From an optimization exercise on the open Yosys and OpenROAD flow, aimed at small area, a short achievable clock period and few clock cycles per item; shortcuts taken in it are not production practice.
In this exercise RTL edits were held to simulation tests only and were not proved equivalent to the original.
Some runs may be left out. An edit can pass the tests and still lose a function that they never use.

--- flow/design.v: outline only ---
// module conv_top: 1979 lines
// module conv_fa: 4 lines
// module conv_ha: 4 lines
// module conv_xor2: 3 lines
module conv_top(
    input           clk,
    input           rst_n,
    input           start,
    input   [127:0] feature,
    input   [71:0]  weight,
    output          ready,
    output          done,
    output  [7:0]   c11_sa,
    output  [7:0]   c12_sa,
    output  [7:0]   c21_sa,
    output  [7:0]   c22_sa,
    output  [7:0]   c11_custom,
    output  [7:0]   c12_custom,
    output  [7:0]   c21_custom,
    output  [7:0]   c22_custom,
    output  [7:0]   c11_serial,
    output  [7:0]   c12_serial,
    output  [7:0]   c21_serial,
    output  [7:0]   c22_serial
);
  // ...
==> flow/run.sh <==
#!/bin/bash
# synth_recipe.tcl (not shown) runs the flow's synth.tcl, then flattens the netlist and writes it again
# the make line also repeats each setting of config.mk as NAME=value (left out here)
make -C /OpenROAD-flow-scripts/flow DESIGN_CONFIG=/design/flow/config.mk WORK_HOME=/design/flow/orfs CLKGATE_MAP_FILE= SYNTH_SCRIPT=/design/flow/synth_recipe.tcl finish
==> flow/config.mk <==
export PLATFORM = sky130hd
export DESIGN_NAME = conv_top
export DESIGN_NICKNAME = conv_top
export VERILOG_FILES = /design/flow/design.v
export SDC_FILE = /design/flow/constraint.sdc
export NUM_CORES = 4
export LEC_CHECK = 0
export CAP_MARGIN = 20
export CORE_MARGIN = 2
export CORE_UTILIZATION = 40
export SLEW_MARGIN = 20
export SYNTH_HIERARCHICAL = 1
export SYNTH_MINIMUM_KEEP_SIZE = 0
==> flow/constraint.sdc <==
create_clock -name core_clock -period 10.0 [get_ports {clk}]
set_input_delay 2.0000 -clock core_clock [delete_from_list [all_inputs] [get_ports {clk}]]
set_output_delay 2.0000 -clock core_clock [all_outputs]
set_load 0.01 [all_outputs]
==> run_1/pdn.png <==
Scale bar: 50 um. Pins as bars on the die edge. Tap cells in grey.
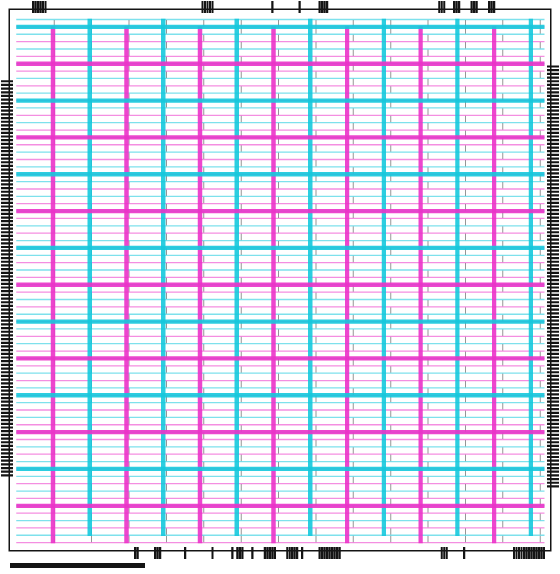
[VDD] cyan
[VSS] magenta
rows: 71
met5 straps: 14
met4 straps: 14
tap cells: 511

==> run_1/final_ir_drop.png <==
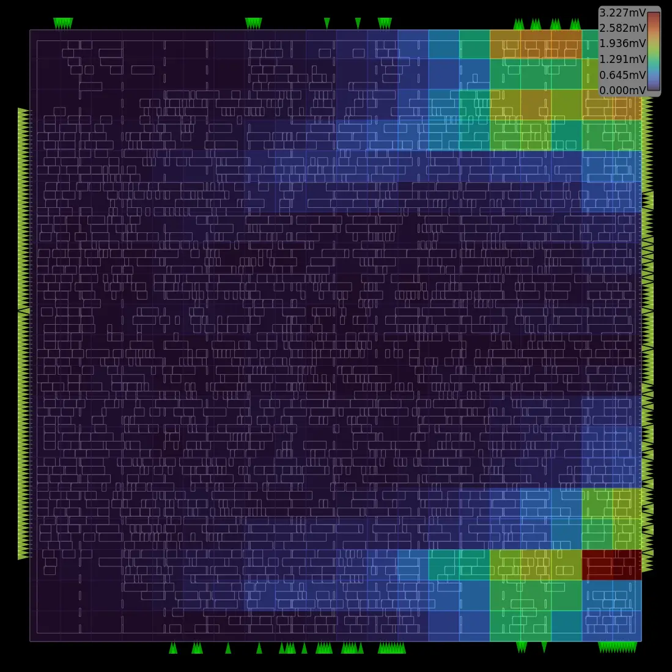

==> run_1/wire_density.png <==
Scale bar: 50 um. 40 x 40 tiles, from dark blue (low) to red (high), scaled to the fullest tile. Values are wire area over tile area, all layers added.
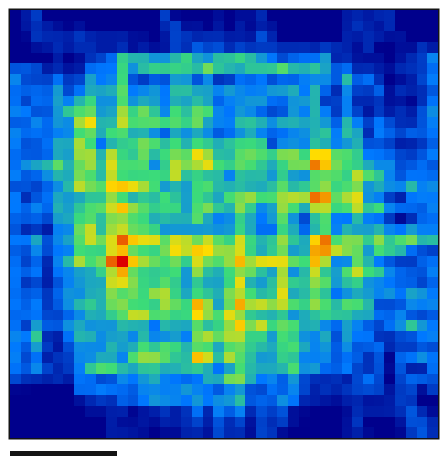
mean over tiles: 0.28
tiles over half the peak: 18%
fullest tile: 0.95
wire length after detailed routing: 64600 um
Global Route Usage Sum: 33.1%
Vias: 13064
Wirelength per Cell: 27.1 um

==> run_1/met1.png <==
Scale bar: 50 um.
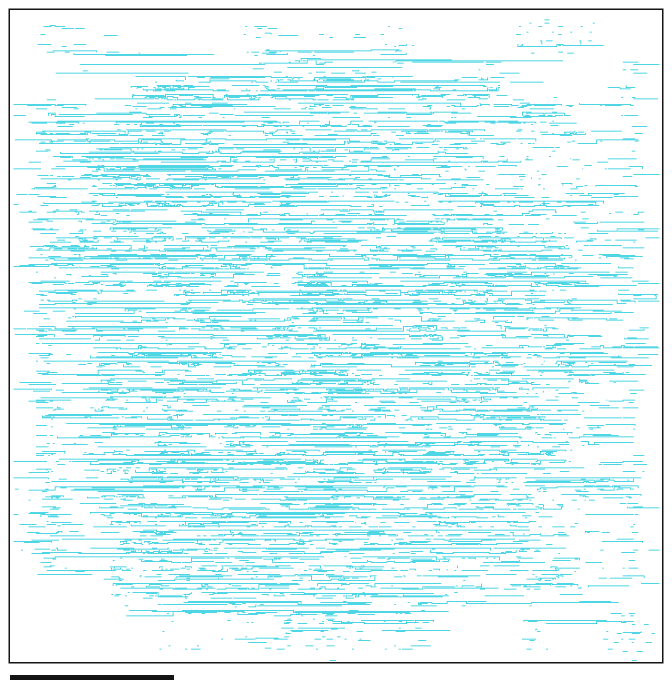
longest straight run: 110 um
main direction: horizontal
GRT met1 Usage: 44.0%

==> flow_results.xml, run 1 <==
<?xml version="1.0" encoding="UTF-8"?>
<metrics>
  <group name="finish">
    <metric name="layout.cells.most_common" unit="">sky130_fd_sc_hd__nand2_1</metric>
    <metric name="non_clock_buffer_area_share" unit="%">22.4</metric>
    <metric name="seq_share" unit="%">1.77</metric>
    <metric name="post_route_insts_no_fill" unit="">2386</metric>
    <metric name="fillerInstances" unit="">3543</metric>
    <metric name="layout.comb_gates.multi_input" unit="">1421</metric>
    <metric name="proportion_of_cell_area_occupied_by_multi_input_gates" unit="%">71.7</metric>
    <metric name="finalNetCount" unit="">2473</metric>
    <metric name="clock_buffer_count" unit="">4</metric>
    <metric name="final-clk-cell-share" unit="%">0.405</metric>
    <metric name="final_util" unit="%">51.7</metric>
    <metric name="antennaDiodeCount" unit="">0</metric>
    <metric name="final-seq-area" unit="sq um">344</metric>
    <metric name="multi_input_comb_area" unit="sq um">14000</metric>
    <metric name="largest_cell_class_by_area" unit="">multi-input combinational cells</metric>
  </group>
  <group name="timing">
    <metric name="timing_hold_violations_final" unit="">0</metric>
    <metric name="fin_setup_tns" unit="ps">0</metric>
    <metric name="final_critical_path_setup_slack" unit="ps">97.8</metric>
    <metric name="pins_over_their_slew_limit" unit="">0</metric>
    <metric name="clock_skew" unit="ps">2.13</metric>
    <metric name="fin_crit_sh" unit="%">99.0</metric>
    <metric name="setup_repair_after_global_routing_missed_its_margin" unit="">yes</metric>
    <metric name="report.final.setup_viol" unit="">0</metric>
    <metric name="timing.final.crit_period" unit="ps">9900</metric>
  </group>
  <group name="clocking">
    <metric name="postCtsSetupRepairBufs" unit="">2</metric>
    <metric name="root_buffer_master" unit="">sky130_fd_sc_hd__clkbuf_16</metric>
    <metric name="tritoncts" unit="">done</metric>
    <metric name="numClockSinks" unit="">17</metric>
    <metric name="clk_transition_reported_paths" unit="ps">50</metric>
    <metric name="cts.hold.buffers_added" unit="">0</metric>
    <metric name="numCtsBuffers" unit="">3</metric>
    <metric name="ctsHtreeMaxLevel" unit="">1</metric>
    <metric name="clk-insertion-delay-late" unit="ps">260</metric>
    <metric name="cts.repair.resized" unit="">2</metric>
    <metric name="cts.path.max_buffers" unit="">2</metric>
  </group>
  <group name="grt">
    <metric name="number_of_global_route_vias_before_repair" unit="">14138</metric>
    <metric name="antenna_violations_before_repair" unit="">0</metric>
    <metric name="grt_start_max_net_pins" unit="">30</metric>
    <metric name="global_route_wire_length_before_repair" unit="um">92400</metric>
    <metric name="grt-ovfl-total" unit="">0</metric>
  </group>
  <group name="yosys">
    <metric name="post_syn_area" unit="sq um">15300</metric>
    <metric name="synthArstFlopShare" unit="%">0</metric>
    <metric name="postSynthRegisterBits" unit="">17</metric>
    <metric name="synth.avg_cell_area" unit="sq um">9.51</metric>
    <metric name="yosysWarningCount" unit="">7</metric>
    <metric name="ys_seq_area_share" unit="%">2.23</metric>
    <metric name="number_of_distinct_library_cell_variants_in_the_gate_level_netlist_after_synthesis" unit="">29</metric>
    <metric name="synth-main-ff-cell" unit="">sky130_fd_sc_hd__dfxtp_1</metric>
    <metric name="synth_enable_flop_cells" unit="">0</metric>
  </group>
  <group name="setup_path">
    <metric name="cp_common_cell" unit="">sky130_fd_sc_hd__fa_1</metric>
    <metric name="reg2reg_setup_slack" unit="ps">3780</metric>
    <metric name="crit_path_end_kind" unit="">output pin</metric>
    <metric name="worstSetupStartpointType" unit="">input port</metric>
    <metric name="max_stage_delay" unit="ps">550</metric>
    <metric name="required" unit="ps">8000</metric>
    <metric name="timing.critical_path.arrival" unit="ps">7900</metric>
    <metric name="r2r.worst_path.cells" unit="">15</metric>
    <metric name="path_buf_inv" unit="">3</metric>
    <metric name="family_of_cells_with_the_greatest_summed_delay_on_the_critical_path" unit="">adder cells</metric>
    <metric name="worstSetupPathType" unit="">input port to output pin</metric>
    <metric name="path_max_fanout" unit="">14</metric>
  </group>
  <group name="die">
    <metric name="dieHeight" unit="um">199</metric>
    <metric name="fp-row-count" unit="">71</metric>
    <metric name="initial_utilization" unit="%">40.5</metric>
    <metric name="fp.dieArea" unit="sq um">39700</metric>
  </group>
  <group name="drt">
    <metric name="vias_per_cell" unit="">5.48</metric>
    <metric name="drt_iter0_drc" unit="">1329</metric>
    <metric name="drc_violations_left" unit="">0</metric>
    <metric name="detailed_router_iteration_count_before_antenna_repair" unit="">6</metric>
    <metric name="post_route_ant_nets" unit="">0</metric>
  </group>
  <group name="place">
    <metric name="pre_cts_slack" unit="ps">-19.6</metric>
    <metric name="finalWeightedCongestion" unit="">1.00</metric>
  </group>
  <group name="min_path">
    <metric name="hold_path_class" unit="">flop to flop</metric>
    <metric name="hold_depth" unit="">2</metric>
  </group>
  <group name="run">
    <metric name="max_cap_violations" unit="">0</metric>
  </group>
  <group name="run_status">
    <metric name="status" unit="">no timing/DRC/antenna violations</metric>
  </group>
</metrics>
Testbench counts for the RTL of run 1, summed over its fixed seeds: cycles 512, items 256.
[run 1: layer usage]
metal / vias up / part of all wire [%] / global-route usage [%]
li1: 5335 / - / -
met1: 6516 / 38 / 44.0
met2: 1051 / 44 / 52.5
met3: 162 / 13 / 7.65
met4: 0 / 4.9 / 13.3
met5: - / 0 / 0
[run 1: cells in the mapped netlist (2+ instances only)]
library cell / count / share of area, %
sky130_fd_sc_hd__nand3_1: 2 / 0.066
sky130_fd_sc_hd__buf_4: 71 / 3.5
sky130_fd_sc_hd__mux2_4: 33 / 3.2
sky130_fd_sc_hd__and2_1: 2 / 0.082
sky130_fd_sc_hd__xnor2_1: 7 / 0.40
sky130_fd_sc_hd__nor2b_1: 2 / 0.082
sky130_fd_sc_hd__a21oi_1: 5 / 0.16
sky130_fd_sc_hd__mux2_2: 63 / 4.6
sky130_fd_sc_hd__nor3_1: 2 / 0.066
sky130_fd_sc_hd__buf_2: 4 / 0.13
sky130_fd_sc_hd__fa_1: 384 / 50
sky130_fd_sc_hd__ha_1: 10 / 0.82
sky130_fd_sc_hd__nand2_1: 646 / 16
sky130_fd_sc_hd__buf_6: 16 / 1.2
sky130_fd_sc_hd__dfxtp_1: 17 / 2.2
sky130_fd_sc_hd__o21ai_0: 2 / 0.066
sky130_fd_sc_hd__clkbuf_1: 27 / 0.66
sky130_fd_sc_hd__xor2_1: 253 / 15
sky130_fd_sc_hd__a211oi_1: 2 / 0.098
sky130_fd_sc_hd__buf_12: 2 / 0.26
sky130_fd_sc_hd__buf_1: 26 / 0.64
sky130_fd_sc_hd__nor2_1: 2 / 0.049
sky130_fd_sc_hd__inv_1: 22 / 0.54
[run 1: logic make-up after synthesis]
| group | after synthesis | share of synthesized area, % |
|---|---|---|
| AND/OR/NAND/NOR | 660 | 16.4 |
| adder cells (fa/ha/maj) | 394 | 51.2 |
| XOR/XNOR | 260 | 14.9 |
| buffers and inverters | 169 | 7.00 |
| multiplexers | 96 | 7.89 |
| flip-flops | 17 | 2.23 |
| AO/OA/AOI/OAI | 10 | 0.369 |
[run 1: stage by stage]
step | instance area, sq um | hold WS [ps]
final | 19500 | 1090
after global routing | 19500 | 1110
after CTS | 19300 | 1050
after detailed placement | 19200 | 1030
after global placement | 19200 | 1040
after floorplan | 15300 | 1010
==> run_1/gate_families.png <==
Scale bar: 50 um.
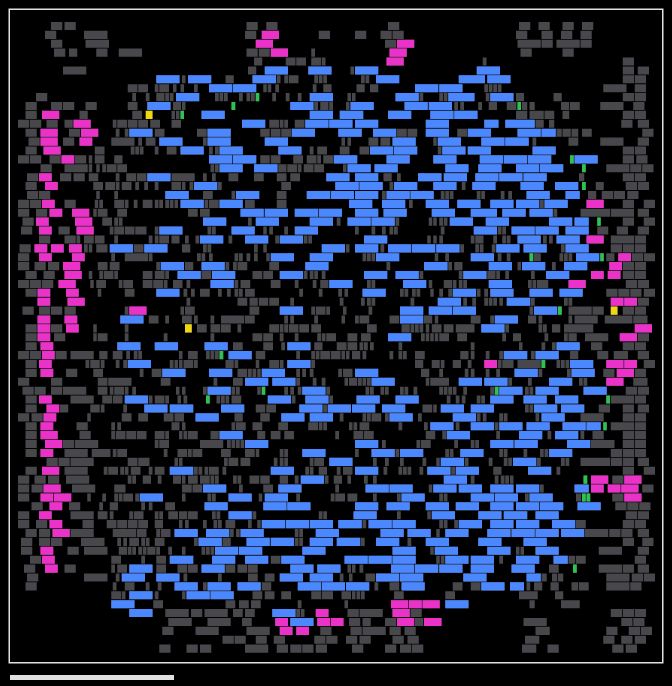

--- run 2 (diff from run 1) ---
--- a/flow/design.v
+++ b/flow/design.v
@@ -1987,2 +1987,5 @@
 endmodule
+module conv_pp3(input s1, input a, input s2, input b, input s3, input c, output y);
+    assign y = ~((s1 & a) | (s2 & b) | (s3 & c));
+endmodule
 module conv_xor2(input a, input b, output y);
==> flow/flow/run.sh (new file) <==
#!/bin/bash
# Own flow: the standard layout (standard.sh) unchanged, except that the
# port buffers are plain buffers (buf_2) rather than the cell buffer_ports
# picks by default (clkdlybuf4s50_1, a slow delay cell).
set -euo pipefail
bash standard.sh synth > synth.log 2>&1
bash standard.sh BUFFER_PORTS_ARGS="-buffer_cell sky130_fd_sc_hd__buf_2" finish > layout.log 2>&1
==> flow/standard.sh (new file) <==
#!/bin/bash
# synth_recipe.tcl (not shown) runs the flow's synth.tcl, then flattens the netlist and writes it again
# the make line also repeats each setting of config.mk as NAME=value (left out here)
make -C /OpenROAD-flow-scripts/flow DESIGN_CONFIG=/design/flow/config.mk WORK_HOME=/design/flow/orfs CLKGATE_MAP_FILE= SYNTH_SCRIPT=/design/flow/synth_recipe.tcl "${@:-finish}"
removed: flow/run.sh
==> run_2/gate_families.png <==
Scale bar: 50 um.
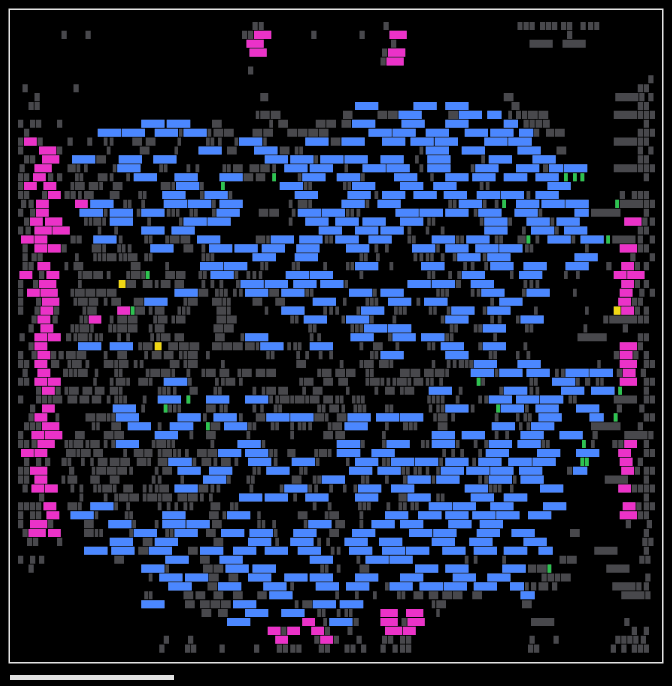
[inverters] green | cells: 22
[multiplexers] magenta | cells: 96 | where: widely spread
[adder and majority cells] blue | cells: 394
[AND and OR gates] yellow | cells: 3
proportion of cell area occupied by multi-input gates: 83.5%
most frequent standard cell in the layout excluding fill and tap cells: sky130_fd_sc_hd__nand2_1
post-route insts no fill: 2286

==> run_2/wire_density.png <==
Scale bar: 50 um. 40 x 40 tiles, from dark blue (low) to red (high), scaled to the fullest tile. Values are wire area over tile area, all layers added.
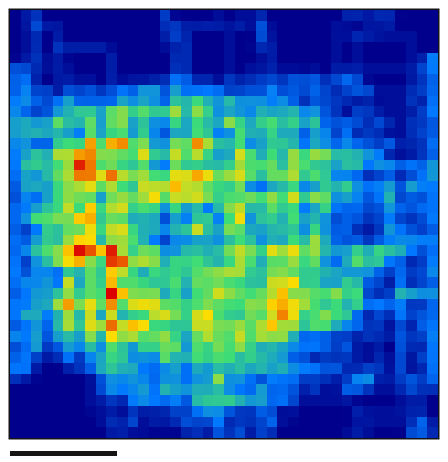
tiles over half the peak: 20%
mean over tiles: 0.28
emptiest ninth of the die: upper right
nearly empty tiles: 13%

==> run 2 against run 1 <==
  * Core utilization shrank 7.7 points
  * Non-clock buffer count decreased by 100
  * Critical endpoint is now c21_serial[7]
  * Still clean on timing, DRC and antenna
  * Global-route usage is 0.82 points lower
  * Critical path depth unchanged
  * Synthesized cell count unchanged
  * Via count down 1.5%
==> flow_results.xml, run 2 <==
<?xml version="1.0" encoding="UTF-8"?>
<metrics>
  <group name="run_status">
    <metric name="status" unit="">no timing/DRC/antenna violations</metric>
  </group>
  <group name="setup_path">
    <metric name="required" unit="ps">8000</metric>
    <metric name="timing.critical_path.arrival" unit="ps">7270</metric>
    <metric name="path_max_fanout" unit="">10</metric>
    <metric name="worstSetupPathType" unit="">input port to output pin</metric>
    <metric name="worstSetupStartpointType" unit="">input port</metric>
    <metric name="r2r.worst_path.cells" unit="">22</metric>
  </group>
  <group name="die">
    <metric name="initial_utilization" unit="%">40.5</metric>
    <metric name="fp-row-count" unit="">71</metric>
    <metric name="dieHeight" unit="um">199</metric>
  </group>
  <group name="clocking">
    <metric name="root_buffer_master" unit="">sky130_fd_sc_hd__clkbuf_16</metric>
    <metric name="numClockSinks" unit="">17</metric>
    <metric name="postCtsSetupRepairBufs" unit="">0</metric>
    <metric name="numCtsBuffers" unit="">3</metric>
    <metric name="cts.repair.resized" unit="">0</metric>
    <metric name="cts.hold.buffers_added" unit="">0</metric>
    <metric name="tritoncts" unit="">done</metric>
  </group>
  <group name="drt">
    <metric name="post_route_ant_nets" unit="">0</metric>
    <metric name="vias_per_cell" unit="">5.63</metric>
    <metric name="wl_met1" unit="um">23600</metric>
    <metric name="drc_violations_left" unit="">0</metric>
    <metric name="detail_route.wirelength" unit="um">63100</metric>
  </group>
  <group name="finish">
    <metric name="fin_area" unit="sq um">16600</metric>
    <metric name="finalNetCount" unit="">2372</metric>
  </group>
  <group name="timing">
    <metric name="clock_skew" unit="ps">3.40</metric>
    <metric name="timing.final.crit_period" unit="ps">9270</metric>
    <metric name="fin_setup_tns" unit="ps">0</metric>
    <metric name="setup_repair_after_global_routing_missed_its_margin" unit="">no</metric>
  </group>
  <group name="grt">
    <metric name="grt_start_max_net_pins" unit="">72</metric>
    <metric name="number_of_global_route_vias_before_repair" unit="">13702</metric>
    <metric name="grtUsageTotal" unit="%">32.3</metric>
    <metric name="grt-ovfl-total" unit="">0</metric>
  </group>
  <group name="yosys">
    <metric name="ys_seq_area_share" unit="%">2.23</metric>
    <metric name="area_share_of_the_largest_cell_type_after_synthesis" unit="%">50.4</metric>
    <metric name="synth.cells.most_frequent" unit="">sky130_fd_sc_hd__nand2_1 (646), sky130_fd_sc_hd__fa_1 (384), sky130_fd_sc_hd__xor2_1 (253)</metric>
    <metric name="number_of_distinct_library_cell_variants_in_the_gate_level_netlist_after_synthesis" unit="">29</metric>
    <metric name="post_syn_area" unit="sq um">15300</metric>
    <metric name="postSynthRegisterBits" unit="">17</metric>
    <metric name="synth_enable_flop_cells" unit="">0</metric>
    <metric name="synth_top_cell_by_area" unit="">sky130_fd_sc_hd__fa_1</metric>
    <metric name="post_synth_main_area_contributors" unit="">sky130_fd_sc_hd__fa_1 (50%), sky130_fd_sc_hd__nand2_1 (16%), sky130_fd_sc_hd__xor2_1 (15%)</metric>
    <metric name="synth.avg_cell_area" unit="sq um">9.51</metric>
    <metric name="synthArstFlopShare" unit="%">0</metric>
    <metric name="yosysWarningCount" unit="">7</metric>
    <metric name="synth-main-ff-cell" unit="">sky130_fd_sc_hd__dfxtp_1</metric>
  </group>
  <group name="place">
    <metric name="placement.cell_area" unit="sq um">16500</metric>
    <metric name="finalWeightedCongestion" unit="">0.971</metric>
  </group>
  <group name="min_path">
    <metric name="hold_path_class" unit="">flop to flop</metric>
  </group>
  <group name="run">
    <metric name="max_cap_violations" unit="">0</metric>
  </group>
</metrics>
Testbench counts for the RTL of run 2, summed over its fixed seeds: cycles 512, items 256.
run 2: metal layers:
| layer | track usage (%) | vias up |
|---|---|---|
| li1 | - | 5120 |
| met2 | 48.4 | 1174 |
| met4 | 13.7 | 0 |
| met1 | 43.0 | 6351 |
| met5 | 0 | - |
| met3 | 10.6 | 221 |
run 2: final cells by class:
type	count	area, sq um	share of cell area [%]
Sequential cell	17	344	2.07
Clock buffer	4	78.8	0.475
Inverter	22	82.6	0.498
Multi-Input combinational cell	1420	13900	83.5
Antenna cell	1	2.50	0.0151
Tap cell	511	639	3.85
Timing Repair Buffer	311	1580	9.55
run 2: kinds of logic after synthesis:
logic type      count (synthesis)  share of synthesized area [%]
compound gates                 10                          0.369
xor+xnor                      260                           14.9
mux                            96                           7.89
fa+ha+maj                     394                           51.2
buf+inv                       169                           7.00
simple gates                  660                           16.4
flops                          17                           2.23
run 2: stage by stage:
step	hold slack, ps	setup WS (ps)	utilization, %	instances
after global routing	1660	424	44.0	2285
final	1610	726	44.0	2286
after detailed placement	1540	714	43.8	2281
after floorplan	1010	1050	-	1606
after CTS	1550	713	44.0	2285
after global placement	1540	803	43.8	2281
run 2: critical path, cell delays in order:
cell,delay [ps]
sky130_fd_sc_hd__buf_2,90
sky130_fd_sc_hd__mux2_2,380
sky130_fd_sc_hd__buf_4,250
sky130_fd_sc_hd__nand2_1,100
sky130_fd_sc_hd__fa_1,510
sky130_fd_sc_hd__fa_1,440
sky130_fd_sc_hd__fa_1,430
sky130_fd_sc_hd__fa_1,550
sky130_fd_sc_hd__fa_1,440
sky130_fd_sc_hd__fa_1,510
sky130_fd_sc_hd__fa_1,420
sky130_fd_sc_hd__ha_1,360
sky130_fd_sc_hd__a211oi_1,270
sky130_fd_sc_hd__a21oi_1,110
sky130_fd_sc_hd__xnor2_1,230
sky130_fd_sc_hd__buf_2,180
==> run_2/met1.png <==
Scale bar: 50 um.
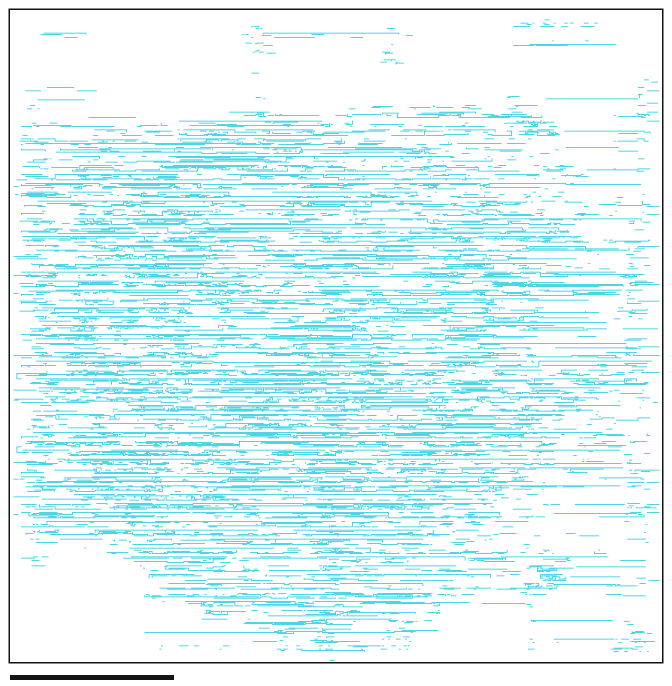

--- run 3 (diff from run 2) ---
--- a/flow/config.mk
+++ b/flow/config.mk
@@ -9,3 +9,3 @@
 export CORE_MARGIN = 2
-export CORE_UTILIZATION = 40
+export CORE_UTILIZATION = 60
 export SLEW_MARGIN = 20
==> run_3/met1.png <==
Scale bar: 50 um.
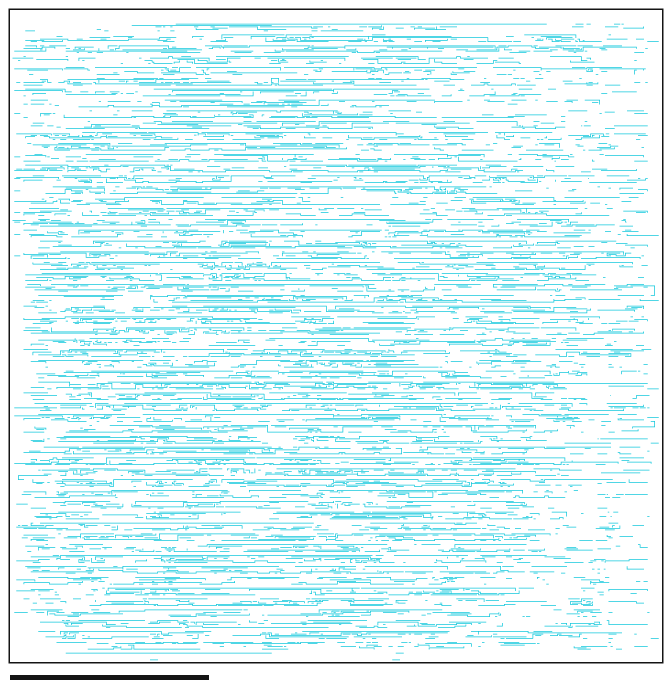
share of all routed wire: 34%
longest straight run: 92.9 um
wire length on this layer: 19800 um
wire length after detailed routing: 58000 um
GRT met1 Usage: 55.5%
Vias: 12872

==> run 3 against run 2 <==
  * Synthesized cell count unchanged
  * Clock-buffer cell count unchanged
  * Global-route usage up 12 points
==> flow_results.xml, run 3 <==
<?xml version="1.0" encoding="UTF-8"?>
<metrics>
  <group name="timing">
    <metric name="fin_crit_sh" unit="%">93.0</metric>
    <metric name="report.final.setup_viol" unit="">0</metric>
    <metric name="pins_over_their_slew_limit" unit="">0</metric>
    <metric name="clock_skew" unit="ps">2.20</metric>
    <metric name="setup_repair_after_global_routing_missed_its_margin" unit="">no</metric>
  </group>
  <group name="grt">
    <metric name="antenna_violations_before_repair" unit="">2</metric>
    <metric name="number_of_global_route_vias_before_repair" unit="">13642</metric>
    <metric name="grt_start_max_net_pins" unit="">48</metric>
  </group>
  <group name="clocking">
    <metric name="clk-insertion-delay-late" unit="ps">250</metric>
    <metric name="ctsHtreeMaxLevel" unit="">1</metric>
    <metric name="cts.repair.resized" unit="">0</metric>
    <metric name="postCtsSetupRepairBufs" unit="">0</metric>
    <metric name="numCtsBuffers" unit="">3</metric>
    <metric name="root_buffer_master" unit="">sky130_fd_sc_hd__clkbuf_16</metric>
  </group>
  <group name="setup_path">
    <metric name="cp_cell_sequence" unit="">buf_2 -&gt; mux2_2 -&gt; nand2_1 -&gt; fa_1 -&gt; fa_1 -&gt; fa_1 -&gt; fa_1 -&gt; fa_1 -&gt; fa_1 -&gt; fa_1 -&gt; ha_1 -&gt; nor2_1 -&gt; a211oi_1 -&gt; xnor2_1 -&gt; buf_2</metric>
    <metric name="worstSetupPathType" unit="">input port to output pin</metric>
    <metric name="critPathSlowestCell" unit="">sky130_fd_sc_hd__fa_1</metric>
    <metric name="max_stage_delay" unit="ps">620</metric>
    <metric name="worstSetupStartpointType" unit="">input port</metric>
    <metric name="reg2reg_setup_slack" unit="ps">3700</metric>
    <metric name="required" unit="ps">8000</metric>
    <metric name="r2r.worst_path.cells" unit="">14</metric>
    <metric name="path_max_fanout" unit="">12</metric>
    <metric name="cp_common_cell" unit="">sky130_fd_sc_hd__fa_1</metric>
  </group>
  <group name="drt">
    <metric name="drc_violations_left" unit="">0</metric>
    <metric name="detailed_router_iteration_count_before_antenna_repair" unit="">6</metric>
    <metric name="met2WireLength" unit="um">25000</metric>
    <metric name="drt_iter0_drc" unit="">1452</metric>
    <metric name="vias_per_cell" unit="">6.13</metric>
    <metric name="top_signal_layer_used" unit="">met4</metric>
    <metric name="detailroute.wirelength.met3" unit="um">8820</metric>
  </group>
  <group name="yosys">
    <metric name="post_syn_area" unit="sq um">15300</metric>
    <metric name="area_share_of_the_largest_cell_type_after_synthesis" unit="%">50.4</metric>
    <metric name="synth_top_cell_by_area" unit="">sky130_fd_sc_hd__fa_1</metric>
    <metric name="synth_enable_flop_cells" unit="">0</metric>
    <metric name="synth.cells.most_frequent" unit="">sky130_fd_sc_hd__nand2_1 (646), sky130_fd_sc_hd__fa_1 (384), sky130_fd_sc_hd__xor2_1 (253)</metric>
    <metric name="yosysMostFrequentCell" unit="">sky130_fd_sc_hd__nand2_1</metric>
    <metric name="post_synth_main_area_contributors" unit="">sky130_fd_sc_hd__fa_1 (50%), sky130_fd_sc_hd__nand2_1 (16%), sky130_fd_sc_hd__xor2_1 (15%)</metric>
    <metric name="postSynthRegisterBits" unit="">17</metric>
    <metric name="synth.avg_cell_area" unit="sq um">9.51</metric>
    <metric name="yosysWarningCount" unit="">7</metric>
    <metric name="synth-main-ff-cell" unit="">sky130_fd_sc_hd__dfxtp_1</metric>
  </group>
  <group name="finish">
    <metric name="finalNetCount" unit="">2367</metric>
    <metric name="multi_input_comb_area" unit="sq um">13900</metric>
    <metric name="fillerInstances" unit="">2197</metric>
    <metric name="layout.cells.most_common" unit="">sky130_fd_sc_hd__nand2_1</metric>
    <metric name="fin_area" unit="sq um">16300</metric>
  </group>
  <group name="die">
    <metric name="initial_utilization" unit="%">60.8</metric>
    <metric name="fp-row-count" unit="">58</metric>
  </group>
  <group name="min_path">
    <metric name="hold_depth" unit="">2</metric>
  </group>
  <group name="run_status">
    <metric name="status" unit="">no timing/DRC/antenna violations</metric>
  </group>
</metrics>
==> run_3/wire_density.png <==
Scale bar: 50 um. 33 x 33 tiles, from dark blue (low) to red (high), scaled to the fullest tile. Values are wire area over tile area, all layers added.
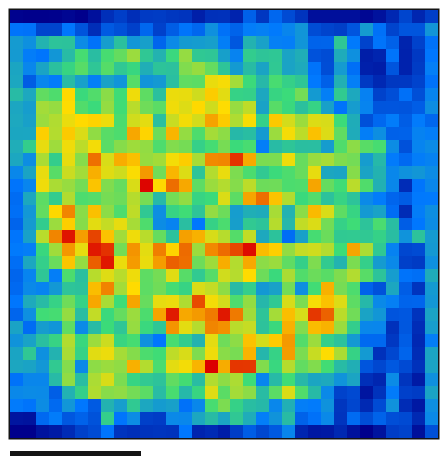
emptiest ninth of the die: upper right
fullest tile: 0.89
tiles over half the peak: 42%
mean over tiles: 0.40
Global Route Usage Sum: 44.5%
Wirelength per Cell: 27.6 um

==> run 3: kinds of logic after synthesis <==
| family | Yosys count | synth area share (%) |
|---|---|---|
| AOI/OAI and AO/OA | 10 | 0.369 |
| adders and majority gates | 394 | 51.2 |
| muxes | 96 | 7.89 |
| buffers and inverters | 169 | 7.00 |
| and+or+nand+nor | 660 | 16.4 |
| xor gates and xnor gates | 260 | 14.9 |
| DFF | 17 | 2.23 |
==> run 3: cell type report <==
type,count,share of cell area (%)
multi-input cells,1420,84.8
repair buffers,306,9.54
well taps,330,2.53
flip-flops and latches,17,2.11
inverters,22,0.505
clock buffers,4,0.482
diodes,2,0.0306
==> run 3: stage by stage <==
| step | setup WS, ps | util, % | instances |
|---|---|---|---|
| 5_1_grt | 525 | 65.1 | 2101 |
| 3_5_place_dp | 776 | 64.7 | 2095 |
| 6_report | 702 | 65.1 | 2101 |
| 3_3_place_gp | 829 | 64.7 | 2095 |
| 2_1_floorplan | 1050 | - | 1606 |
| 4_1_cts | 775 | 65.1 | 2099 |
==> run 3: layer usage <==
layer,global-route usage (%),vias to the layer above
met5,0,-
met4,26.2,0
met3,13.8,259
met2,68.8,1267
met1,55.5,6233
li1,-,5113
==> run 3: critical path, delay by kind of cell <==
family,cells,cell delay (ps)
fa+ha+maj,8,3850
mux,1,490
buf+inv,2,280
compound gates,1,260
xor+xnor,1,210
simple gates,2,200
==> run 4: too many edits to list; what changed since run 3 <==
flow/design.v: 1993 -> 2061 lines; modules unchanged: 4
  conv_top: edited, 1979 -> 2035 lines
  conv_pp2: new, 3 lines
  conv_bpp: new, 3 lines
  conv_bpp0: new, 3 lines
  conv_cy: new, 3 lines
==> module conv_cy as of run 4 <==
module conv_cy(input a, input b, input t, input c, output co);
    assign co = (a & b) | (t & c);
endmodule
==> module conv_bpp as of run 4 <==
module conv_bpp(input one, input two, input neg, input a, input b, output y);
    assign y = ((a & one) | (b & two)) ^ neg;
endmodule
==> module conv_bpp0 as of run 4 <==
module conv_bpp0(input one, input neg, input a, output y);
    assign y = (a & one) ^ neg;
endmodule
==> module conv_pp2 as of run 4 <==
module conv_pp2(input s1, input a, input s3, input c, output y);
    assign y = ~((s1 & a) | (s3 & c));
endmodule
==> run_4/gate_families.png <==
Scale bar: 50 um.
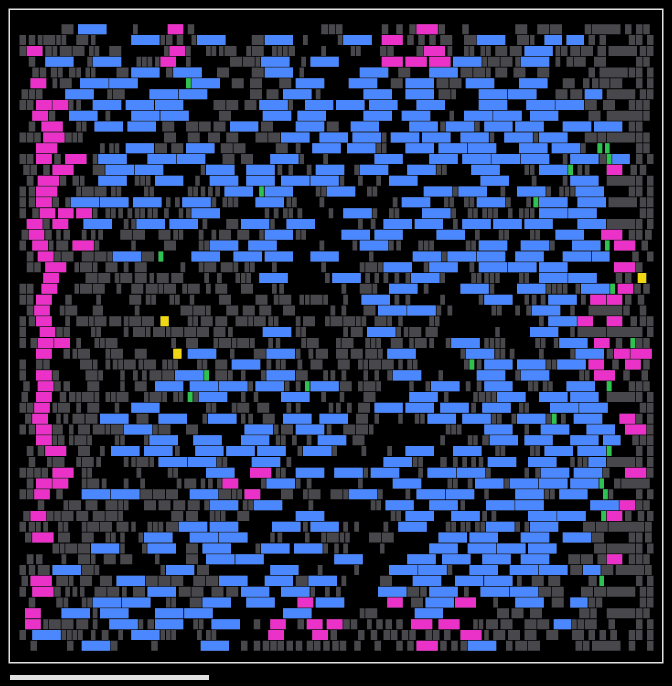
[multiplexers] magenta | cells: 96 | where: widely spread
[AND and OR gates] yellow | cells: 3
[inverters] green | cells: 22
[adder and majority cells] blue | cells: 380 | where: widely spread
proportion of cell area occupied by multi-input gates: 85.0%
post-route insts no fill: 2126

==> run 4 against run 3 <==
  * Core utilization up 0.071 points
  * First-iteration DRC count down 2.2%
  * Synthesized cell count up 1.7%
  * Critical path depth up 6
  * Via count up 2.0%
  * Critical path type unchanged
  * Global-route usage up 0.49 points
==> flow_results.xml, run 4 <==
<?xml version="1.0" encoding="UTF-8"?>
<metrics>
  <group name="die">
    <metric name="coreArea" unit="sq um">25200</metric>
    <metric name="dieHeight" unit="um">164</metric>
    <metric name="fp.dieArea" unit="sq um">26900</metric>
    <metric name="fp-row-count" unit="">58</metric>
  </group>
  <group name="yosys">
    <metric name="number_of_distinct_library_cell_variants_in_the_gate_level_netlist_after_synthesis" unit="">30</metric>
    <metric name="synth_enable_flop_cells" unit="">0</metric>
    <metric name="synth_top_cell_by_area" unit="">sky130_fd_sc_hd__fa_1</metric>
    <metric name="area_share_of_the_largest_cell_type_after_synthesis" unit="%">48.2</metric>
    <metric name="ys_seq_area_share" unit="%">2.22</metric>
    <metric name="post_synth_inst_count" unit="">1634</metric>
    <metric name="post_syn_area" unit="sq um">15400</metric>
    <metric name="post_synth_main_area_contributors" unit="">sky130_fd_sc_hd__fa_1 (48%), sky130_fd_sc_hd__xor2_1 (16%), sky130_fd_sc_hd__nand2_1 (16%)</metric>
    <metric name="synth.cells.most_frequent" unit="">sky130_fd_sc_hd__nand2_1 (646), sky130_fd_sc_hd__fa_1 (370), sky130_fd_sc_hd__xor2_1 (281)</metric>
    <metric name="yosysWarningCount" unit="">7</metric>
    <metric name="yosysMostFrequentCell" unit="">sky130_fd_sc_hd__nand2_1</metric>
    <metric name="synthArstFlopShare" unit="%">0</metric>
    <metric name="synth.avg_cell_area" unit="sq um">9.40</metric>
    <metric name="postSynthRegisterBits" unit="">17</metric>
    <metric name="synth-main-ff-cell" unit="">sky130_fd_sc_hd__dfxtp_1</metric>
  </group>
  <group name="place">
    <metric name="placement.cell_area" unit="sq um">16300</metric>
    <metric name="place_inst" unit="">2120</metric>
    <metric name="pre_cts_slack" unit="ps">1040</metric>
    <metric name="finalWeightedCongestion" unit="">1.02</metric>
  </group>
  <group name="finish">
    <metric name="final-seq-area" unit="sq um">344</metric>
    <metric name="fin_area" unit="sq um">16400</metric>
    <metric name="multi_input_comb_area" unit="sq um">13900</metric>
    <metric name="finalNetCount" unit="">2378</metric>
    <metric name="layout.cells.most_common" unit="">sky130_fd_sc_hd__nand2_1</metric>
    <metric name="final_util" unit="%">65.1</metric>
    <metric name="fillerInstances" unit="">2165</metric>
  </group>
  <group name="setup_path">
    <metric name="crit_path_end_kind" unit="">output pin</metric>
    <metric name="r2r.worst_path.cells" unit="">20</metric>
    <metric name="worstSetupStartpointType" unit="">input port</metric>
    <metric name="worstSetupPathType" unit="">input port to output pin</metric>
    <metric name="path_max_fanout" unit="">12</metric>
    <metric name="timing.critical_path.arrival" unit="ps">7080</metric>
    <metric name="required" unit="ps">8000</metric>
  </group>
  <group name="clocking">
    <metric name="root_buffer_master" unit="">sky130_fd_sc_hd__clkbuf_16</metric>
    <metric name="postCtsSetupRepairBufs" unit="">0</metric>
    <metric name="cts.path.max_buffers" unit="">2</metric>
    <metric name="ctsHtreeMaxLevel" unit="">1</metric>
    <metric name="cts.repair.resized" unit="">0</metric>
    <metric name="clk_transition_reported_paths" unit="ps">50</metric>
    <metric name="tritoncts" unit="">done</metric>
    <metric name="numCtsBuffers" unit="">3</metric>
    <metric name="cts.hold.buffers_added" unit="">0</metric>
    <metric name="numClockSinks" unit="">17</metric>
  </group>
  <group name="grt">
    <metric name="grtUsageTotal" unit="%">45.0</metric>
    <metric name="grt_start_max_net_pins" unit="">42</metric>
    <metric name="antenna_violations_before_repair" unit="">3</metric>
    <metric name="grt-ovfl-total" unit="">0</metric>
  </group>
  <group name="timing">
    <metric name="pins_over_their_slew_limit" unit="">0</metric>
    <metric name="timing.final.crit_period" unit="ps">9080</metric>
    <metric name="report.final.setup_viol" unit="">0</metric>
    <metric name="fin_crit_sh" unit="%">90.8</metric>
    <metric name="timing_hold_violations_final" unit="">0</metric>
    <metric name="setup_repair_after_global_routing_missed_its_margin" unit="">no</metric>
    <metric name="clock_skew" unit="ps">1.00</metric>
    <metric name="final.hold.worst_slack" unit="ps">1120</metric>
  </group>
  <group name="min_path">
    <metric name="hold_depth" unit="">3</metric>
    <metric name="hold_path_class" unit="">flop to flop</metric>
  </group>
  <group name="drt">
    <metric name="drt_iter0_drc" unit="">1420</metric>
    <metric name="post_route_ant_nets" unit="">0</metric>
    <metric name="drc_violations_left" unit="">0</metric>
    <metric name="vias_per_cell" unit="">6.18</metric>
    <metric name="vias" unit="">13134</metric>
    <metric name="detailed_router_iteration_count_before_antenna_repair" unit="">7</metric>
    <metric name="detail_route.wirelength" unit="um">58700</metric>
    <metric name="wl_per_cell" unit="um">27.6</metric>
  </group>
  <group name="run">
    <metric name="max_cap_violations" unit="">0</metric>
  </group>
  <group name="run_status">
    <metric name="status" unit="">no timing/DRC/antenna violations</metric>
  </group>
</metrics>
Testbench counts for the RTL of run 4, summed over its fixed seeds: cycles 512, items 256.
==> run_4/met1.png <==
Scale bar: 50 um.
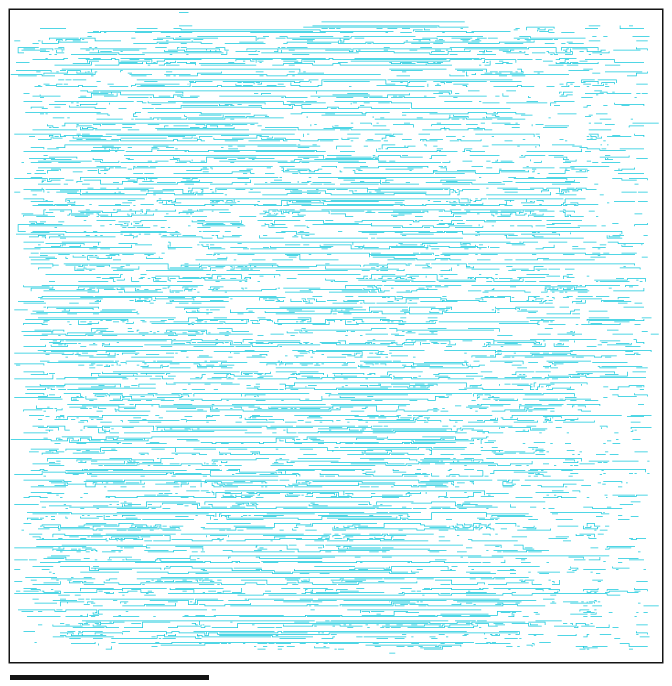
longest straight run: 90.2 um
main direction: horizontal

run 4: changes by cell type after synthesis:
cell and delta:
sky130_fd_sc_hd__a22o_1 +14, sky130_fd_sc_hd__fa_1 -14, sky130_fd_sc_hd__xor2_1 +28
run 4: final cells by class:
| cell class | count | share of cell area [%] |
|---|---|---|
| Multi-Input combinational cell | 1448 | 85.0 |
| Timing Repair Buffer | 303 | 9.37 |
| Tap cell | 330 | 2.52 |
| Sequential cell | 17 | 2.10 |
| Inverter | 22 | 0.503 |
| Clock buffer | 4 | 0.481 |
| Antenna cell | 2 | 0.0305 |
run 4: worst max-delay path: stages:
cell and delay [ps]:
sky130_fd_sc_hd__buf_2 90, sky130_fd_sc_hd__mux2_2 500, sky130_fd_sc_hd__nand2_1 190, sky130_fd_sc_hd__fa_1 450, sky130_fd_sc_hd__xor2_1 220, sky130_fd_sc_hd__xor2_1 330, sky130_fd_sc_hd__xor2_1 250, sky130_fd_sc_hd__xor2_1 240
sky130_fd_sc_hd__xor2_1 260, sky130_fd_sc_hd__xor2_1 200, sky130_fd_sc_hd__xor2_1 200, sky130_fd_sc_hd__xor2_1 200, sky130_fd_sc_hd__xor2_1 200, sky130_fd_sc_hd__xor2_1 190, sky130_fd_sc_hd__xor2_1 180, sky130_fd_sc_hd__xor2_1 320
sky130_fd_sc_hd__xor2_1 310, sky130_fd_sc_hd__xor2_1 210, sky130_fd_sc_hd__xor2_1 190, sky130_fd_sc_hd__xnor2_1 180, sky130_fd_sc_hd__buf_2 180
run 4: metal layers:
layer | up-vias | share of wire (%) | GRT usage, %
li1 | 5226 | - | -
met1 | 6483 | 36 | 57.6
met2 | 1151 | 43 | 68.3
met3 | 270 | 14 | 13.5
met4 | 4 | 6.9 | 26.1
met5 | - | 0.073 | 0.947
run 4: cells by family after synthesis:
family / Yosys count / share of synthesized area [%]
muxes: 96 / 7.85
and+or+nand+nor: 660 / 16.3
xor gates and xnor gates: 288 / 16.4
buffers and inverters: 169 / 6.96
adders and majority gates: 380 / 49.1
AOI/OAI and AO/OA: 24 / 1.17
DFF: 17 / 2.22
--- run 5 (diff from run 4) ---
--- a/flow/config.mk
+++ b/flow/config.mk
@@ -9,3 +9,3 @@
 export CORE_MARGIN = 2
-export CORE_UTILIZATION = 60
+export CORE_UTILIZATION = 70
 export SLEW_MARGIN = 20
==> run_5/final_ir_drop.png <==
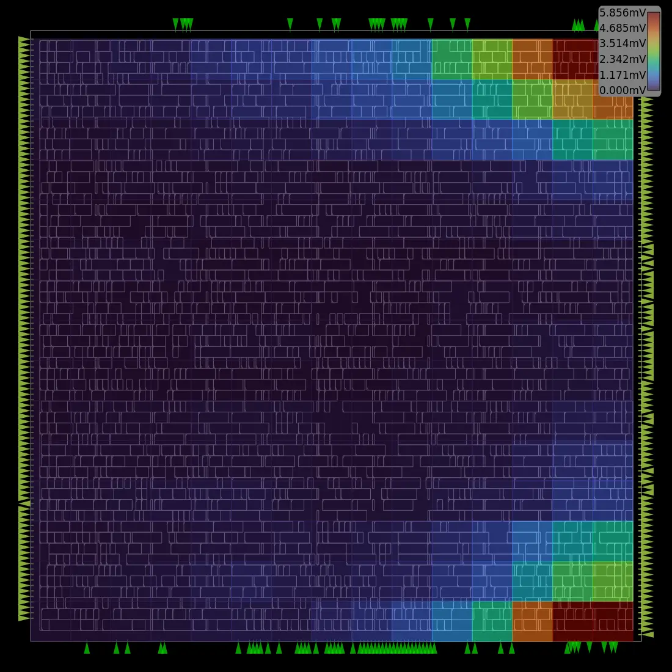

==> run 5 against run 4 <==
  * Routed wire length fell by 2.0%
  * Synthesized area is the same
  * Highest routed layer unchanged
  * First-iteration DRC count increased by 15%
  * Maximum frequency down 0.58%
  * Cell count fell by 2.2%
  * Worst hold slack gained 150 ps
==> flow_results.xml, run 5 <==
<?xml version="1.0" encoding="UTF-8"?>
<metrics>
  <group name="setup_path">
    <metric name="cp_cell_sequence" unit="">buf_2 -&gt; mux2_2 -&gt; nand2_1 -&gt; fa_1 -&gt; fa_1 -&gt; fa_1 -&gt; fa_1 -&gt; fa_1 -&gt; xor2_1 -&gt; xor2_1 -&gt; xor2_1 -&gt; xor2_1 -&gt; ha_1 -&gt; nor3_1 -&gt; a211oi_1 -&gt; xnor2_1 -&gt; buf_2</metric>
    <metric name="cp_common_cell" unit="">sky130_fd_sc_hd__fa_1</metric>
    <metric name="timing.critical_path.arrival" unit="ps">7130</metric>
    <metric name="r2r.worst_path.cells" unit="">16</metric>
    <metric name="reg2reg_setup_slack" unit="ps">3810</metric>
    <metric name="path_max_fanout" unit="">12</metric>
    <metric name="critPathSlowestCell" unit="">sky130_fd_sc_hd__fa_1</metric>
    <metric name="max_stage_delay" unit="ps">530</metric>
    <metric name="worstSetupStartpointType" unit="">input port</metric>
  </group>
  <group name="finish">
    <metric name="post_route_insts_no_fill" unit="">2079</metric>
    <metric name="finalNetCount" unit="">2379</metric>
    <metric name="layout.cells.most_common" unit="">sky130_fd_sc_hd__nand2_1</metric>
  </group>
  <group name="drt">
    <metric name="vias_per_cell" unit="">6.48</metric>
    <metric name="post_route_ant_nets" unit="">0</metric>
    <metric name="drt_iter0_drc" unit="">1637</metric>
    <metric name="detail_route.wirelength" unit="um">57500</metric>
    <metric name="detailed_router_iteration_count_before_antenna_repair" unit="">5</metric>
    <metric name="vias" unit="">13466</metric>
    <metric name="drc_violations_left" unit="">0</metric>
    <metric name="wl_per_cell" unit="um">27.6</metric>
  </group>
  <group name="grt">
    <metric name="antenna_violations_before_repair" unit="">5</metric>
    <metric name="grt_start_max_net_pins" unit="">50</metric>
    <metric name="grtUsageTotal" unit="%">50.1</metric>
    <metric name="global_route_wire_length_before_repair" unit="um">84700</metric>
    <metric name="grt-ovfl-total" unit="">0</metric>
    <metric name="number_of_global_route_vias_before_repair" unit="">14505</metric>
  </group>
  <group name="yosys">
    <metric name="synth_enable_flop_cells" unit="">0</metric>
    <metric name="synth.cells.most_frequent" unit="">sky130_fd_sc_hd__nand2_1 (646), sky130_fd_sc_hd__fa_1 (370), sky130_fd_sc_hd__xor2_1 (281)</metric>
    <metric name="postSynthNetCount" unit="">2217</metric>
    <metric name="synth-main-ff-cell" unit="">sky130_fd_sc_hd__dfxtp_1</metric>
    <metric name="postSynthRegisterBits" unit="">17</metric>
    <metric name="ys_seq_area_share" unit="%">2.22</metric>
    <metric name="area_share_of_the_largest_cell_type_after_synthesis" unit="%">48.2</metric>
    <metric name="synthArstFlopShare" unit="%">0</metric>
    <metric name="post_syn_area" unit="sq um">15400</metric>
    <metric name="yosysMostFrequentCell" unit="">sky130_fd_sc_hd__nand2_1</metric>
    <metric name="post_synth_main_area_contributors" unit="">sky130_fd_sc_hd__fa_1 (48%), sky130_fd_sc_hd__xor2_1 (16%), sky130_fd_sc_hd__nand2_1 (16%)</metric>
    <metric name="synth.avg_cell_area" unit="sq um">9.40</metric>
    <metric name="synth_top_cell_by_area" unit="">sky130_fd_sc_hd__fa_1</metric>
  </group>
  <group name="timing">
    <metric name="clock_skew" unit="ps">3.16</metric>
    <metric name="timing.final.crit_period" unit="ps">9130</metric>
    <metric name="pins_over_their_slew_limit" unit="">0</metric>
    <metric name="fin_setup_tns" unit="ps">0</metric>
    <metric name="setup_repair_after_global_routing_missed_its_margin" unit="">no</metric>
    <metric name="report.final.setup_viol" unit="">0</metric>
    <metric name="timing_hold_violations_final" unit="">0</metric>
    <metric name="fin_crit_sh" unit="%">91.3</metric>
  </group>
  <group name="clocking">
    <metric name="numCtsBuffers" unit="">3</metric>
    <metric name="postCtsSetupRepairBufs" unit="">0</metric>
    <metric name="tritoncts" unit="">done</metric>
    <metric name="clk_transition_reported_paths" unit="ps">50</metric>
    <metric name="ctsHtreeMaxLevel" unit="">1</metric>
    <metric name="cts.repair.resized" unit="">0</metric>
    <metric name="cts.path.max_buffers" unit="">2</metric>
    <metric name="root_buffer_master" unit="">sky130_fd_sc_hd__clkbuf_16</metric>
    <metric name="cts.hold.buffers_added" unit="">0</metric>
    <metric name="numClockSinks" unit="">17</metric>
  </group>
  <group name="run">
    <metric name="max_cap_violations" unit="">0</metric>
  </group>
  <group name="place">
    <metric name="finalWeightedCongestion" unit="">1.05</metric>
    <metric name="place_inst" unit="">2071</metric>
  </group>
  <group name="die">
    <metric name="coreArea" unit="sq um">21700</metric>
    <metric name="fp-row-count" unit="">54</metric>
    <metric name="initial_utilization" unit="%">70.8</metric>
    <metric name="die-width" unit="um">152</metric>
    <metric name="fp.dieArea" unit="sq um">23100</metric>
  </group>
  <group name="min_path">
    <metric name="hold_path_class" unit="">flop to flop</metric>
    <metric name="hold_depth" unit="">2</metric>
  </group>
  <group name="run_status">
    <metric name="status" unit="">no timing/DRC/antenna violations</metric>
  </group>
</metrics>
==> run_5/wire_density.png <==
Scale bar: 50 um. 30 x 30 tiles, from dark blue (low) to red (high), scaled to the fullest tile. Values are wire area over tile area, all layers added.
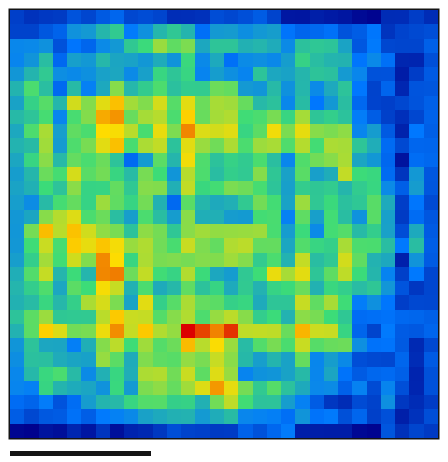
mean over tiles: 0.47
nearly empty tiles: 0.70%
fullest tile: 1.2
tiles over half the peak: 35%

## run 5: cell counts after synthesis
No cell type changed its count.
## run 5: worst max-delay path, delay by kind of cell
| family | cells | cell delay [ps] |
|---|---|---|
| compound gates | 1 | 280 |
| mux | 1 | 440 |
| simple gates | 2 | 220 |
| buf+inv | 2 | 310 |
| xor+xnor | 5 | 1270 |
| fa+ha+maj | 6 | 2600 |
## run 5: metrics by stage
step,area [sq um],utilization (%),hold slack (ps),setup slack (ps)
floorplan,15400,-,1010,1350
global placement,16300,74.9,1230,1220
detailed placement,16300,74.9,1230,979
CTS,16300,75.3,1240,987
global route,16300,75.3,1320,679
finish,16300,75.3,1260,868
## run 5: logic make-up after synthesis
logic type,after synthesis,synth area share [%]
fa+ha+maj,380,49.1
flops,17,2.22
xor+xnor,288,16.4
compound gates,24,1.17
buf+inv,169,6.96
mux,96,7.85
simple gates,660,16.3
## run 5: cell type report
type	count	area, sq um
fill	1675	5350
sequential	17	344
inverter	22	82.6
antenna	4	10.0
clock buffer	4	78.8
timing repair buffer	304	1530
tap	280	350
multi-input combinational	1448	13900
## run 5: per-layer routing
metal  share of wire, %  track usage, %  vias up
met5              0.033               0        -
met1                 31            58.2     6395
met3                 17            21.1      418
met4                 10            37.5        2
li1                   -               -     5232
met2                 42            74.5     1419
--- run 6 (diff from run 5) ---
--- a/flow/design.v
+++ b/flow/design.v
@@ -886,41 +886,41 @@
     wire xo259;
-    conv_xor2 xr259(.a(xo240), .b(xo241), .y(xo259));
+    conv_xor2 xr259(.a(xo240), .b(fc146), .y(xo259));
     wire xo260;
-    conv_xor2 xr260(.a(xo242), .b(xo243), .y(xo260));
+    conv_xor2 xr260(.a(fc147), .b(fc148), .y(xo260));
     wire xo261;
-    conv_xor2 xr261(.a(xo244), .b(xo245), .y(xo261));
+    conv_xor2 xr261(.a(fc149), .b(fc150), .y(xo261));
     wire xo262;
-    conv_xor2 xr262(.a(xo246), .b(xo247), .y(xo262));
+    conv_xor2 xr262(.a(fc151), .b(fc152), .y(xo262));
     wire xo263;
-    conv_xor2 xr263(.a(xo248), .b(xo249), .y(xo263));
+    conv_xor2 xr263(.a(fc153), .b(fc154), .y(xo263));
     wire xo264;
-    conv_xor2 xr264(.a(xo250), .b(xo251), .y(xo264));
+    conv_xor2 xr264(.a(fc155), .b(fc156), .y(xo264));
     wire xo265;
-    conv_xor2 xr265(.a(xo252), .b(xo253), .y(xo265));
+    conv_xor2 xr265(.a(fc157), .b(fc158), .y(xo265));
     wire xo266;
-    conv_xor2 xr266(.a(xo254), .b(xo255), .y(xo266));
+    conv_xor2 xr266(.a(fc159), .b(fc160), .y(xo266));
     wire xo267;
-    conv_xor2 xr267(.a(xo256), .b(xo257), .y(xo267));
+    conv_xor2 xr267(.a(fc161), .b(fc162), .y(xo267));
     wire xo268;
-    conv_xor2 xr268(.a(xo258), .b(fc146), .y(xo268));
+    conv_xor2 xr268(.a(fc163), .b(fc164), .y(xo268));
     wire xo269;
-    conv_xor2 xr269(.a(fc147), .b(fc148), .y(xo269));
+    conv_xor2 xr269(.a(fc165), .b(fc166), .y(xo269));
     wire xo270;
-    conv_xor2 xr270(.a(fc149), .b(fc150), .y(xo270));
+    conv_xor2 xr270(.a(xo241), .b(xo242), .y(xo270));
     wire xo271;
-    conv_xor2 xr271(.a(fc151), .b(fc152), .y(xo271));
+    conv_xor2 xr271(.a(xo243), .b(xo244), .y(xo271));
     wire xo272;
-    conv_xor2 xr272(.a(fc153), .b(fc154), .y(xo272));
+    conv_xor2 xr272(.a(xo245), .b(xo246), .y(xo272));
     wire xo273;
-    conv_xor2 xr273(.a(fc155), .b(fc156), .y(xo273));
+    conv_xor2 xr273(.a(xo247), .b(xo248), .y(xo273));
     wire xo274;
-    conv_xor2 xr274(.a(fc157), .b(fc158), .y(xo274));
+    conv_xor2 xr274(.a(xo249), .b(xo250), .y(xo274));
     wire xo275;
-    conv_xor2 xr275(.a(fc159), .b(fc160), .y(xo275));
+    conv_xor2 xr275(.a(xo251), .b(xo252), .y(xo275));
     wire xo276;
-    conv_xor2 xr276(.a(fc161), .b(fc162), .y(xo276));
+    conv_xor2 xr276(.a(xo253), .b(xo254), .y(xo276));
     wire xo277;
-    conv_xor2 xr277(.a(fc163), .b(fc164), .y(xo277));
+    conv_xor2 xr277(.a(xo255), .b(xo256), .y(xo277));
     wire xo278;
-    conv_xor2 xr278(.a(fc165), .b(fc166), .y(xo278));
+    conv_xor2 xr278(.a(xo257), .b(xo258), .y(xo278));
     wire xo279;
@@ -946,27 +946,27 @@
     wire xo289;
-    conv_xor2 xr289(.a(xo279), .b(xo280), .y(xo289));
+    conv_xor2 xr289(.a(fc167), .b(fc168), .y(xo289));
     wire xo290;
-    conv_xor2 xr290(.a(xo281), .b(xo282), .y(xo290));
+    conv_xor2 xr290(.a(fc169), .b(fc170), .y(xo290));
     wire xo291;
-    conv_xor2 xr291(.a(xo283), .b(xo284), .y(xo291));
+    conv_xor2 xr291(.a(fc171), .b(fc172), .y(xo291));
     wire xo292;
-    conv_xor2 xr292(.a(xo285), .b(xo286), .y(xo292));
+    conv_xor2 xr292(.a(fc173), .b(fc174), .y(xo292));
     wire xo293;
-    conv_xor2 xr293(.a(xo287), .b(xo288), .y(xo293));
+    conv_xor2 xr293(.a(fc175), .b(fc176), .y(xo293));
     wire xo294;
-    conv_xor2 xr294(.a(fc167), .b(fc168), .y(xo294));
+    conv_xor2 xr294(.a(fc177), .b(fc178), .y(xo294));
     wire xo295;
-    conv_xor2 xr295(.a(fc169), .b(fc170), .y(xo295));
+    conv_xor2 xr295(.a(fc179), .b(xo279), .y(xo295));
     wire xo296;
-    conv_xor2 xr296(.a(fc171), .b(fc172), .y(xo296));
+    conv_xor2 xr296(.a(xo280), .b(xo281), .y(xo296));
     wire xo297;
-    conv_xor2 xr297(.a(xo289), .b(xo290), .y(xo297));
+    conv_xor2 xr297(.a(xo282), .b(xo283), .y(xo297));
     wire xo298;
-    conv_xor2 xr298(.a(fc173), .b(fc174), .y(xo298));
+    conv_xor2 xr298(.a(xo284), .b(xo285), .y(xo298));
     wire xo299;
-    conv_xor2 xr299(.a(fc175), .b(fc176), .y(xo299));
+    conv_xor2 xr299(.a(xo286), .b(xo287), .y(xo299));
     wire xo300;
-    conv_xor2 xr300(.a(fc177), .b(fc178), .y(xo300));
+    conv_xor2 xr300(.a(xo288), .b(xo289), .y(xo300));
     wire xo301;
-    conv_xor2 xr301(.a(fc179), .b(xo291), .y(xo301));
+    conv_xor2 xr301(.a(xo290), .b(xo291), .y(xo301));
     wire xo302;
@@ -980,17 +980,17 @@
     wire xo306;
-    conv_xor2 xr306(.a(xo300), .b(xo301), .y(xo306));
+    conv_xor2 xr306(.a(fc180), .b(fc181), .y(xo306));
     wire xo307;
-    conv_xor2 xr307(.a(xo302), .b(xo303), .y(xo307));
+    conv_xor2 xr307(.a(fc182), .b(fc183), .y(xo307));
     wire xo308;
-    conv_xor2 xr308(.a(xo304), .b(fc180), .y(xo308));
+    conv_xor2 xr308(.a(fc184), .b(fc185), .y(xo308));
     wire xo309;
-    conv_xor2 xr309(.a(fc181), .b(xo305), .y(xo309));
+    conv_xor2 xr309(.a(xo300), .b(xo301), .y(xo309));
     wire xo310;
-    conv_xor2 xr310(.a(xo306), .b(fc182), .y(xo310));
+    conv_xor2 xr310(.a(fc186), .b(fc187), .y(xo310));
     wire xo311;
-    conv_xor2 xr311(.a(fc183), .b(fc184), .y(xo311));
+    conv_xor2 xr311(.a(xo302), .b(xo303), .y(xo311));
     wire xo312;
-    conv_xor2 xr312(.a(fc185), .b(xo307), .y(xo312));
+    conv_xor2 xr312(.a(xo304), .b(xo305), .y(xo312));
     wire xo313;
-    conv_xor2 xr313(.a(fc186), .b(fc187), .y(xo313));
+    conv_xor2 xr313(.a(xo306), .b(xo307), .y(xo313));
     wire xo314;
@@ -1000,25 +1000,25 @@
     wire xo316;
-    conv_xor2 xr316(.a(xo312), .b(xo313), .y(xo316));
+    conv_xor2 xr316(.a(xo312), .b(fc188), .y(xo316));
     wire xo317;
-    conv_xor2 xr317(.a(xo314), .b(xo315), .y(xo317));
+    conv_xor2 xr317(.a(fc189), .b(xo313), .y(xo317));
     wire xo318;
-    conv_xor2 xr318(.a(fc188), .b(fc189), .y(xo318));
+    conv_xor2 xr318(.a(xo314), .b(fc190), .y(xo318));
     wire xo319;
-    conv_xor2 xr319(.a(xo316), .b(fc190), .y(xo319));
+    conv_xor2 xr319(.a(fc191), .b(fc192), .y(xo319));
     wire xo320;
-    conv_xor2 xr320(.a(fc191), .b(xo317), .y(xo320));
+    conv_xor2 xr320(.a(xo315), .b(xo316), .y(xo320));
     wire xo321;
-    conv_xor2 xr321(.a(fc192), .b(xo318), .y(xo321));
+    conv_xor2 xr321(.a(xo317), .b(xo318), .y(xo321));
     wire xo322;
-    conv_xor2 xr322(.a(xo319), .b(xo320), .y(xo322));
+    conv_xor2 xr322(.a(xo319), .b(fc193), .y(xo322));
     wire xo323;
-    conv_xor2 xr323(.a(xo321), .b(xo322), .y(xo323));
+    conv_xor2 xr323(.a(fc194), .b(xo320), .y(xo323));
     wire xo324;
-    conv_xor2 xr324(.a(fc193), .b(fc194), .y(xo324));
+    conv_xor2 xr324(.a(fc195), .b(xo321), .y(xo324));
     wire xo325;
-    conv_xor2 xr325(.a(fc195), .b(xo323), .y(xo325));
+    conv_xor2 xr325(.a(xo322), .b(xo323), .y(xo325));
     wire xo326;
-    conv_xor2 xr326(.a(xo324), .b(xo325), .y(xo326));
+    conv_xor2 xr326(.a(xo324), .b(cy198), .y(xo326));
     wire xo327;
-    conv_xor2 xr327(.a(cy198), .b(cy201), .y(xo327));
+    conv_xor2 xr327(.a(cy201), .b(xo325), .y(xo327));
     wire xo328;
@@ -1877,41 +1877,41 @@
     wire xo590;
-    conv_xor2 xr590(.a(xo571), .b(xo572), .y(xo590));
+    conv_xor2 xr590(.a(xo571), .b(fc477), .y(xo590));
     wire xo591;
-    conv_xor2 xr591(.a(xo573), .b(xo574), .y(xo591));
+    conv_xor2 xr591(.a(fc478), .b(fc479), .y(xo591));
     wire xo592;
-    conv_xor2 xr592(.a(xo575), .b(xo576), .y(xo592));
+    conv_xor2 xr592(.a(fc480), .b(fc481), .y(xo592));
     wire xo593;
-    conv_xor2 xr593(.a(xo577), .b(xo578), .y(xo593));
+    conv_xor2 xr593(.a(fc482), .b(fc483), .y(xo593));
     wire xo594;
-    conv_xor2 xr594(.a(xo579), .b(xo580), .y(xo594));
+    conv_xor2 xr594(.a(fc484), .b(fc485), .y(xo594));
     wire xo595;
-    conv_xor2 xr595(.a(xo581), .b(xo582), .y(xo595));
+    conv_xor2 xr595(.a(fc486), .b(fc487), .y(xo595));
     wire xo596;
-    conv_xor2 xr596(.a(xo583), .b(xo584), .y(xo596));
+    conv_xor2 xr596(.a(fc488), .b(fc489), .y(xo596));
     wire xo597;
-    conv_xor2 xr597(.a(xo585), .b(xo586), .y(xo597));
+    conv_xor2 xr597(.a(fc490), .b(fc491), .y(xo597));
     wire xo598;
-    conv_xor2 xr598(.a(xo587), .b(xo588), .y(xo598));
+    conv_xor2 xr598(.a(fc492), .b(fc493), .y(xo598));
     wire xo599;
-    conv_xor2 xr599(.a(xo589), .b(fc477), .y(xo599));
+    conv_xor2 xr599(.a(fc494), .b(fc495), .y(xo599));
     wire xo600;
-    conv_xor2 xr600(.a(fc478), .b(fc479), .y(xo600));
+    conv_xor2 xr600(.a(fc496), .b(fc497), .y(xo600));
     wire xo601;
-    conv_xor2 xr601(.a(fc480), .b(fc481), .y(xo601));
+    conv_xor2 xr601(.a(xo572), .b(xo573), .y(xo601));
     wire xo602;
-    conv_xor2 xr602(.a(fc482), .b(fc483), .y(xo602));
+    conv_xor2 xr602(.a(xo574), .b(xo575), .y(xo602));
     wire xo603;
-    conv_xor2 xr603(.a(fc484), .b(fc485), .y(xo603));
+    conv_xor2 xr603(.a(xo576), .b(xo577), .y(xo603));
     wire xo604;
-    conv_xor2 xr604(.a(fc486), .b(fc487), .y(xo604));
+    conv_xor2 xr604(.a(xo578), .b(xo579), .y(xo604));
     wire xo605;
-    conv_xor2 xr605(.a(fc488), .b(fc489), .y(xo605));
+    conv_xor2 xr605(.a(xo580), .b(xo581), .y(xo605));
     wire xo606;
-    conv_xor2 xr606(.a(fc490), .b(fc491), .y(xo606));
+    conv_xor2 xr606(.a(xo582), .b(xo583), .y(xo606));
     wire xo607;
-    conv_xor2 xr607(.a(fc492), .b(fc493), .y(xo607));
+    conv_xor2 xr607(.a(xo584), .b(xo585), .y(xo607));
     wire xo608;
-    conv_xor2 xr608(.a(fc494), .b(fc495), .y(xo608));
+    conv_xor2 xr608(.a(xo586), .b(xo587), .y(xo608));
     wire xo609;
-    conv_xor2 xr609(.a(fc496), .b(fc497), .y(xo609));
+    conv_xor2 xr609(.a(xo588), .b(xo589), .y(xo609));
     wire xo610;
@@ -1937,27 +1937,27 @@
     wire xo620;
-    conv_xor2 xr620(.a(xo610), .b(xo611), .y(xo620));
+    conv_xor2 xr620(.a(fc498), .b(fc499), .y(xo620));
     wire xo621;
-    conv_xor2 xr621(.a(xo612), .b(xo613), .y(xo621));
+    conv_xor2 xr621(.a(fc500), .b(fc501), .y(xo621));
     wire xo622;
-    conv_xor2 xr622(.a(xo614), .b(xo615), .y(xo622));
+    conv_xor2 xr622(.a(fc502), .b(fc503), .y(xo622));
     wire xo623;
-    conv_xor2 xr623(.a(xo616), .b(xo617), .y(xo623));
+    conv_xor2 xr623(.a(fc504), .b(fc505), .y(xo623));
     wire xo624;
-    conv_xor2 xr624(.a(xo618), .b(xo619), .y(xo624));
+    conv_xor2 xr624(.a(fc506), .b(fc507), .y(xo624));
     wire xo625;
-    conv_xor2 xr625(.a(fc498), .b(fc499), .y(xo625));
+    conv_xor2 xr625(.a(fc508), .b(fc509), .y(xo625));
     wire xo626;
-    conv_xor2 xr626(.a(fc500), .b(fc501), .y(xo626));
+    conv_xor2 xr626(.a(fc510), .b(xo610), .y(xo626));
     wire xo627;
-    conv_xor2 xr627(.a(fc502), .b(fc503), .y(xo627));
+    conv_xor2 xr627(.a(xo611), .b(xo612), .y(xo627));
     wire xo628;
-    conv_xor2 xr628(.a(xo620), .b(xo621), .y(xo628));
+    conv_xor2 xr628(.a(xo613), .b(xo614), .y(xo628));
     wire xo629;
-    conv_xor2 xr629(.a(fc504), .b(fc505), .y(xo629));
+    conv_xor2 xr629(.a(xo615), .b(xo616), .y(xo629));
     wire xo630;
-    conv_xor2 xr630(.a(fc506), .b(fc507), .y(xo630));
+    conv_xor2 xr630(.a(xo617), .b(xo618), .y(xo630));
     wire xo631;
-    conv_xor2 xr631(.a(fc508), .b(fc509), .y(xo631));
+    conv_xor2 xr631(.a(xo619), .b(xo620), .y(xo631));
     wire xo632;
-    conv_xor2 xr632(.a(fc510), .b(xo622), .y(xo632));
+    conv_xor2 xr632(.a(xo621), .b(xo622), .y(xo632));
     wire xo633;
@@ -1971,17 +1971,17 @@
     wire xo637;
-    conv_xor2 xr637(.a(xo631), .b(xo632), .y(xo637));
+    conv_xor2 xr637(.a(fc511), .b(fc512), .y(xo637));
     wire xo638;
-    conv_xor2 xr638(.a(xo633), .b(xo634), .y(xo638));
+    conv_xor2 xr638(.a(fc513), .b(fc514), .y(xo638));
     wire xo639;
-    conv_xor2 xr639(.a(xo635), .b(fc511), .y(xo639));
+    conv_xor2 xr639(.a(fc515), .b(fc516), .y(xo639));
     wire xo640;
-    conv_xor2 xr640(.a(fc512), .b(xo636), .y(xo640));
+    conv_xor2 xr640(.a(xo631), .b(xo632), .y(xo640));
     wire xo641;
-    conv_xor2 xr641(.a(xo637), .b(fc513), .y(xo641));
+    conv_xor2 xr641(.a(fc517), .b(fc518), .y(xo641));
     wire xo642;
-    conv_xor2 xr642(.a(fc514), .b(fc515), .y(xo642));
+    conv_xor2 xr642(.a(xo633), .b(xo634), .y(xo642));
     wire xo643;
-    conv_xor2 xr643(.a(fc516), .b(xo638), .y(xo643));
+    conv_xor2 xr643(.a(xo635), .b(xo636), .y(xo643));
     wire xo644;
-    conv_xor2 xr644(.a(fc517), .b(fc518), .y(xo644));
+    conv_xor2 xr644(.a(xo637), .b(xo638), .y(xo644));
     wire xo645;
@@ -1991,25 +1991,25 @@
     wire xo647;
-    conv_xor2 xr647(.a(xo643), .b(xo644), .y(xo647));
+    conv_xor2 xr647(.a(xo643), .b(fc519), .y(xo647));
     wire xo648;
-    conv_xor2 xr648(.a(xo645), .b(xo646), .y(xo648));
+    conv_xor2 xr648(.a(fc520), .b(xo644), .y(xo648));
     wire xo649;
-    conv_xor2 xr649(.a(fc519), .b(fc520), .y(xo649));
+    conv_xor2 xr649(.a(xo645), .b(fc521), .y(xo649));
     wire xo650;
-    conv_xor2 xr650(.a(xo647), .b(fc521), .y(xo650));
+    conv_xor2 xr650(.a(fc522), .b(fc523), .y(xo650));
     wire xo651;
-    conv_xor2 xr651(.a(fc522), .b(xo648), .y(xo651));
+    conv_xor2 xr651(.a(xo646), .b(xo647), .y(xo651));
     wire xo652;
-    conv_xor2 xr652(.a(fc523), .b(xo649), .y(xo652));
+    conv_xor2 xr652(.a(xo648), .b(xo649), .y(xo652));
     wire xo653;
-    conv_xor2 xr653(.a(xo650), .b(xo651), .y(xo653));
+    conv_xor2 xr653(.a(xo650), .b(fc524), .y(xo653));
     wire xo654;
-    conv_xor2 xr654(.a(xo652), .b(xo653), .y(xo654));
+    conv_xor2 xr654(.a(fc525), .b(xo651), .y(xo654));
     wire xo655;
-    conv_xor2 xr655(.a(fc524), .b(fc525), .y(xo655));
+    conv_xor2 xr655(.a(fc526), .b(xo652), .y(xo655));
     wire xo656;
-    conv_xor2 xr656(.a(fc526), .b(xo654), .y(xo656));
+    conv_xor2 xr656(.a(xo653), .b(xo654), .y(xo656));
     wire xo657;
-    conv_xor2 xr657(.a(xo655), .b(xo656), .y(xo657));
+    conv_xor2 xr657(.a(xo655), .b(cy529), .y(xo657));
     wire xo658;
-    conv_xor2 xr658(.a(cy529), .b(cy532), .y(xo658));
+    conv_xor2 xr658(.a(cy532), .b(xo656), .y(xo658));
     wire xo659;
--- a/flow/config.mk
+++ b/flow/config.mk
@@ -9,3 +9,3 @@
 export CORE_MARGIN = 2
-export CORE_UTILIZATION = 70
+export CORE_UTILIZATION = 60
 export SLEW_MARGIN = 20
==> run_6/pdn.png <==
Scale bar: 50 um. Pins as bars on the die edge. Tap cells in grey.
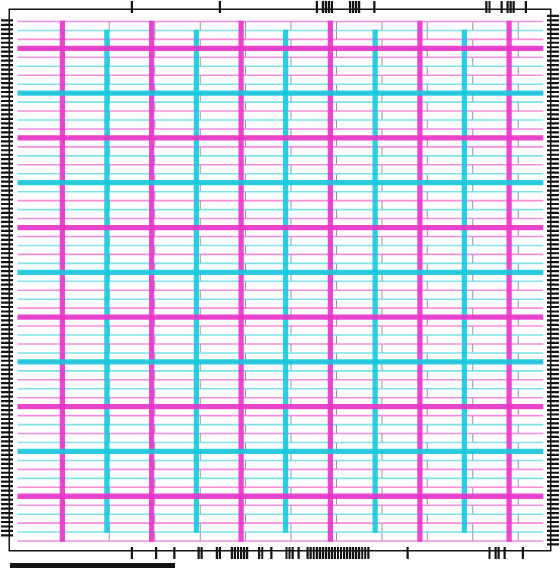
[VSS] magenta
[VDD] cyan
signal pins: 301
met1 rails: 59
rows: 58
met5 straps: 11
met4 straps: 11

==> run_6/wire_density.png <==
Scale bar: 50 um. 33 x 33 tiles, from dark blue (low) to red (high), scaled to the fullest tile. Values are wire area over tile area, all layers added.
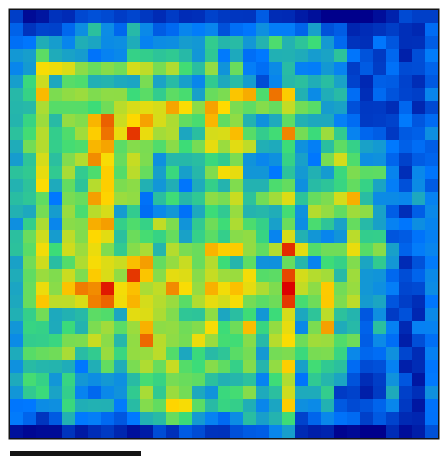
tiles over half the peak: 39%
nearly empty tiles: 0.70%
mean over tiles: 0.40
densest ninth of the die: middle left

==> run 6 against run 5 <==
  * Final area up 0.32%
  * Worst hold slack got worse by 90 ps
  * Sequential share of layout area is essentially flat
  * Still clean on timing, DRC and antenna
  * Critical path type unchanged
  * Highest routed layer is now met4
==> flow_results.xml, run 6 <==
<?xml version="1.0" encoding="UTF-8"?>
<metrics>
  <group name="setup_path">
    <metric name="cp_common_cell" unit="">sky130_fd_sc_hd__fa_1</metric>
    <metric name="family_of_cells_with_the_greatest_summed_delay_on_the_critical_path" unit="">adder cells</metric>
    <metric name="crit_path_end_kind" unit="">output pin</metric>
    <metric name="path_buf_inv" unit="">2</metric>
    <metric name="timing.critical_path.arrival" unit="ps">7000</metric>
    <metric name="reg2reg_setup_slack" unit="ps">3880</metric>
    <metric name="path_max_fanout" unit="">16</metric>
    <metric name="critical_path_depth" unit="">16</metric>
    <metric name="worstSetupStartpointType" unit="">input port</metric>
    <metric name="worstSetupPathType" unit="">input port to output pin</metric>
    <metric name="r2r.worst_path.cells" unit="">15</metric>
  </group>
  <group name="timing">
    <metric name="setup_repair_after_global_routing_missed_its_margin" unit="">no</metric>
    <metric name="pins_over_their_slew_limit" unit="">0</metric>
    <metric name="report.final.setup_viol" unit="">0</metric>
  </group>
  <group name="drt">
    <metric name="drc_violations_left" unit="">0</metric>
    <metric name="vias" unit="">13014</metric>
    <metric name="drt_iter0_drc" unit="">1208</metric>
    <metric name="detail_route.wirelength" unit="um">58700</metric>
  </group>
  <group name="yosys">
    <metric name="area_share_of_the_largest_cell_type_after_synthesis" unit="%">48.2</metric>
    <metric name="post_synth_inst_count" unit="">1634</metric>
    <metric name="synthArstFlopShare" unit="%">0</metric>
    <metric name="yosysMostFrequentCell" unit="">sky130_fd_sc_hd__nand2_1</metric>
    <metric name="post_syn_area" unit="sq um">15400</metric>
    <metric name="post_synth_main_area_contributors" unit="">sky130_fd_sc_hd__fa_1 (48%), sky130_fd_sc_hd__xor2_1 (16%), sky130_fd_sc_hd__nand2_1 (16%)</metric>
    <metric name="synth_enable_flop_cells" unit="">0</metric>
    <metric name="number_of_distinct_library_cell_variants_in_the_gate_level_netlist_after_synthesis" unit="">30</metric>
    <metric name="postSynthNetCount" unit="">2217</metric>
    <metric name="synth.cells.most_frequent" unit="">sky130_fd_sc_hd__nand2_1 (646), sky130_fd_sc_hd__fa_1 (370), sky130_fd_sc_hd__xor2_1 (281)</metric>
    <metric name="postSynthRegisterBits" unit="">17</metric>
    <metric name="synth.avg_cell_area" unit="sq um">9.40</metric>
    <metric name="yosysWarningCount" unit="">7</metric>
  </group>
  <group name="run_status">
    <metric name="status" unit="">no timing/DRC/antenna violations</metric>
  </group>
  <group name="run">
    <metric name="max_cap_violations" unit="">0</metric>
  </group>
  <group name="finish">
    <metric name="post_route_insts_no_fill" unit="">2127</metric>
    <metric name="fillerInstances" unit="">2181</metric>
    <metric name="finalNetCount" unit="">2378</metric>
    <metric name="final-seq-area" unit="sq um">344</metric>
  </group>
  <group name="grt">
    <metric name="grtUsageTotal" unit="%">44.9</metric>
  </group>
  <group name="die">
    <metric name="coreArea" unit="sq um">25200</metric>
    <metric name="fp.dieArea" unit="sq um">26900</metric>
    <metric name="die-width" unit="um">164</metric>
    <metric name="fp-row-count" unit="">58</metric>
  </group>
  <group name="clocking">
    <metric name="cts.path.max_buffers" unit="">2</metric>
    <metric name="cts.repair.resized" unit="">0</metric>
    <metric name="numCtsBuffers" unit="">3</metric>
    <metric name="root_buffer_master" unit="">sky130_fd_sc_hd__clkbuf_16</metric>
  </group>
  <group name="min_path">
    <metric name="hold_depth" unit="">3</metric>
    <metric name="hold_path_class" unit="">flop to flop</metric>
  </group>
  <group name="place">
    <metric name="finalWeightedCongestion" unit="">1.01</metric>
  </group>
</metrics>
Testbench counts for the RTL of run 6, summed over its fixed seeds: cycles 512, items 256.
run 6: area by class of cell:
type,instances,share of cell area (%)
multi-input cells,1448,85.1
clock buffers,4,0.481
inverters,22,0.504
flip-flops and latches,17,2.10
diodes,3,0.0458
repair buffers,303,9.30
well taps,330,2.52
run 6: tightest hold or removal path, stage by stage, from the launching register on:
cell	delay [ps]
sky130_fd_sc_hd__dfxtp_4	550
sky130_fd_sc_hd__buf_4	350
sky130_fd_sc_hd__inv_1	90
sky130_fd_sc_hd__and3_1	140
run 6: per-layer routing:
metal / global-route usage (%) / part of all wire, % / vias to the layer above
li1: - / - / 5229
met1: 56.9 / 34 / 6346
met2: 66.9 / 42 / 1199
met3: 14.1 / 15 / 240
met4: 28.6 / 7.9 / 0
met5: 0 / 0 / -
run 6: logic make-up (layout without fill, tap and decap cells):
kind of cell	after synthesis	after routing	synth area share [%]
and+or+nand+nor	660	660	16.3
other	0	3	0
AOI/OAI and AO/OA	24	24	1.17
adders and majority gates	380	380	49.1
buffers and inverters	169	329	6.96
DFF	17	17	2.22
muxes	96	96	7.85
xor gates and xnor gates	288	288	16.4
run 6: metrics by stage:
stage / utilization (%) / worst slack, ps / instance area [sq um] / hold slack (ps)
after floorplan: - / 1350 / 15400 / 1010
after global placement: 64.8 / 1160 / 16300 / 1170
after detailed placement: 64.8 / 1060 / 16300 / 1160
after CTS: 65.1 / 1060 / 16400 / 1190
after global routing: 65.1 / 802 / 16400 / 1250
final: 65.1 / 996 / 16400 / 1170
--- run 7: outline of the changes from run 6 ---
flow/design.v: 2061 -> 2111 lines; modules unchanged: 8
  conv_top: edited, 2035 -> 2085 lines
==> run_7/gate_families.png <==
Scale bar: 50 um.
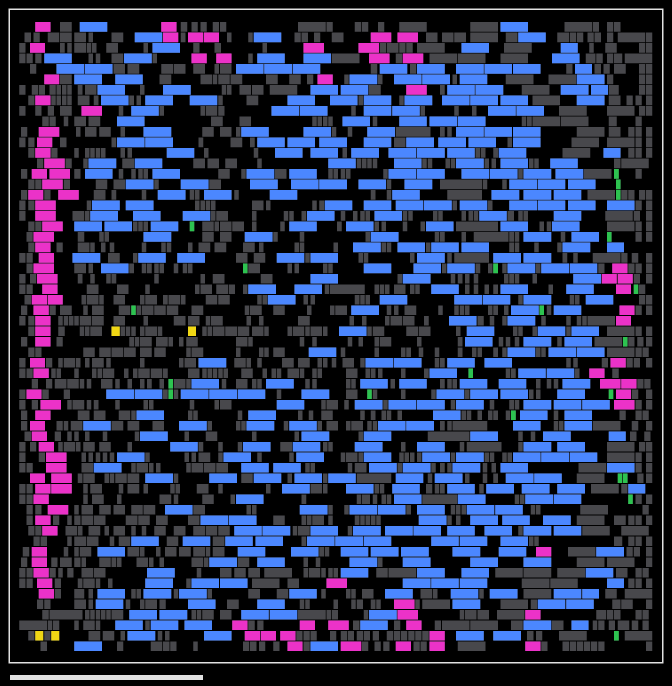
[adder and majority cells] blue | cells: 394 | where: widely spread
[AND and OR gates] yellow | cells: 4
[multiplexers] magenta | cells: 96 | where: widely spread
[inverters] green | cells: 21
post-route insts no fill: 2172
proportion of cell area occupied by multi-input gates: 78.7%

==> run_7/met1.png <==
Scale bar: 50 um.
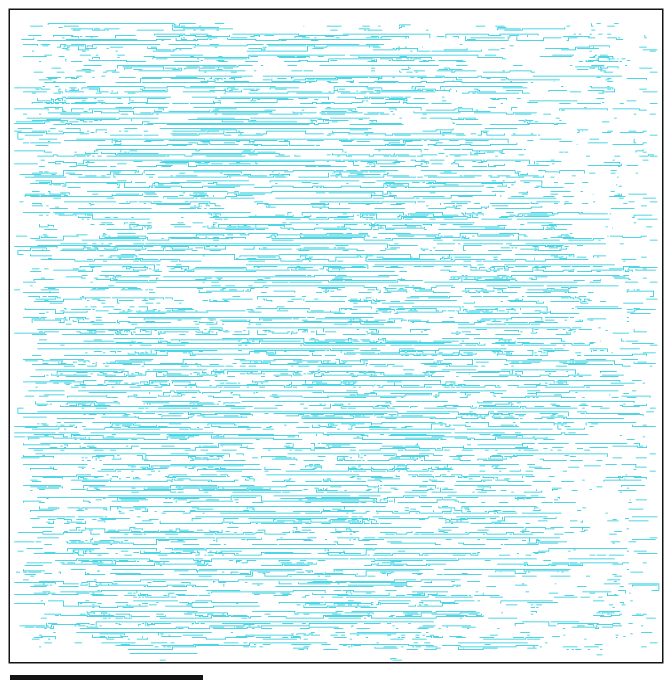
wire length on this layer: 21.2 mm
share of all routed wire: 35%
nets with wire on the layer: 2029
main direction: horizontal

==> run 7 against run 6 <==
  * Still clean on timing, DRC and antenna
  * Via count grew 2.3%
  * Die area grew 6.1%
  * Synthesized area grew 6.3%
  * Worst hold slack lost 760 ps
  * Flip-flop and latch count grew 53
  * Sequential share of layout area grew 5.9 points
  * Final area grew 7.5%
  * Routed wire length grew 2.8%
  * Worst setup slack gained 3800 ps
  * Clock skew grew 13 ps
  * Core utilization grew 0.65 points
==> flow_results.xml, run 7 <==
<?xml version="1.0" encoding="UTF-8"?>
<metrics>
  <group name="grt">
    <metric name="groute.layer.met2.usage" unit="%">65.9</metric>
    <metric name="grt-ovfl-total" unit="">0</metric>
    <metric name="grt_start_max_net_pins" unit="">67</metric>
    <metric name="globalRouteMet1Util" unit="%">56.3</metric>
    <metric name="grt_most_used_layer" unit="">met2</metric>
    <metric name="globalRouteMet3Util" unit="%">11.5</metric>
    <metric name="grtUsageTotal" unit="%">43.5</metric>
    <metric name="number_of_global_route_vias_before_repair" unit="">14142</metric>
    <metric name="global_route_wire_length_before_repair" unit="um">87800</metric>
    <metric name="antenna_violations_before_repair" unit="">2</metric>
  </group>
  <group name="die">
    <metric name="coreArea" unit="sq um">26800</metric>
    <metric name="fp-row-count" unit="">60</metric>
    <metric name="dieHeight" unit="um">169</metric>
    <metric name="die-width" unit="um">169</metric>
    <metric name="fp.dieArea" unit="sq um">28500</metric>
    <metric name="initial_utilization" unit="%">60.9</metric>
  </group>
  <group name="yosys">
    <metric name="post_synth_main_area_contributors" unit="">sky130_fd_sc_hd__fa_1 (47%), sky130_fd_sc_hd__nand2_1 (15%), sky130_fd_sc_hd__xor2_1 (14%)</metric>
    <metric name="number_of_distinct_library_cell_variants_in_the_gate_level_netlist_after_synthesis" unit="">28</metric>
    <metric name="post_synthesis_compound_gate_area_fraction" unit="%">0.345</metric>
    <metric name="post_syn_area" unit="sq um">16300</metric>
    <metric name="synth.cells.most_frequent" unit="">sky130_fd_sc_hd__nand2_1 (646), sky130_fd_sc_hd__fa_1 (384), sky130_fd_sc_hd__xor2_1 (253)</metric>
    <metric name="simple_gate_share_of_the_synthesized_area" unit="%">15.4</metric>
    <metric name="synth-main-ff-cell" unit="">sky130_fd_sc_hd__dfxtp_1</metric>
    <metric name="area_share_of_the_largest_cell_type_after_synthesis" unit="%">47.1</metric>
    <metric name="synthAdderAreaFrac" unit="%">47.9</metric>
    <metric name="synth_enable_flop_cells" unit="">0</metric>
    <metric name="synth.avg_cell_area" unit="sq um">9.83</metric>
    <metric name="synth_top_family_by_area" unit="">adder cells</metric>
    <metric name="post_synth_mux_area_share" unit="%">7.36</metric>
    <metric name="postSynthNetCount" unit="">2257</metric>
    <metric name="yosysWarningCount" unit="">7</metric>
    <metric name="ys_seq_area_share" unit="%">8.59</metric>
    <metric name="post_synth_inst_count" unit="">1660</metric>
    <metric name="post_synth_xor_xnor_area" unit="%">14.0</metric>
    <metric name="postSynthRegisterBits" unit="">70</metric>
  </group>
  <group name="setup_path">
    <metric name="crit_path_end_kind" unit="">flop</metric>
    <metric name="timing.critical_path.arrival" unit="ps">5390</metric>
    <metric name="worstSetupStartpointType" unit="">input port</metric>
    <metric name="worstSetupPathType" unit="">input port to flop</metric>
    <metric name="required" unit="ps">10230</metric>
    <metric name="path_max_fanout" unit="">16</metric>
    <metric name="cp_cell_sequence" unit="">buf_2 -&gt; mux2_2 -&gt; nand2_1 -&gt; fa_1 -&gt; fa_1 -&gt; fa_1 -&gt; fa_1 -&gt; fa_1 -&gt; xor2_1</metric>
    <metric name="critPathSlowestCell" unit="">sky130_fd_sc_hd__mux2_2</metric>
    <metric name="r2r.worst_path.cells" unit="">16</metric>
    <metric name="cp_common_cell" unit="">sky130_fd_sc_hd__fa_1</metric>
    <metric name="max_stage_delay" unit="ps">570</metric>
  </group>
  <group name="finish">
    <metric name="layout.cells.most_common" unit="">sky130_fd_sc_hd__nand2_1</metric>
    <metric name="final_util" unit="%">65.8</metric>
    <metric name="finalNetCount" unit="">2422</metric>
    <metric name="fin_area" unit="sq um">17600</metric>
  </group>
  <group name="run">
    <metric name="max_cap_violations" unit="">0</metric>
  </group>
  <group name="clocking">
    <metric name="numClockSinks" unit="">70</metric>
    <metric name="cts.repair.resized" unit="">0</metric>
    <metric name="clk-insertion-delay-late" unit="ps">350</metric>
    <metric name="cts.hold.buffers_added" unit="">0</metric>
    <metric name="postCtsSetupRepairBufs" unit="">0</metric>
    <metric name="root_buffer_master" unit="">sky130_fd_sc_hd__clkbuf_16</metric>
    <metric name="cts.path.max_buffers" unit="">2</metric>
    <metric name="tritoncts" unit="">done</metric>
    <metric name="clk_transition_reported_paths" unit="ps">70</metric>
  </group>
  <group name="timing">
    <metric name="report.final.setup_viol" unit="">0</metric>
    <metric name="clock_skew" unit="ps">13.6</metric>
    <metric name="timing.final.crit_period" unit="ps">5160</metric>
    <metric name="setup_repair_after_global_routing_missed_its_margin" unit="">no</metric>
    <metric name="fin_setup_tns" unit="ps">0</metric>
    <metric name="pins_over_their_slew_limit" unit="">0</metric>
    <metric name="timing_hold_violations_final" unit="">0</metric>
  </group>
  <group name="place">
    <metric name="io_buffers" unit="">300</metric>
    <metric name="finalWeightedCongestion" unit="">1.02</metric>
    <metric name="place_inst" unit="">2155</metric>
    <metric name="placement.cell_area" unit="sq um">17300</metric>
  </group>
  <group name="drt">
    <metric name="vias_per_cell" unit="">6.13</metric>
    <metric name="drt_iter0_drc" unit="">1669</metric>
    <metric name="post_route_ant_nets" unit="">0</metric>
    <metric name="detail_route.wirelength" unit="um">60300</metric>
    <metric name="drc_violations_left" unit="">0</metric>
    <metric name="detailed_router_iteration_count_before_antenna_repair" unit="">7</metric>
  </group>
  <group name="run_status">
    <metric name="status" unit="">no timing/DRC/antenna violations</metric>
  </group>
  <group name="min_path">
    <metric name="hold_depth" unit="">1</metric>
  </group>
</metrics>
Testbench counts for the RTL of run 7, summed over its fixed seeds: cycles 768, items 256.
run 7: cell types whose count changed in the layout (fill, tap and decap cells not counted), moves of 2 or more:
cell,change
sky130_fd_sc_hd__dfxtp_1,+53
sky130_fd_sc_hd__xor2_1,-28
sky130_fd_sc_hd__a22o_1,-14
sky130_fd_sc_hd__fa_1,+14
sky130_fd_sc_hd__clkbuf_16,+6
sky130_fd_sc_hd__bufinv_16,+3
sky130_fd_sc_hd__buf_4,-2
run 7: metal layers:
metal | wire length, um | vias up
met3 | 8610 | 271
met5 | 13 | -
li1 | - | 5288
met1 | 21200 | 6552
met2 | 25700 | 1200
met4 | 4820 | 2
run 7: metrics by stage:
step	hold WS (ps)	worst slack (ps)
after floorplan	436	4810
after global placement	390	4600
after detailed placement	400	4540
after CTS	412	4900
after global routing	463	4670
final	407	4840
run 7: kinds of logic after synthesis:
family	after synthesis
AOI/OAI and AO/OA	10
xor gates and xnor gates	260
adders and majority gates	394
buffers and inverters	168
DFF	70
muxes	96
and+or+nand+nor	662
run 7: critical path, delay by kind of cell:
family / cells / cell delay (ps)
and+or+nand+nor: 1 / 170
buffers and inverters: 1 / 90
muxes: 1 / 570
adders and majority gates: 5 / 2370
xor gates and xnor gates: 1 / 170
run 7: cell type report:
type                    count  area, sq um
repair buffers            301         1510
clock buffers               9          225
well taps                 341          427
inverters                  21         78.8
flip-flops and latches     70         1410
clock inverters             6          110
diodes                      2         5.00
fillers                  2239         9180
multi-input cells        1422        13900
--- run 8: outline of the changes from run 7 ---
flow/design.v: 2111 -> 2104 lines; modules unchanged: 2
  conv_top: edited, 2085 -> 2097 lines
  removed: conv_ha, conv_pp3, conv_pp2, conv_bpp, conv_bpp0, conv_cy
--- a/flow/config.mk
+++ b/flow/config.mk
@@ -9,4 +9,5 @@
 export CORE_MARGIN = 2
 export CORE_UTILIZATION = 60
+export SETUP_SLACK_MARGIN = 5.0
 export SLEW_MARGIN = 20
 export SYNTH_HIERARCHICAL = 1
==> run 8 against run 7 <==
  * Still clean on timing, DRC and antenna
  * Flip-flop and latch count increased by 6
  * Worst hold slack got worse by 0.99 ps
  * Cell count increased by 0.23%
  * Register-to-register slack improved by 390 ps
==> flow_results.xml, run 8 <==
<?xml version="1.0" encoding="UTF-8"?>
<metrics>
  <group name="run_status">
    <metric name="status" unit="">no timing/DRC/antenna violations</metric>
  </group>
  <group name="place">
    <metric name="place_inst" unit="">2161</metric>
    <metric name="finalWeightedCongestion" unit="">1.01</metric>
    <metric name="placement.cell_area" unit="sq um">17400</metric>
  </group>
  <group name="yosys">
    <metric name="synthArstFlopShare" unit="%">0</metric>
    <metric name="synth_top_family_by_area" unit="">adder cells</metric>
    <metric name="number_of_distinct_library_cell_variants_in_the_gate_level_netlist_after_synthesis" unit="">28</metric>
    <metric name="synth_enable_flop_cells" unit="">0</metric>
    <metric name="synth.cells.most_frequent" unit="">sky130_fd_sc_hd__nand2_1 (646), sky130_fd_sc_hd__fa_1 (384), sky130_fd_sc_hd__xor2_1 (253)</metric>
    <metric name="post_synth_mux_area_share" unit="%">7.31</metric>
    <metric name="post_syn_area" unit="sq um">16400</metric>
    <metric name="post_synth_xor_xnor_area" unit="%">13.9</metric>
    <metric name="post_synth_main_area_contributors" unit="">sky130_fd_sc_hd__fa_1 (47%), sky130_fd_sc_hd__nand2_1 (15%), sky130_fd_sc_hd__xor2_1 (13%)</metric>
    <metric name="synth_top_cell_by_area" unit="">sky130_fd_sc_hd__fa_1</metric>
    <metric name="post_synth_inst_count" unit="">1666</metric>
    <metric name="simple_gate_share_of_the_synthesized_area" unit="%">15.3</metric>
    <metric name="area_share_of_the_largest_cell_type_after_synthesis" unit="%">46.8</metric>
  </group>
  <group name="setup_path">
    <metric name="required" unit="ps">10230</metric>
    <metric name="r2r.worst_path.cells" unit="">8</metric>
    <metric name="crit_path_end_kind" unit="">flop</metric>
    <metric name="reg2reg_setup_slack" unit="ps">5380</metric>
    <metric name="path_max_fanout" unit="">12</metric>
  </group>
  <group name="die">
    <metric name="coreArea" unit="sq um">27000</metric>
    <metric name="initial_utilization" unit="%">61.0</metric>
  </group>
  <group name="timing">
    <metric name="setup_repair_after_global_routing_missed_its_margin" unit="">yes</metric>
    <metric name="timing.final.crit_period" unit="ps">4950</metric>
    <metric name="clock_skew" unit="ps">10.3</metric>
    <metric name="timing_hold_violations_final" unit="">0</metric>
  </group>
  <group name="grt">
    <metric name="global_route_wire_length_before_repair" unit="um">87100</metric>
    <metric name="grt_start_max_net_pins" unit="">74</metric>
    <metric name="grtUsageTotal" unit="%">43.4</metric>
  </group>
  <group name="clocking">
    <metric name="numCtsBuffers" unit="">9</metric>
    <metric name="cts.path.max_buffers" unit="">2</metric>
    <metric name="ctsHtreeMaxLevel" unit="">3</metric>
    <metric name="root_buffer_master" unit="">sky130_fd_sc_hd__clkbuf_16</metric>
    <metric name="cts.hold.buffers_added" unit="">0</metric>
    <metric name="clk-insertion-delay-late" unit="ps">360</metric>
  </group>
  <group name="drt">
    <metric name="wl_per_cell" unit="um">27.9</metric>
    <metric name="drc_violations_left" unit="">0</metric>
    <metric name="vias" unit="">13352</metric>
    <metric name="drt_iter0_drc" unit="">1566</metric>
  </group>
  <group name="finish">
    <metric name="final_util" unit="%">66.0</metric>
    <metric name="fin_area" unit="sq um">17800</metric>
  </group>
  <group name="run">
    <metric name="max_cap_violations" unit="">0</metric>
  </group>
</metrics>
Testbench counts for the RTL of run 8, summed over its fixed seeds: cycles 768, items 256.
[run 8: changes by cell type after synthesis]
cell,delta
sky130_fd_sc_hd__dfxtp_1,+6
[run 8: layout make-up]
class	instances	area [sq um]
timing repair buffer	301	1520
sequential	76	1530
antenna	1	2.50
clock buffer	10	250
multi-input combinational	1422	13900
fill	2243	9170
tap	341	427
inverter	21	78.8
clock inverter	5	82.6
[run 8: cell families (layout without fill, tap and decap cells)]
family,after synthesis,count (layout)
mux,96,96
xor+xnor,260,260
buf+inv,168,337
fa+ha+maj,394,394
other cells,0,1
compound gates,10,10
simple gates,662,662
flops,76,76
[run 8: routing by layer]
| layer | GRT usage (%) | vias up | routed length, um | share of wire [%] |
|---|---|---|---|---|
| met5 | 0 | - | 0 | 0 |
| met4 | 24.0 | 0 | 4320 | 7.1 |
| met3 | 15.9 | 268 | 9240 | 15 |
| met2 | 63.6 | 1234 | 25500 | 42 |
| met1 | 56.3 | 6542 | 21700 | 36 |
| li1 | - | 5308 | - | - |
[run 8: timing repair]
action	in CTS	in global routing
resized for setup	1	10
endpoints found under the hold margin	0	0
endpoints found under the setup margin	1	13
setup buffers	0	0
[run 8: critical path, stage by stage]
cell and delay (ps):
sky130_fd_sc_hd__buf_2 80, sky130_fd_sc_hd__mux2_2 460, sky130_fd_sc_hd__nand2_1 150, sky130_fd_sc_hd__fa_1 480, sky130_fd_sc_hd__fa_1 480, sky130_fd_sc_hd__fa_1 520, sky130_fd_sc_hd__fa_1 580, sky130_fd_sc_hd__fa_1 410
[run 8: through the flow]
stage	setup WS [ps]	hold WS, ps
3_3_place_gp	4700	392
4_1_cts	5010	408
3_5_place_dp	4640	396
5_1_grt	4990	433
2_1_floorplan	5000	436
6_report	5050	406
==> run_8/gate_families.png <==
Scale bar: 50 um.
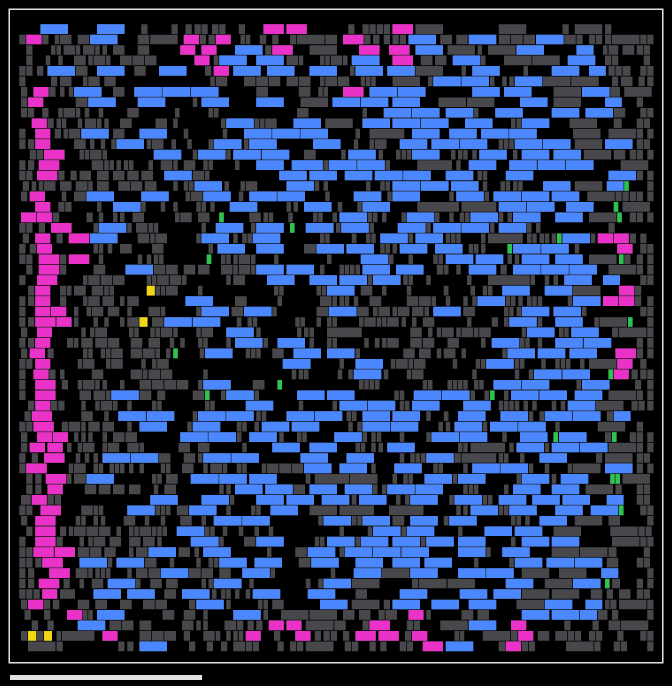
[adder and majority cells] blue | cells: 394 | where: widely spread
[multiplexers] magenta | cells: 96 | where: widely spread
[inverters] green | cells: 21
[AND and OR gates] yellow | cells: 4
proportion of cell area occupied by multi-input gates: 78.2%
post-route insts no fill: 2177

==> run_8/wire_density.png <==
Scale bar: 50 um. 34 x 34 tiles, from dark blue (low) to red (high), scaled to the fullest tile. Values are wire area over tile area, all layers added.
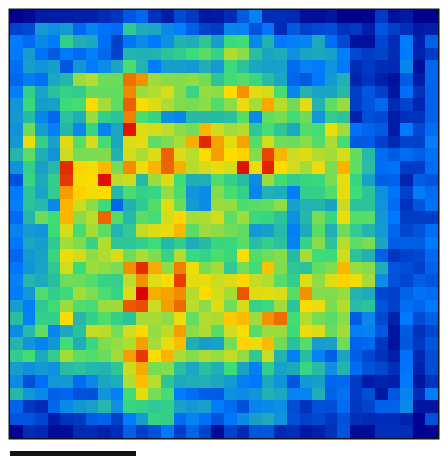
mean over tiles: 0.39
fullest tile: 0.94
nearly empty tiles: 0.90%

==> run_8/pdn.png <==
Scale bar: 50 um. Pins as bars on the die edge. Tap cells in grey.
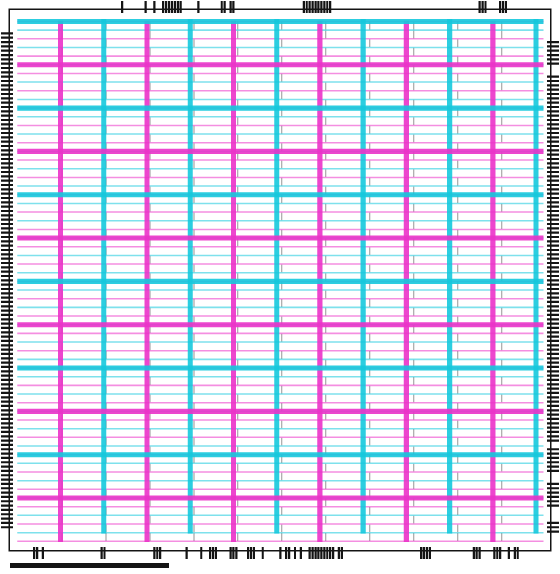

--- run 9: outline of the changes from run 8 ---
flow/design.v: 2104 -> 2127 lines; modules unchanged: 2
  conv_top: edited, 2097 -> 2101 lines
  conv_ha: new, 4 lines
  conv_pp3: new, 3 lines
  conv_pp2: new, 3 lines
  conv_bpp: new, 3 lines
  conv_bpp0: new, 3 lines
  conv_cy: new, 3 lines
==> module conv_pp2 as of run 9 <==
module conv_pp2(input s1, input a, input s3, input c, output y);
    assign y = ~((s1 & a) | (s3 & c));
endmodule
==> module conv_ha as of run 9 <==
module conv_ha(input a, input b, output s, output co);
    assign s  = a ^ b;
    assign co = a & b;
endmodule
==> module conv_cy as of run 9 <==
module conv_cy(input a, input b, input t, input c, output co);
    assign co = (a & b) | (t & c);
endmodule
==> module conv_bpp0 as of run 9 <==
module conv_bpp0(input one, input neg, input a, output y);
    assign y = (a & one) ^ neg;
endmodule
==> module conv_bpp as of run 9 <==
module conv_bpp(input one, input two, input neg, input a, input b, output y);
    assign y = ((a & one) | (b & two)) ^ neg;
endmodule
==> module conv_pp3 as of run 9 <==
module conv_pp3(input s1, input a, input s2, input b, input s3, input c, output y);
    assign y = ~((s1 & a) | (s2 & b) | (s3 & c));
endmodule
--- a/flow/config.mk
+++ b/flow/config.mk
@@ -9,5 +9,4 @@
 export CORE_MARGIN = 2
 export CORE_UTILIZATION = 60
-export SETUP_SLACK_MARGIN = 5.0
 export SLEW_MARGIN = 20
 export SYNTH_HIERARCHICAL = 1
==> run_9/pdn.png <==
Scale bar: 50 um. Pins as bars on the die edge. Tap cells in grey.
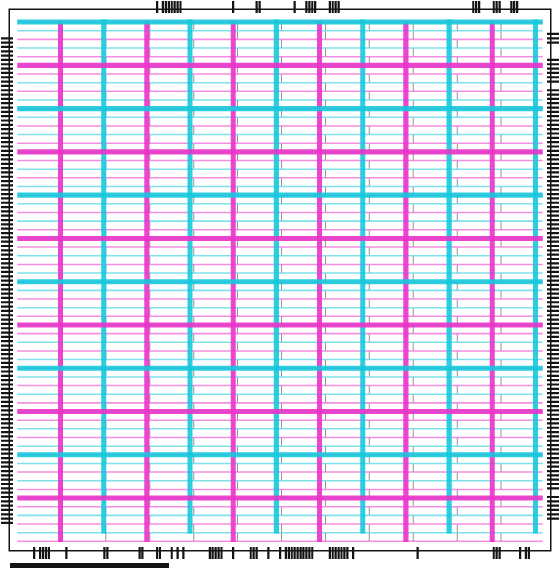
[VSS] magenta
[VDD] cyan
met4 straps: 12
met1 rails: 61
signal pins: 301

==> run 9 against run 8 <==
  * Clock-buffer cell count is the same
  * Worst setup slack lost 190 ps
  * Via count grew 0.46%
  * Routed wire length shrank 0.57%
  * First-iteration DRC count shrank 6.4%
  * Global-route usage shrank 0.21 points
  * Cell count grew 0.14%
  * Non-clock buffer count is the same
==> flow_results.xml, run 9 <==
<?xml version="1.0" encoding="UTF-8"?>
<metrics>
  <group name="die">
    <metric name="boundaryPins" unit="">301</metric>
    <metric name="fp.dieArea" unit="sq um">28800</metric>
    <metric name="initial_utilization" unit="%">61.1</metric>
    <metric name="fp-row-count" unit="">60</metric>
    <metric name="coreArea" unit="sq um">27000</metric>
    <metric name="die-width" unit="um">170</metric>
    <metric name="dieHeight" unit="um">170</metric>
  </group>
  <group name="yosys">
    <metric name="yosysWarningCount" unit="">7</metric>
    <metric name="postSynthRegisterBits" unit="">78</metric>
    <metric name="synthArstFlopShare" unit="%">0</metric>
    <metric name="synth_enable_flop_cells" unit="">0</metric>
    <metric name="post_synth_inst_count" unit="">1668</metric>
    <metric name="area_share_of_the_largest_cell_type_after_synthesis" unit="%">46.7</metric>
    <metric name="post_syn_area" unit="sq um">16500</metric>
    <metric name="synth-main-ff-cell" unit="">sky130_fd_sc_hd__dfxtp_1</metric>
    <metric name="post_synth_main_area_contributors" unit="">sky130_fd_sc_hd__fa_1 (47%), sky130_fd_sc_hd__nand2_1 (15%), sky130_fd_sc_hd__xor2_1 (13%)</metric>
    <metric name="synth_top_cell_by_area" unit="">sky130_fd_sc_hd__fa_1</metric>
    <metric name="yosysMostFrequentCell" unit="">sky130_fd_sc_hd__nand2_1</metric>
    <metric name="ys_seq_area_share" unit="%">9.48</metric>
    <metric name="number_of_distinct_library_cell_variants_in_the_gate_level_netlist_after_synthesis" unit="">28</metric>
    <metric name="postSynthNetCount" unit="">2265</metric>
    <metric name="synth.avg_cell_area" unit="sq um">9.88</metric>
    <metric name="synth.cells.most_frequent" unit="">sky130_fd_sc_hd__nand2_1 (646), sky130_fd_sc_hd__fa_1 (384), sky130_fd_sc_hd__xor2_1 (253)</metric>
  </group>
  <group name="timing">
    <metric name="worst_slew_margin_rel" unit="%">30.9</metric>
    <metric name="pins_over_their_slew_limit" unit="">0</metric>
    <metric name="fin_crit_sh" unit="%">51.4</metric>
    <metric name="setup_repair_after_global_routing_missed_its_margin" unit="">no</metric>
    <metric name="timing.final.crit_period" unit="ps">5140</metric>
    <metric name="clock_skew" unit="ps">9.54</metric>
    <metric name="fin_setup_tns" unit="ps">0</metric>
    <metric name="report.final.setup_viol" unit="">0</metric>
    <metric name="max_slew.worst_pin.slew" unit="ps">1040</metric>
    <metric name="timing_hold_violations_final" unit="">0</metric>
    <metric name="maxClockFrequency" unit="MHz">195</metric>
  </group>
  <group name="grt">
    <metric name="antenna_violations_before_repair" unit="">1</metric>
    <metric name="grt_start_max_net_pins" unit="">71</metric>
    <metric name="grtUsageTotal" unit="%">43.2</metric>
    <metric name="number_of_global_route_vias_before_repair" unit="">14199</metric>
    <metric name="global_route_wire_length_before_repair" unit="um">87900</metric>
    <metric name="grt-ovfl-total" unit="">0</metric>
  </group>
  <group name="clocking">
    <metric name="ctsHtreeMaxLevel" unit="">3</metric>
    <metric name="clk_transition_reported_paths" unit="ps">80</metric>
    <metric name="postCtsSetupRepairBufs" unit="">0</metric>
    <metric name="cts.path.max_buffers" unit="">2</metric>
    <metric name="cts.hold.buffers_added" unit="">0</metric>
    <metric name="root_buffer_master" unit="">sky130_fd_sc_hd__clkbuf_16</metric>
    <metric name="numClockSinks" unit="">78</metric>
    <metric name="clk-insertion-delay-late" unit="ps">360</metric>
    <metric name="numCtsBuffers" unit="">9</metric>
    <metric name="cts.repair.resized" unit="">0</metric>
    <metric name="tritoncts" unit="">done</metric>
  </group>
  <group name="run_status">
    <metric name="status" unit="">no timing/DRC/antenna violations</metric>
  </group>
  <group name="finish">
    <metric name="final_util" unit="%">65.8</metric>
    <metric name="most-common-layout-cells" unit="">sky130_fd_sc_hd__nand2_1 (646), sky130_fd_sc_hd__fa_1 (384), sky130_fd_sc_hd__buf_2 (300)</metric>
    <metric name="layout.cells.most_common" unit="">sky130_fd_sc_hd__nand2_1</metric>
    <metric name="fillerInstances" unit="">2241</metric>
    <metric name="final_layout_size_suffix_gt1_share" unit="%">22.5</metric>
    <metric name="syn_to_final_growth" unit="%">7.69</metric>
    <metric name="finalNetCount" unit="">2430</metric>
    <metric name="fin_area" unit="sq um">17700</metric>
  </group>
  <group name="setup_path">
    <metric name="path_max_fanout" unit="">4</metric>
    <metric name="worstSetupStartpointType" unit="">flop</metric>
    <metric name="timing.critical_path.arrival" unit="ps">3140</metric>
    <metric name="r2r.worst_path.cells" unit="">8</metric>
    <metric name="required" unit="ps">8000</metric>
    <metric name="reg2reg_setup_slack" unit="ps">4980</metric>
    <metric name="crit_path_end_kind" unit="">output pin</metric>
    <metric name="worstSetupPathType" unit="">flop to output pin</metric>
  </group>
  <group name="run">
    <metric name="max_cap_violations" unit="">0</metric>
  </group>
  <group name="min_path">
    <metric name="hold_path_class" unit="">flop to flop</metric>
    <metric name="hold_depth" unit="">1</metric>
  </group>
  <group name="drt">
    <metric name="post_route_ant_nets" unit="">0</metric>
    <metric name="drc_violations_left" unit="">0</metric>
    <metric name="vias" unit="">13414</metric>
    <metric name="drt_iter0_drc" unit="">1465</metric>
    <metric name="detailed_router_iteration_count_before_antenna_repair" unit="">7</metric>
    <metric name="vias_per_cell" unit="">6.15</metric>
    <metric name="detail_route.wirelength" unit="um">60500</metric>
    <metric name="wl_per_cell" unit="um">27.7</metric>
  </group>
  <group name="place">
    <metric name="io_buffers" unit="">300</metric>
    <metric name="placement.cell_area" unit="sq um">17400</metric>
    <metric name="finalWeightedCongestion" unit="">1.02</metric>
    <metric name="dp_hpwl" unit="um">46400</metric>
  </group>
</metrics>
Testbench counts for the RTL of run 9, summed over its fixed seeds: cycles 768, items 256.
==> run_9/met1.png <==
Scale bar: 50 um.
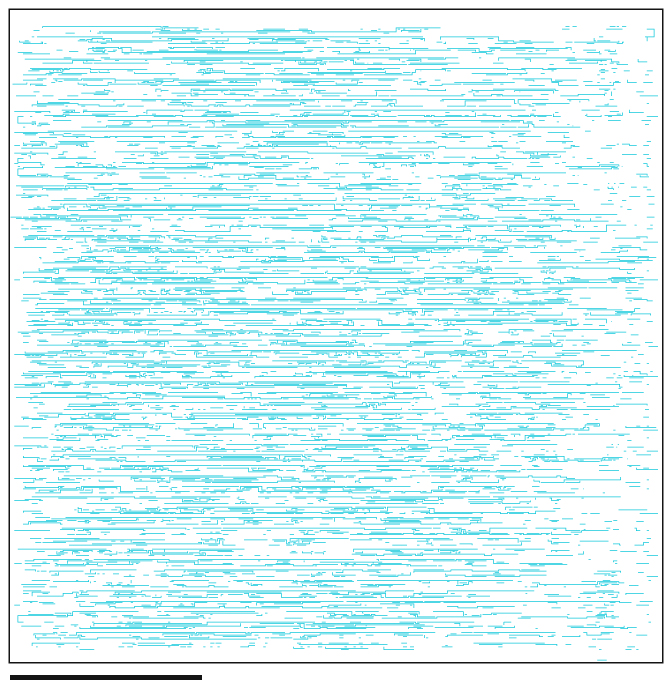
longest straight run: 72.7 um
main direction: horizontal
share of all routed wire: 36%
wire length on this layer: 21.7 mm

run 9: per-layer routing:
layer	wire length [um]	global-route usage (%)	vias to the layer above
met5	0	0	-
met4	4000	22.2	0
met3	8540	12.8	265
met2	26200	66.6	1244
met1	21700	55.8	6592
li1	-	-	5313
run 9: layout make-up:
cell class	count	area, sq um	share of cell area (%)
antenna	1	2.50	0.0141
clock buffer	10	229	1.29
clock inverter	6	70.1	0.395
inverter	21	78.8	0.444
multi-input combinational	1422	13900	78.1
sequential	78	1570	8.82
tap	341	427	2.40
timing repair buffer	301	1510	8.50
run 9: critical path, stage by stage (launching register included):
cell and delay, ps:
sky130_fd_sc_hd__dfxtp_1 320, sky130_fd_sc_hd__fa_1 510, sky130_fd_sc_hd__fa_1 420, sky130_fd_sc_hd__fa_1 450
sky130_fd_sc_hd__ha_1 330, sky130_fd_sc_hd__nor2_1 50, sky130_fd_sc_hd__a211oi_1 310, sky130_fd_sc_hd__xnor2_1 200
sky130_fd_sc_hd__buf_2 180
run 9: per-stage QoR:
stage / std cells / hold slack (ps) / worst slack (ps)
floorplan: 1668 / 436 / 4930
global placement: 2163 / 386 / 4700
detailed placement: 2163 / 408 / 4630
CTS: 2179 / 411 / 4810
global route: 2180 / 429 / 4670
finish: 2180 / 412 / 4860
run 9: kinds of logic (layout without fill, tap and decap cells):
group | after synthesis | count (layout) | share of synthesized area [%]
buf+inv | 168 | 338 | 6.39
fa+ha+maj | 394 | 394 | 47.4
simple gates | 662 | 662 | 15.3
compound gates | 10 | 10 | 0.342
other cells | 0 | 1 | 0
xor+xnor | 260 | 260 | 13.8
mux | 96 | 96 | 7.29
flops | 78 | 78 | 9.48
--- run 10 (diff from run 9) ---
--- a/flow/config.mk
+++ b/flow/config.mk
@@ -9,3 +9,3 @@
 export CORE_MARGIN = 2
-export CORE_UTILIZATION = 60
+export CORE_UTILIZATION = 70
 export SLEW_MARGIN = 20
==> run_10/wire_density.png <==
Scale bar: 50 um. 31 x 31 tiles, from dark blue (low) to red (high), scaled to the fullest tile. Values are wire area over tile area, all layers added.
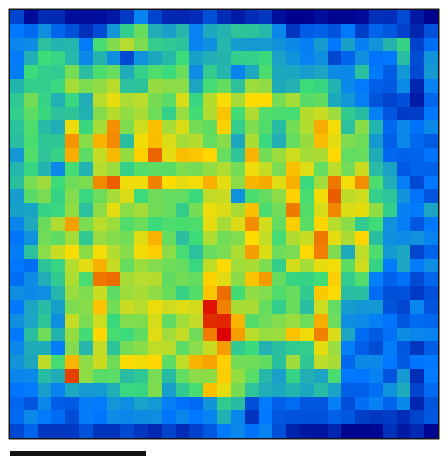
densest ninth of the die: centre
tiles over half the peak: 45%
fullest tile: 1.0
mean over tiles: 0.47
nearly empty tiles: 0.90%
Wirelength per Cell: 28.3 um
wire length after detailed routing: 61100 um

==> run_10/gate_families.png <==
Scale bar: 50 um.
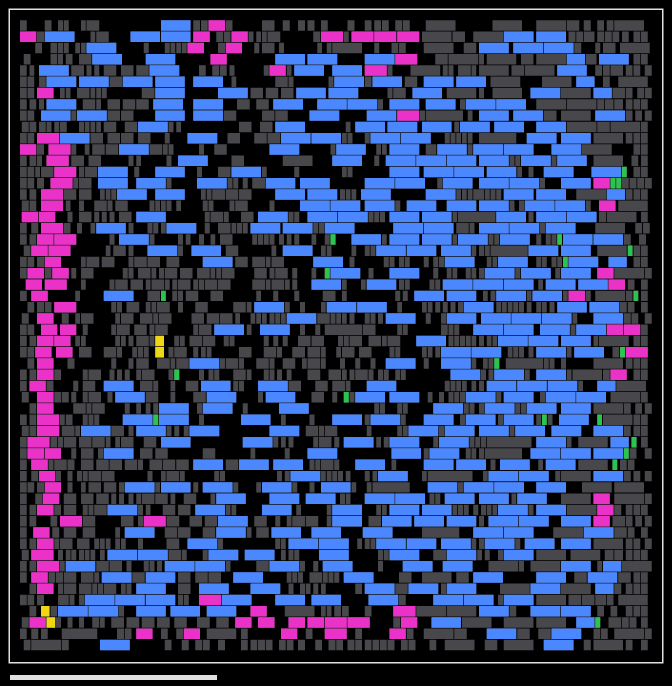
[adder and majority cells] blue | cells: 394 | where: widely spread
[AND and OR gates] yellow | cells: 4
[multiplexers] magenta | cells: 96 | where: widely spread
[inverters] green | cells: 21

==> run 10 against run 9 <==
  * Still clean on timing, DRC and antenna
  * Global-route usage is 7.8 points higher
  * First-iteration DRC count is 19% higher
  * Final area about the same
  * Register-to-register slack improved by 30 ps
  * Via count rose by 3.8%
  * Sequential share of layout area about the same
  * Routed wire length increased by 1.1%
  * Flip-flop and latch count did not move
  * Cell count fell by 0.96%
  * Critical path type unchanged
==> flow_results.xml, run 10 <==
<?xml version="1.0" encoding="UTF-8"?>
<metrics>
  <group name="finish">
    <metric name="most-common-layout-cells" unit="">sky130_fd_sc_hd__nand2_1 (646), sky130_fd_sc_hd__fa_1 (384), sky130_fd_sc_hd__buf_2 (300)</metric>
    <metric name="final_layout_size_suffix_gt1_share" unit="%">22.5</metric>
    <metric name="finalNetCount" unit="">2430</metric>
    <metric name="syn_to_final_growth" unit="%">7.68</metric>
    <metric name="fillerInstances" unit="">1633</metric>
    <metric name="fin_area" unit="sq um">17700</metric>
  </group>
  <group name="clocking">
    <metric name="ctsHtreeMaxLevel" unit="">3</metric>
    <metric name="numCtsBuffers" unit="">9</metric>
    <metric name="numClockSinks" unit="">78</metric>
  </group>
  <group name="yosys">
    <metric name="synth_top_family_by_area" unit="">adder cells</metric>
    <metric name="synth.cells.most_frequent" unit="">sky130_fd_sc_hd__nand2_1 (646), sky130_fd_sc_hd__fa_1 (384), sky130_fd_sc_hd__xor2_1 (253)</metric>
    <metric name="post_synth_main_area_contributors" unit="">sky130_fd_sc_hd__fa_1 (47%), sky130_fd_sc_hd__nand2_1 (15%), sky130_fd_sc_hd__xor2_1 (13%)</metric>
    <metric name="yosysWarningCount" unit="">7</metric>
    <metric name="yosysMostFrequentCell" unit="">sky130_fd_sc_hd__nand2_1</metric>
    <metric name="area_share_of_the_largest_cell_type_after_synthesis" unit="%">46.7</metric>
    <metric name="simple_gate_share_of_the_synthesized_area" unit="%">15.3</metric>
    <metric name="synth_top_cell_by_area" unit="">sky130_fd_sc_hd__fa_1</metric>
    <metric name="synth.avg_cell_area" unit="sq um">9.88</metric>
  </group>
  <group name="setup_path">
    <metric name="critPathSlowestCell" unit="">sky130_fd_sc_hd__fa_1</metric>
    <metric name="path_max_fanout" unit="">4</metric>
    <metric name="worstSetupStartpointType" unit="">flop</metric>
    <metric name="reg2reg_setup_slack" unit="ps">5010</metric>
    <metric name="cp_cell_sequence" unit="">fa_1 -&gt; fa_1 -&gt; fa_1 -&gt; ha_1 -&gt; nor2_1 -&gt; a211oi_1 -&gt; xnor2_1 -&gt; buf_2</metric>
    <metric name="worstSetupPathType" unit="">flop to output pin</metric>
  </group>
  <group name="timing">
    <metric name="report.final.setup_viol" unit="">0</metric>
    <metric name="fin_setup_tns" unit="ps">0</metric>
    <metric name="setup_repair_after_global_routing_missed_its_margin" unit="">no</metric>
    <metric name="worst_slew_margin_rel" unit="%">35.9</metric>
    <metric name="max_slew.worst_pin.slew" unit="ps">962</metric>
    <metric name="clock_skew" unit="ps">10.9</metric>
    <metric name="pins_over_their_slew_limit" unit="">0</metric>
    <metric name="maxClockFrequency" unit="MHz">196</metric>
  </group>
  <group name="die">
    <metric name="coreArea" unit="sq um">23300</metric>
    <metric name="initial_utilization" unit="%">70.8</metric>
    <metric name="fp-row-count" unit="">56</metric>
    <metric name="boundaryPins" unit="">301</metric>
    <metric name="die-width" unit="um">157</metric>
  </group>
  <group name="drt">
    <metric name="top_signal_layer_used" unit="">met5</metric>
    <metric name="detailroute.wirelength.met3" unit="um">10500</metric>
    <metric name="vias_per_cell" unit="">6.45</metric>
    <metric name="post_route_ant_nets" unit="">0</metric>
    <metric name="detailed_router_iteration_count_before_antenna_repair" unit="">6</metric>
    <metric name="vias" unit="">13926</metric>
    <metric name="met2WireLength" unit="um">25600</metric>
    <metric name="drc_violations_left" unit="">0</metric>
    <metric name="drt_iter0_drc" unit="">1739</metric>
  </group>
  <group name="run_status">
    <metric name="status" unit="">no timing/DRC/antenna violations</metric>
  </group>
  <group name="grt">
    <metric name="grt_start_max_net_pins" unit="">70</metric>
    <metric name="number_of_global_route_vias_before_repair" unit="">14847</metric>
  </group>
  <group name="place">
    <metric name="io_buffers" unit="">300</metric>
    <metric name="dp_hpwl" unit="um">46100</metric>
  </group>
  <group name="min_path">
    <metric name="hold_path_class" unit="">flop to flop</metric>
    <metric name="hold_depth" unit="">1</metric>
  </group>
</metrics>
## run 10: cells by family after synthesis
family | count (synthesis)
and+or+nand+nor | 662
AOI/OAI and AO/OA | 10
buffers and inverters | 168
xor gates and xnor gates | 260
adders and majority gates | 394
DFF | 78
muxes | 96
## run 10: area by class of cell
class	instances	share of cell area, %
multi-input cells	1422	78.1
flip-flops and latches	78	8.82
repair buffers	301	8.50
well taps	319	2.25
clock buffers	10	1.29
clock inverters	6	0.522
inverters	21	0.444
diodes	2	0.0282
## run 10: worst max-delay path: cells and delay by family (launching register included)
kind	cells	cell delay [ps]
compound gates	1	260
xor+xnor	1	210
fa+ha+maj	4	1710
buf+inv	1	190
flops	1	320
simple gates	1	50
## run 10: through the flow
step	util, %	cells
after floorplan	-	1668
after global placement	74.9	2141
after detailed placement	74.9	2141
after CTS	76.2	2157
after global routing	76.2	2157
final	76.3	2159
## run 10: per-layer routing
metal	up-vias	track usage, %
met1	6665	59.8
met3	426	23.0
met2	1514	75.2
met5	-	0
met4	2	35.1
li1	5319	-

==> layout pictures side by side <==
Met1 routing.
Scale bar: 50 um.
(a)
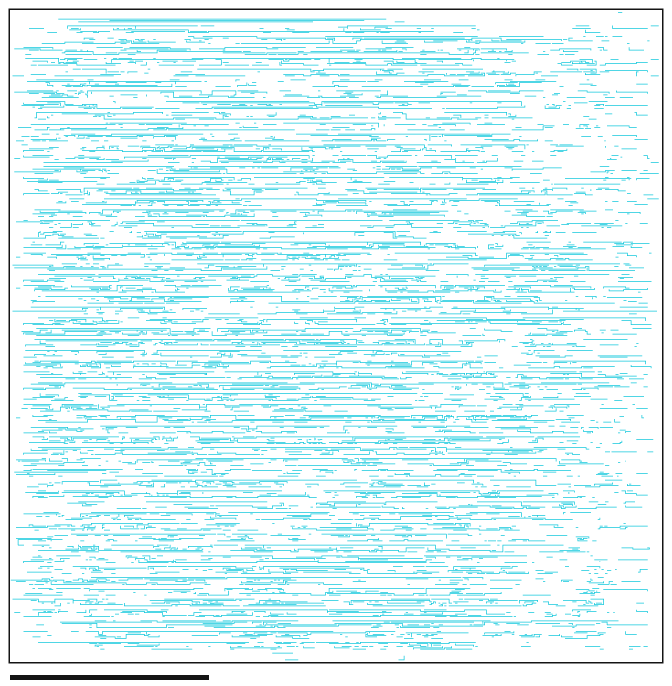
(b)
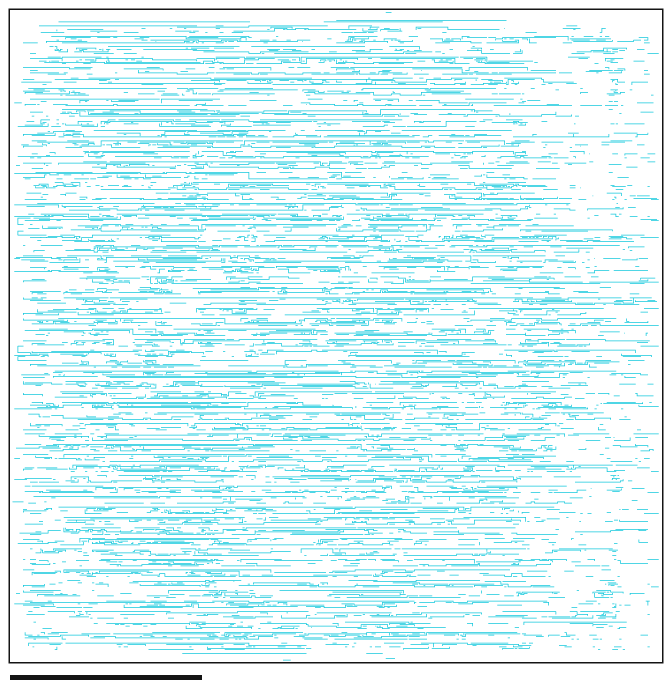
(c)
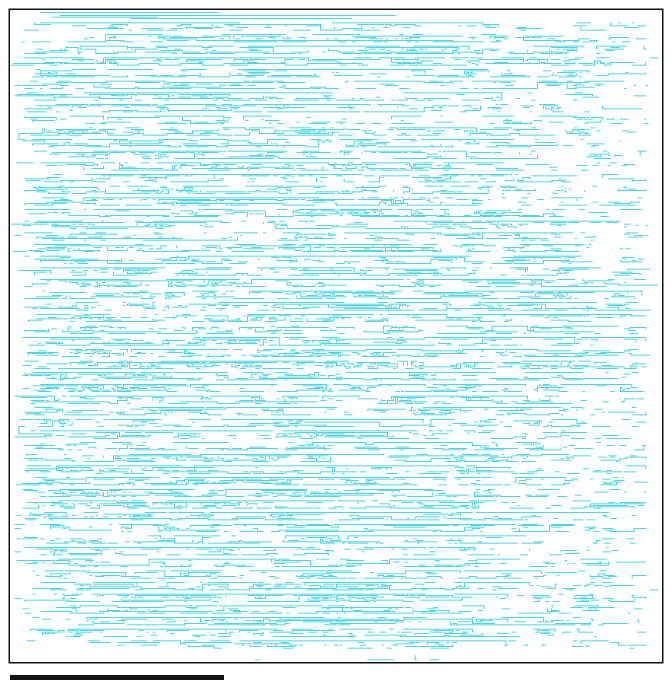
The one with the smallest die is (c).
| from | picture |
|---|---|
| run 6 | (a) |
| run 5 | (c) |
| run 8 | (b) |

Key to (b):
nets with wire on the layer: 2025
longest straight run: 110 um

==> what the ideal ports hide <==
In the flow no input, the clock included, has a driving cell. The finished layouts below were timed again as built, in two steps. Step 1: set_driving_cell puts a clkbuf_16 on clk and a buf_2 on each other input, an assumption about the parent block. Step 2 times the ports against the registers' clock, not the clock port: input delays grow and output delays shrink by t, the midpoint of the rising clock arrivals with the driver on. Slacks: ideal ports / drivers / drivers and shift; pairs: ideal ports / drivers.
run	t, ns	slack for setup (ns)	worst data-port slew with drivers (ns)
run 1	0.295	0.098 / 0.069 / 0.069	0.07
run 2	0.293	0.726 / 0.701 / 0.701	0.12
run 3	0.290	0.702 / 0.673 / 0.673	0.08
run 4	0.298	0.921 / 0.899 / 0.899	0.08
run 5	0.291	0.868 / 0.840 / 0.840	0.10
run 6	0.289	0.996 / 0.972 / 0.972	0.08
run 7	0.395	4.842 / 4.870 / 4.475	0.08
run 8	0.403	5.054 / 5.078 / 4.675	0.07
run 9	0.396	4.862 / 4.816 / 4.570	0.08
run 10	0.402	4.904 / 4.855 / 4.534	0.08
After both steps every run listed still meets setup and hold. The setup slack of run 8, which loses most, moves by +0.024 ns with the drivers and by -0.379 ns with both steps.
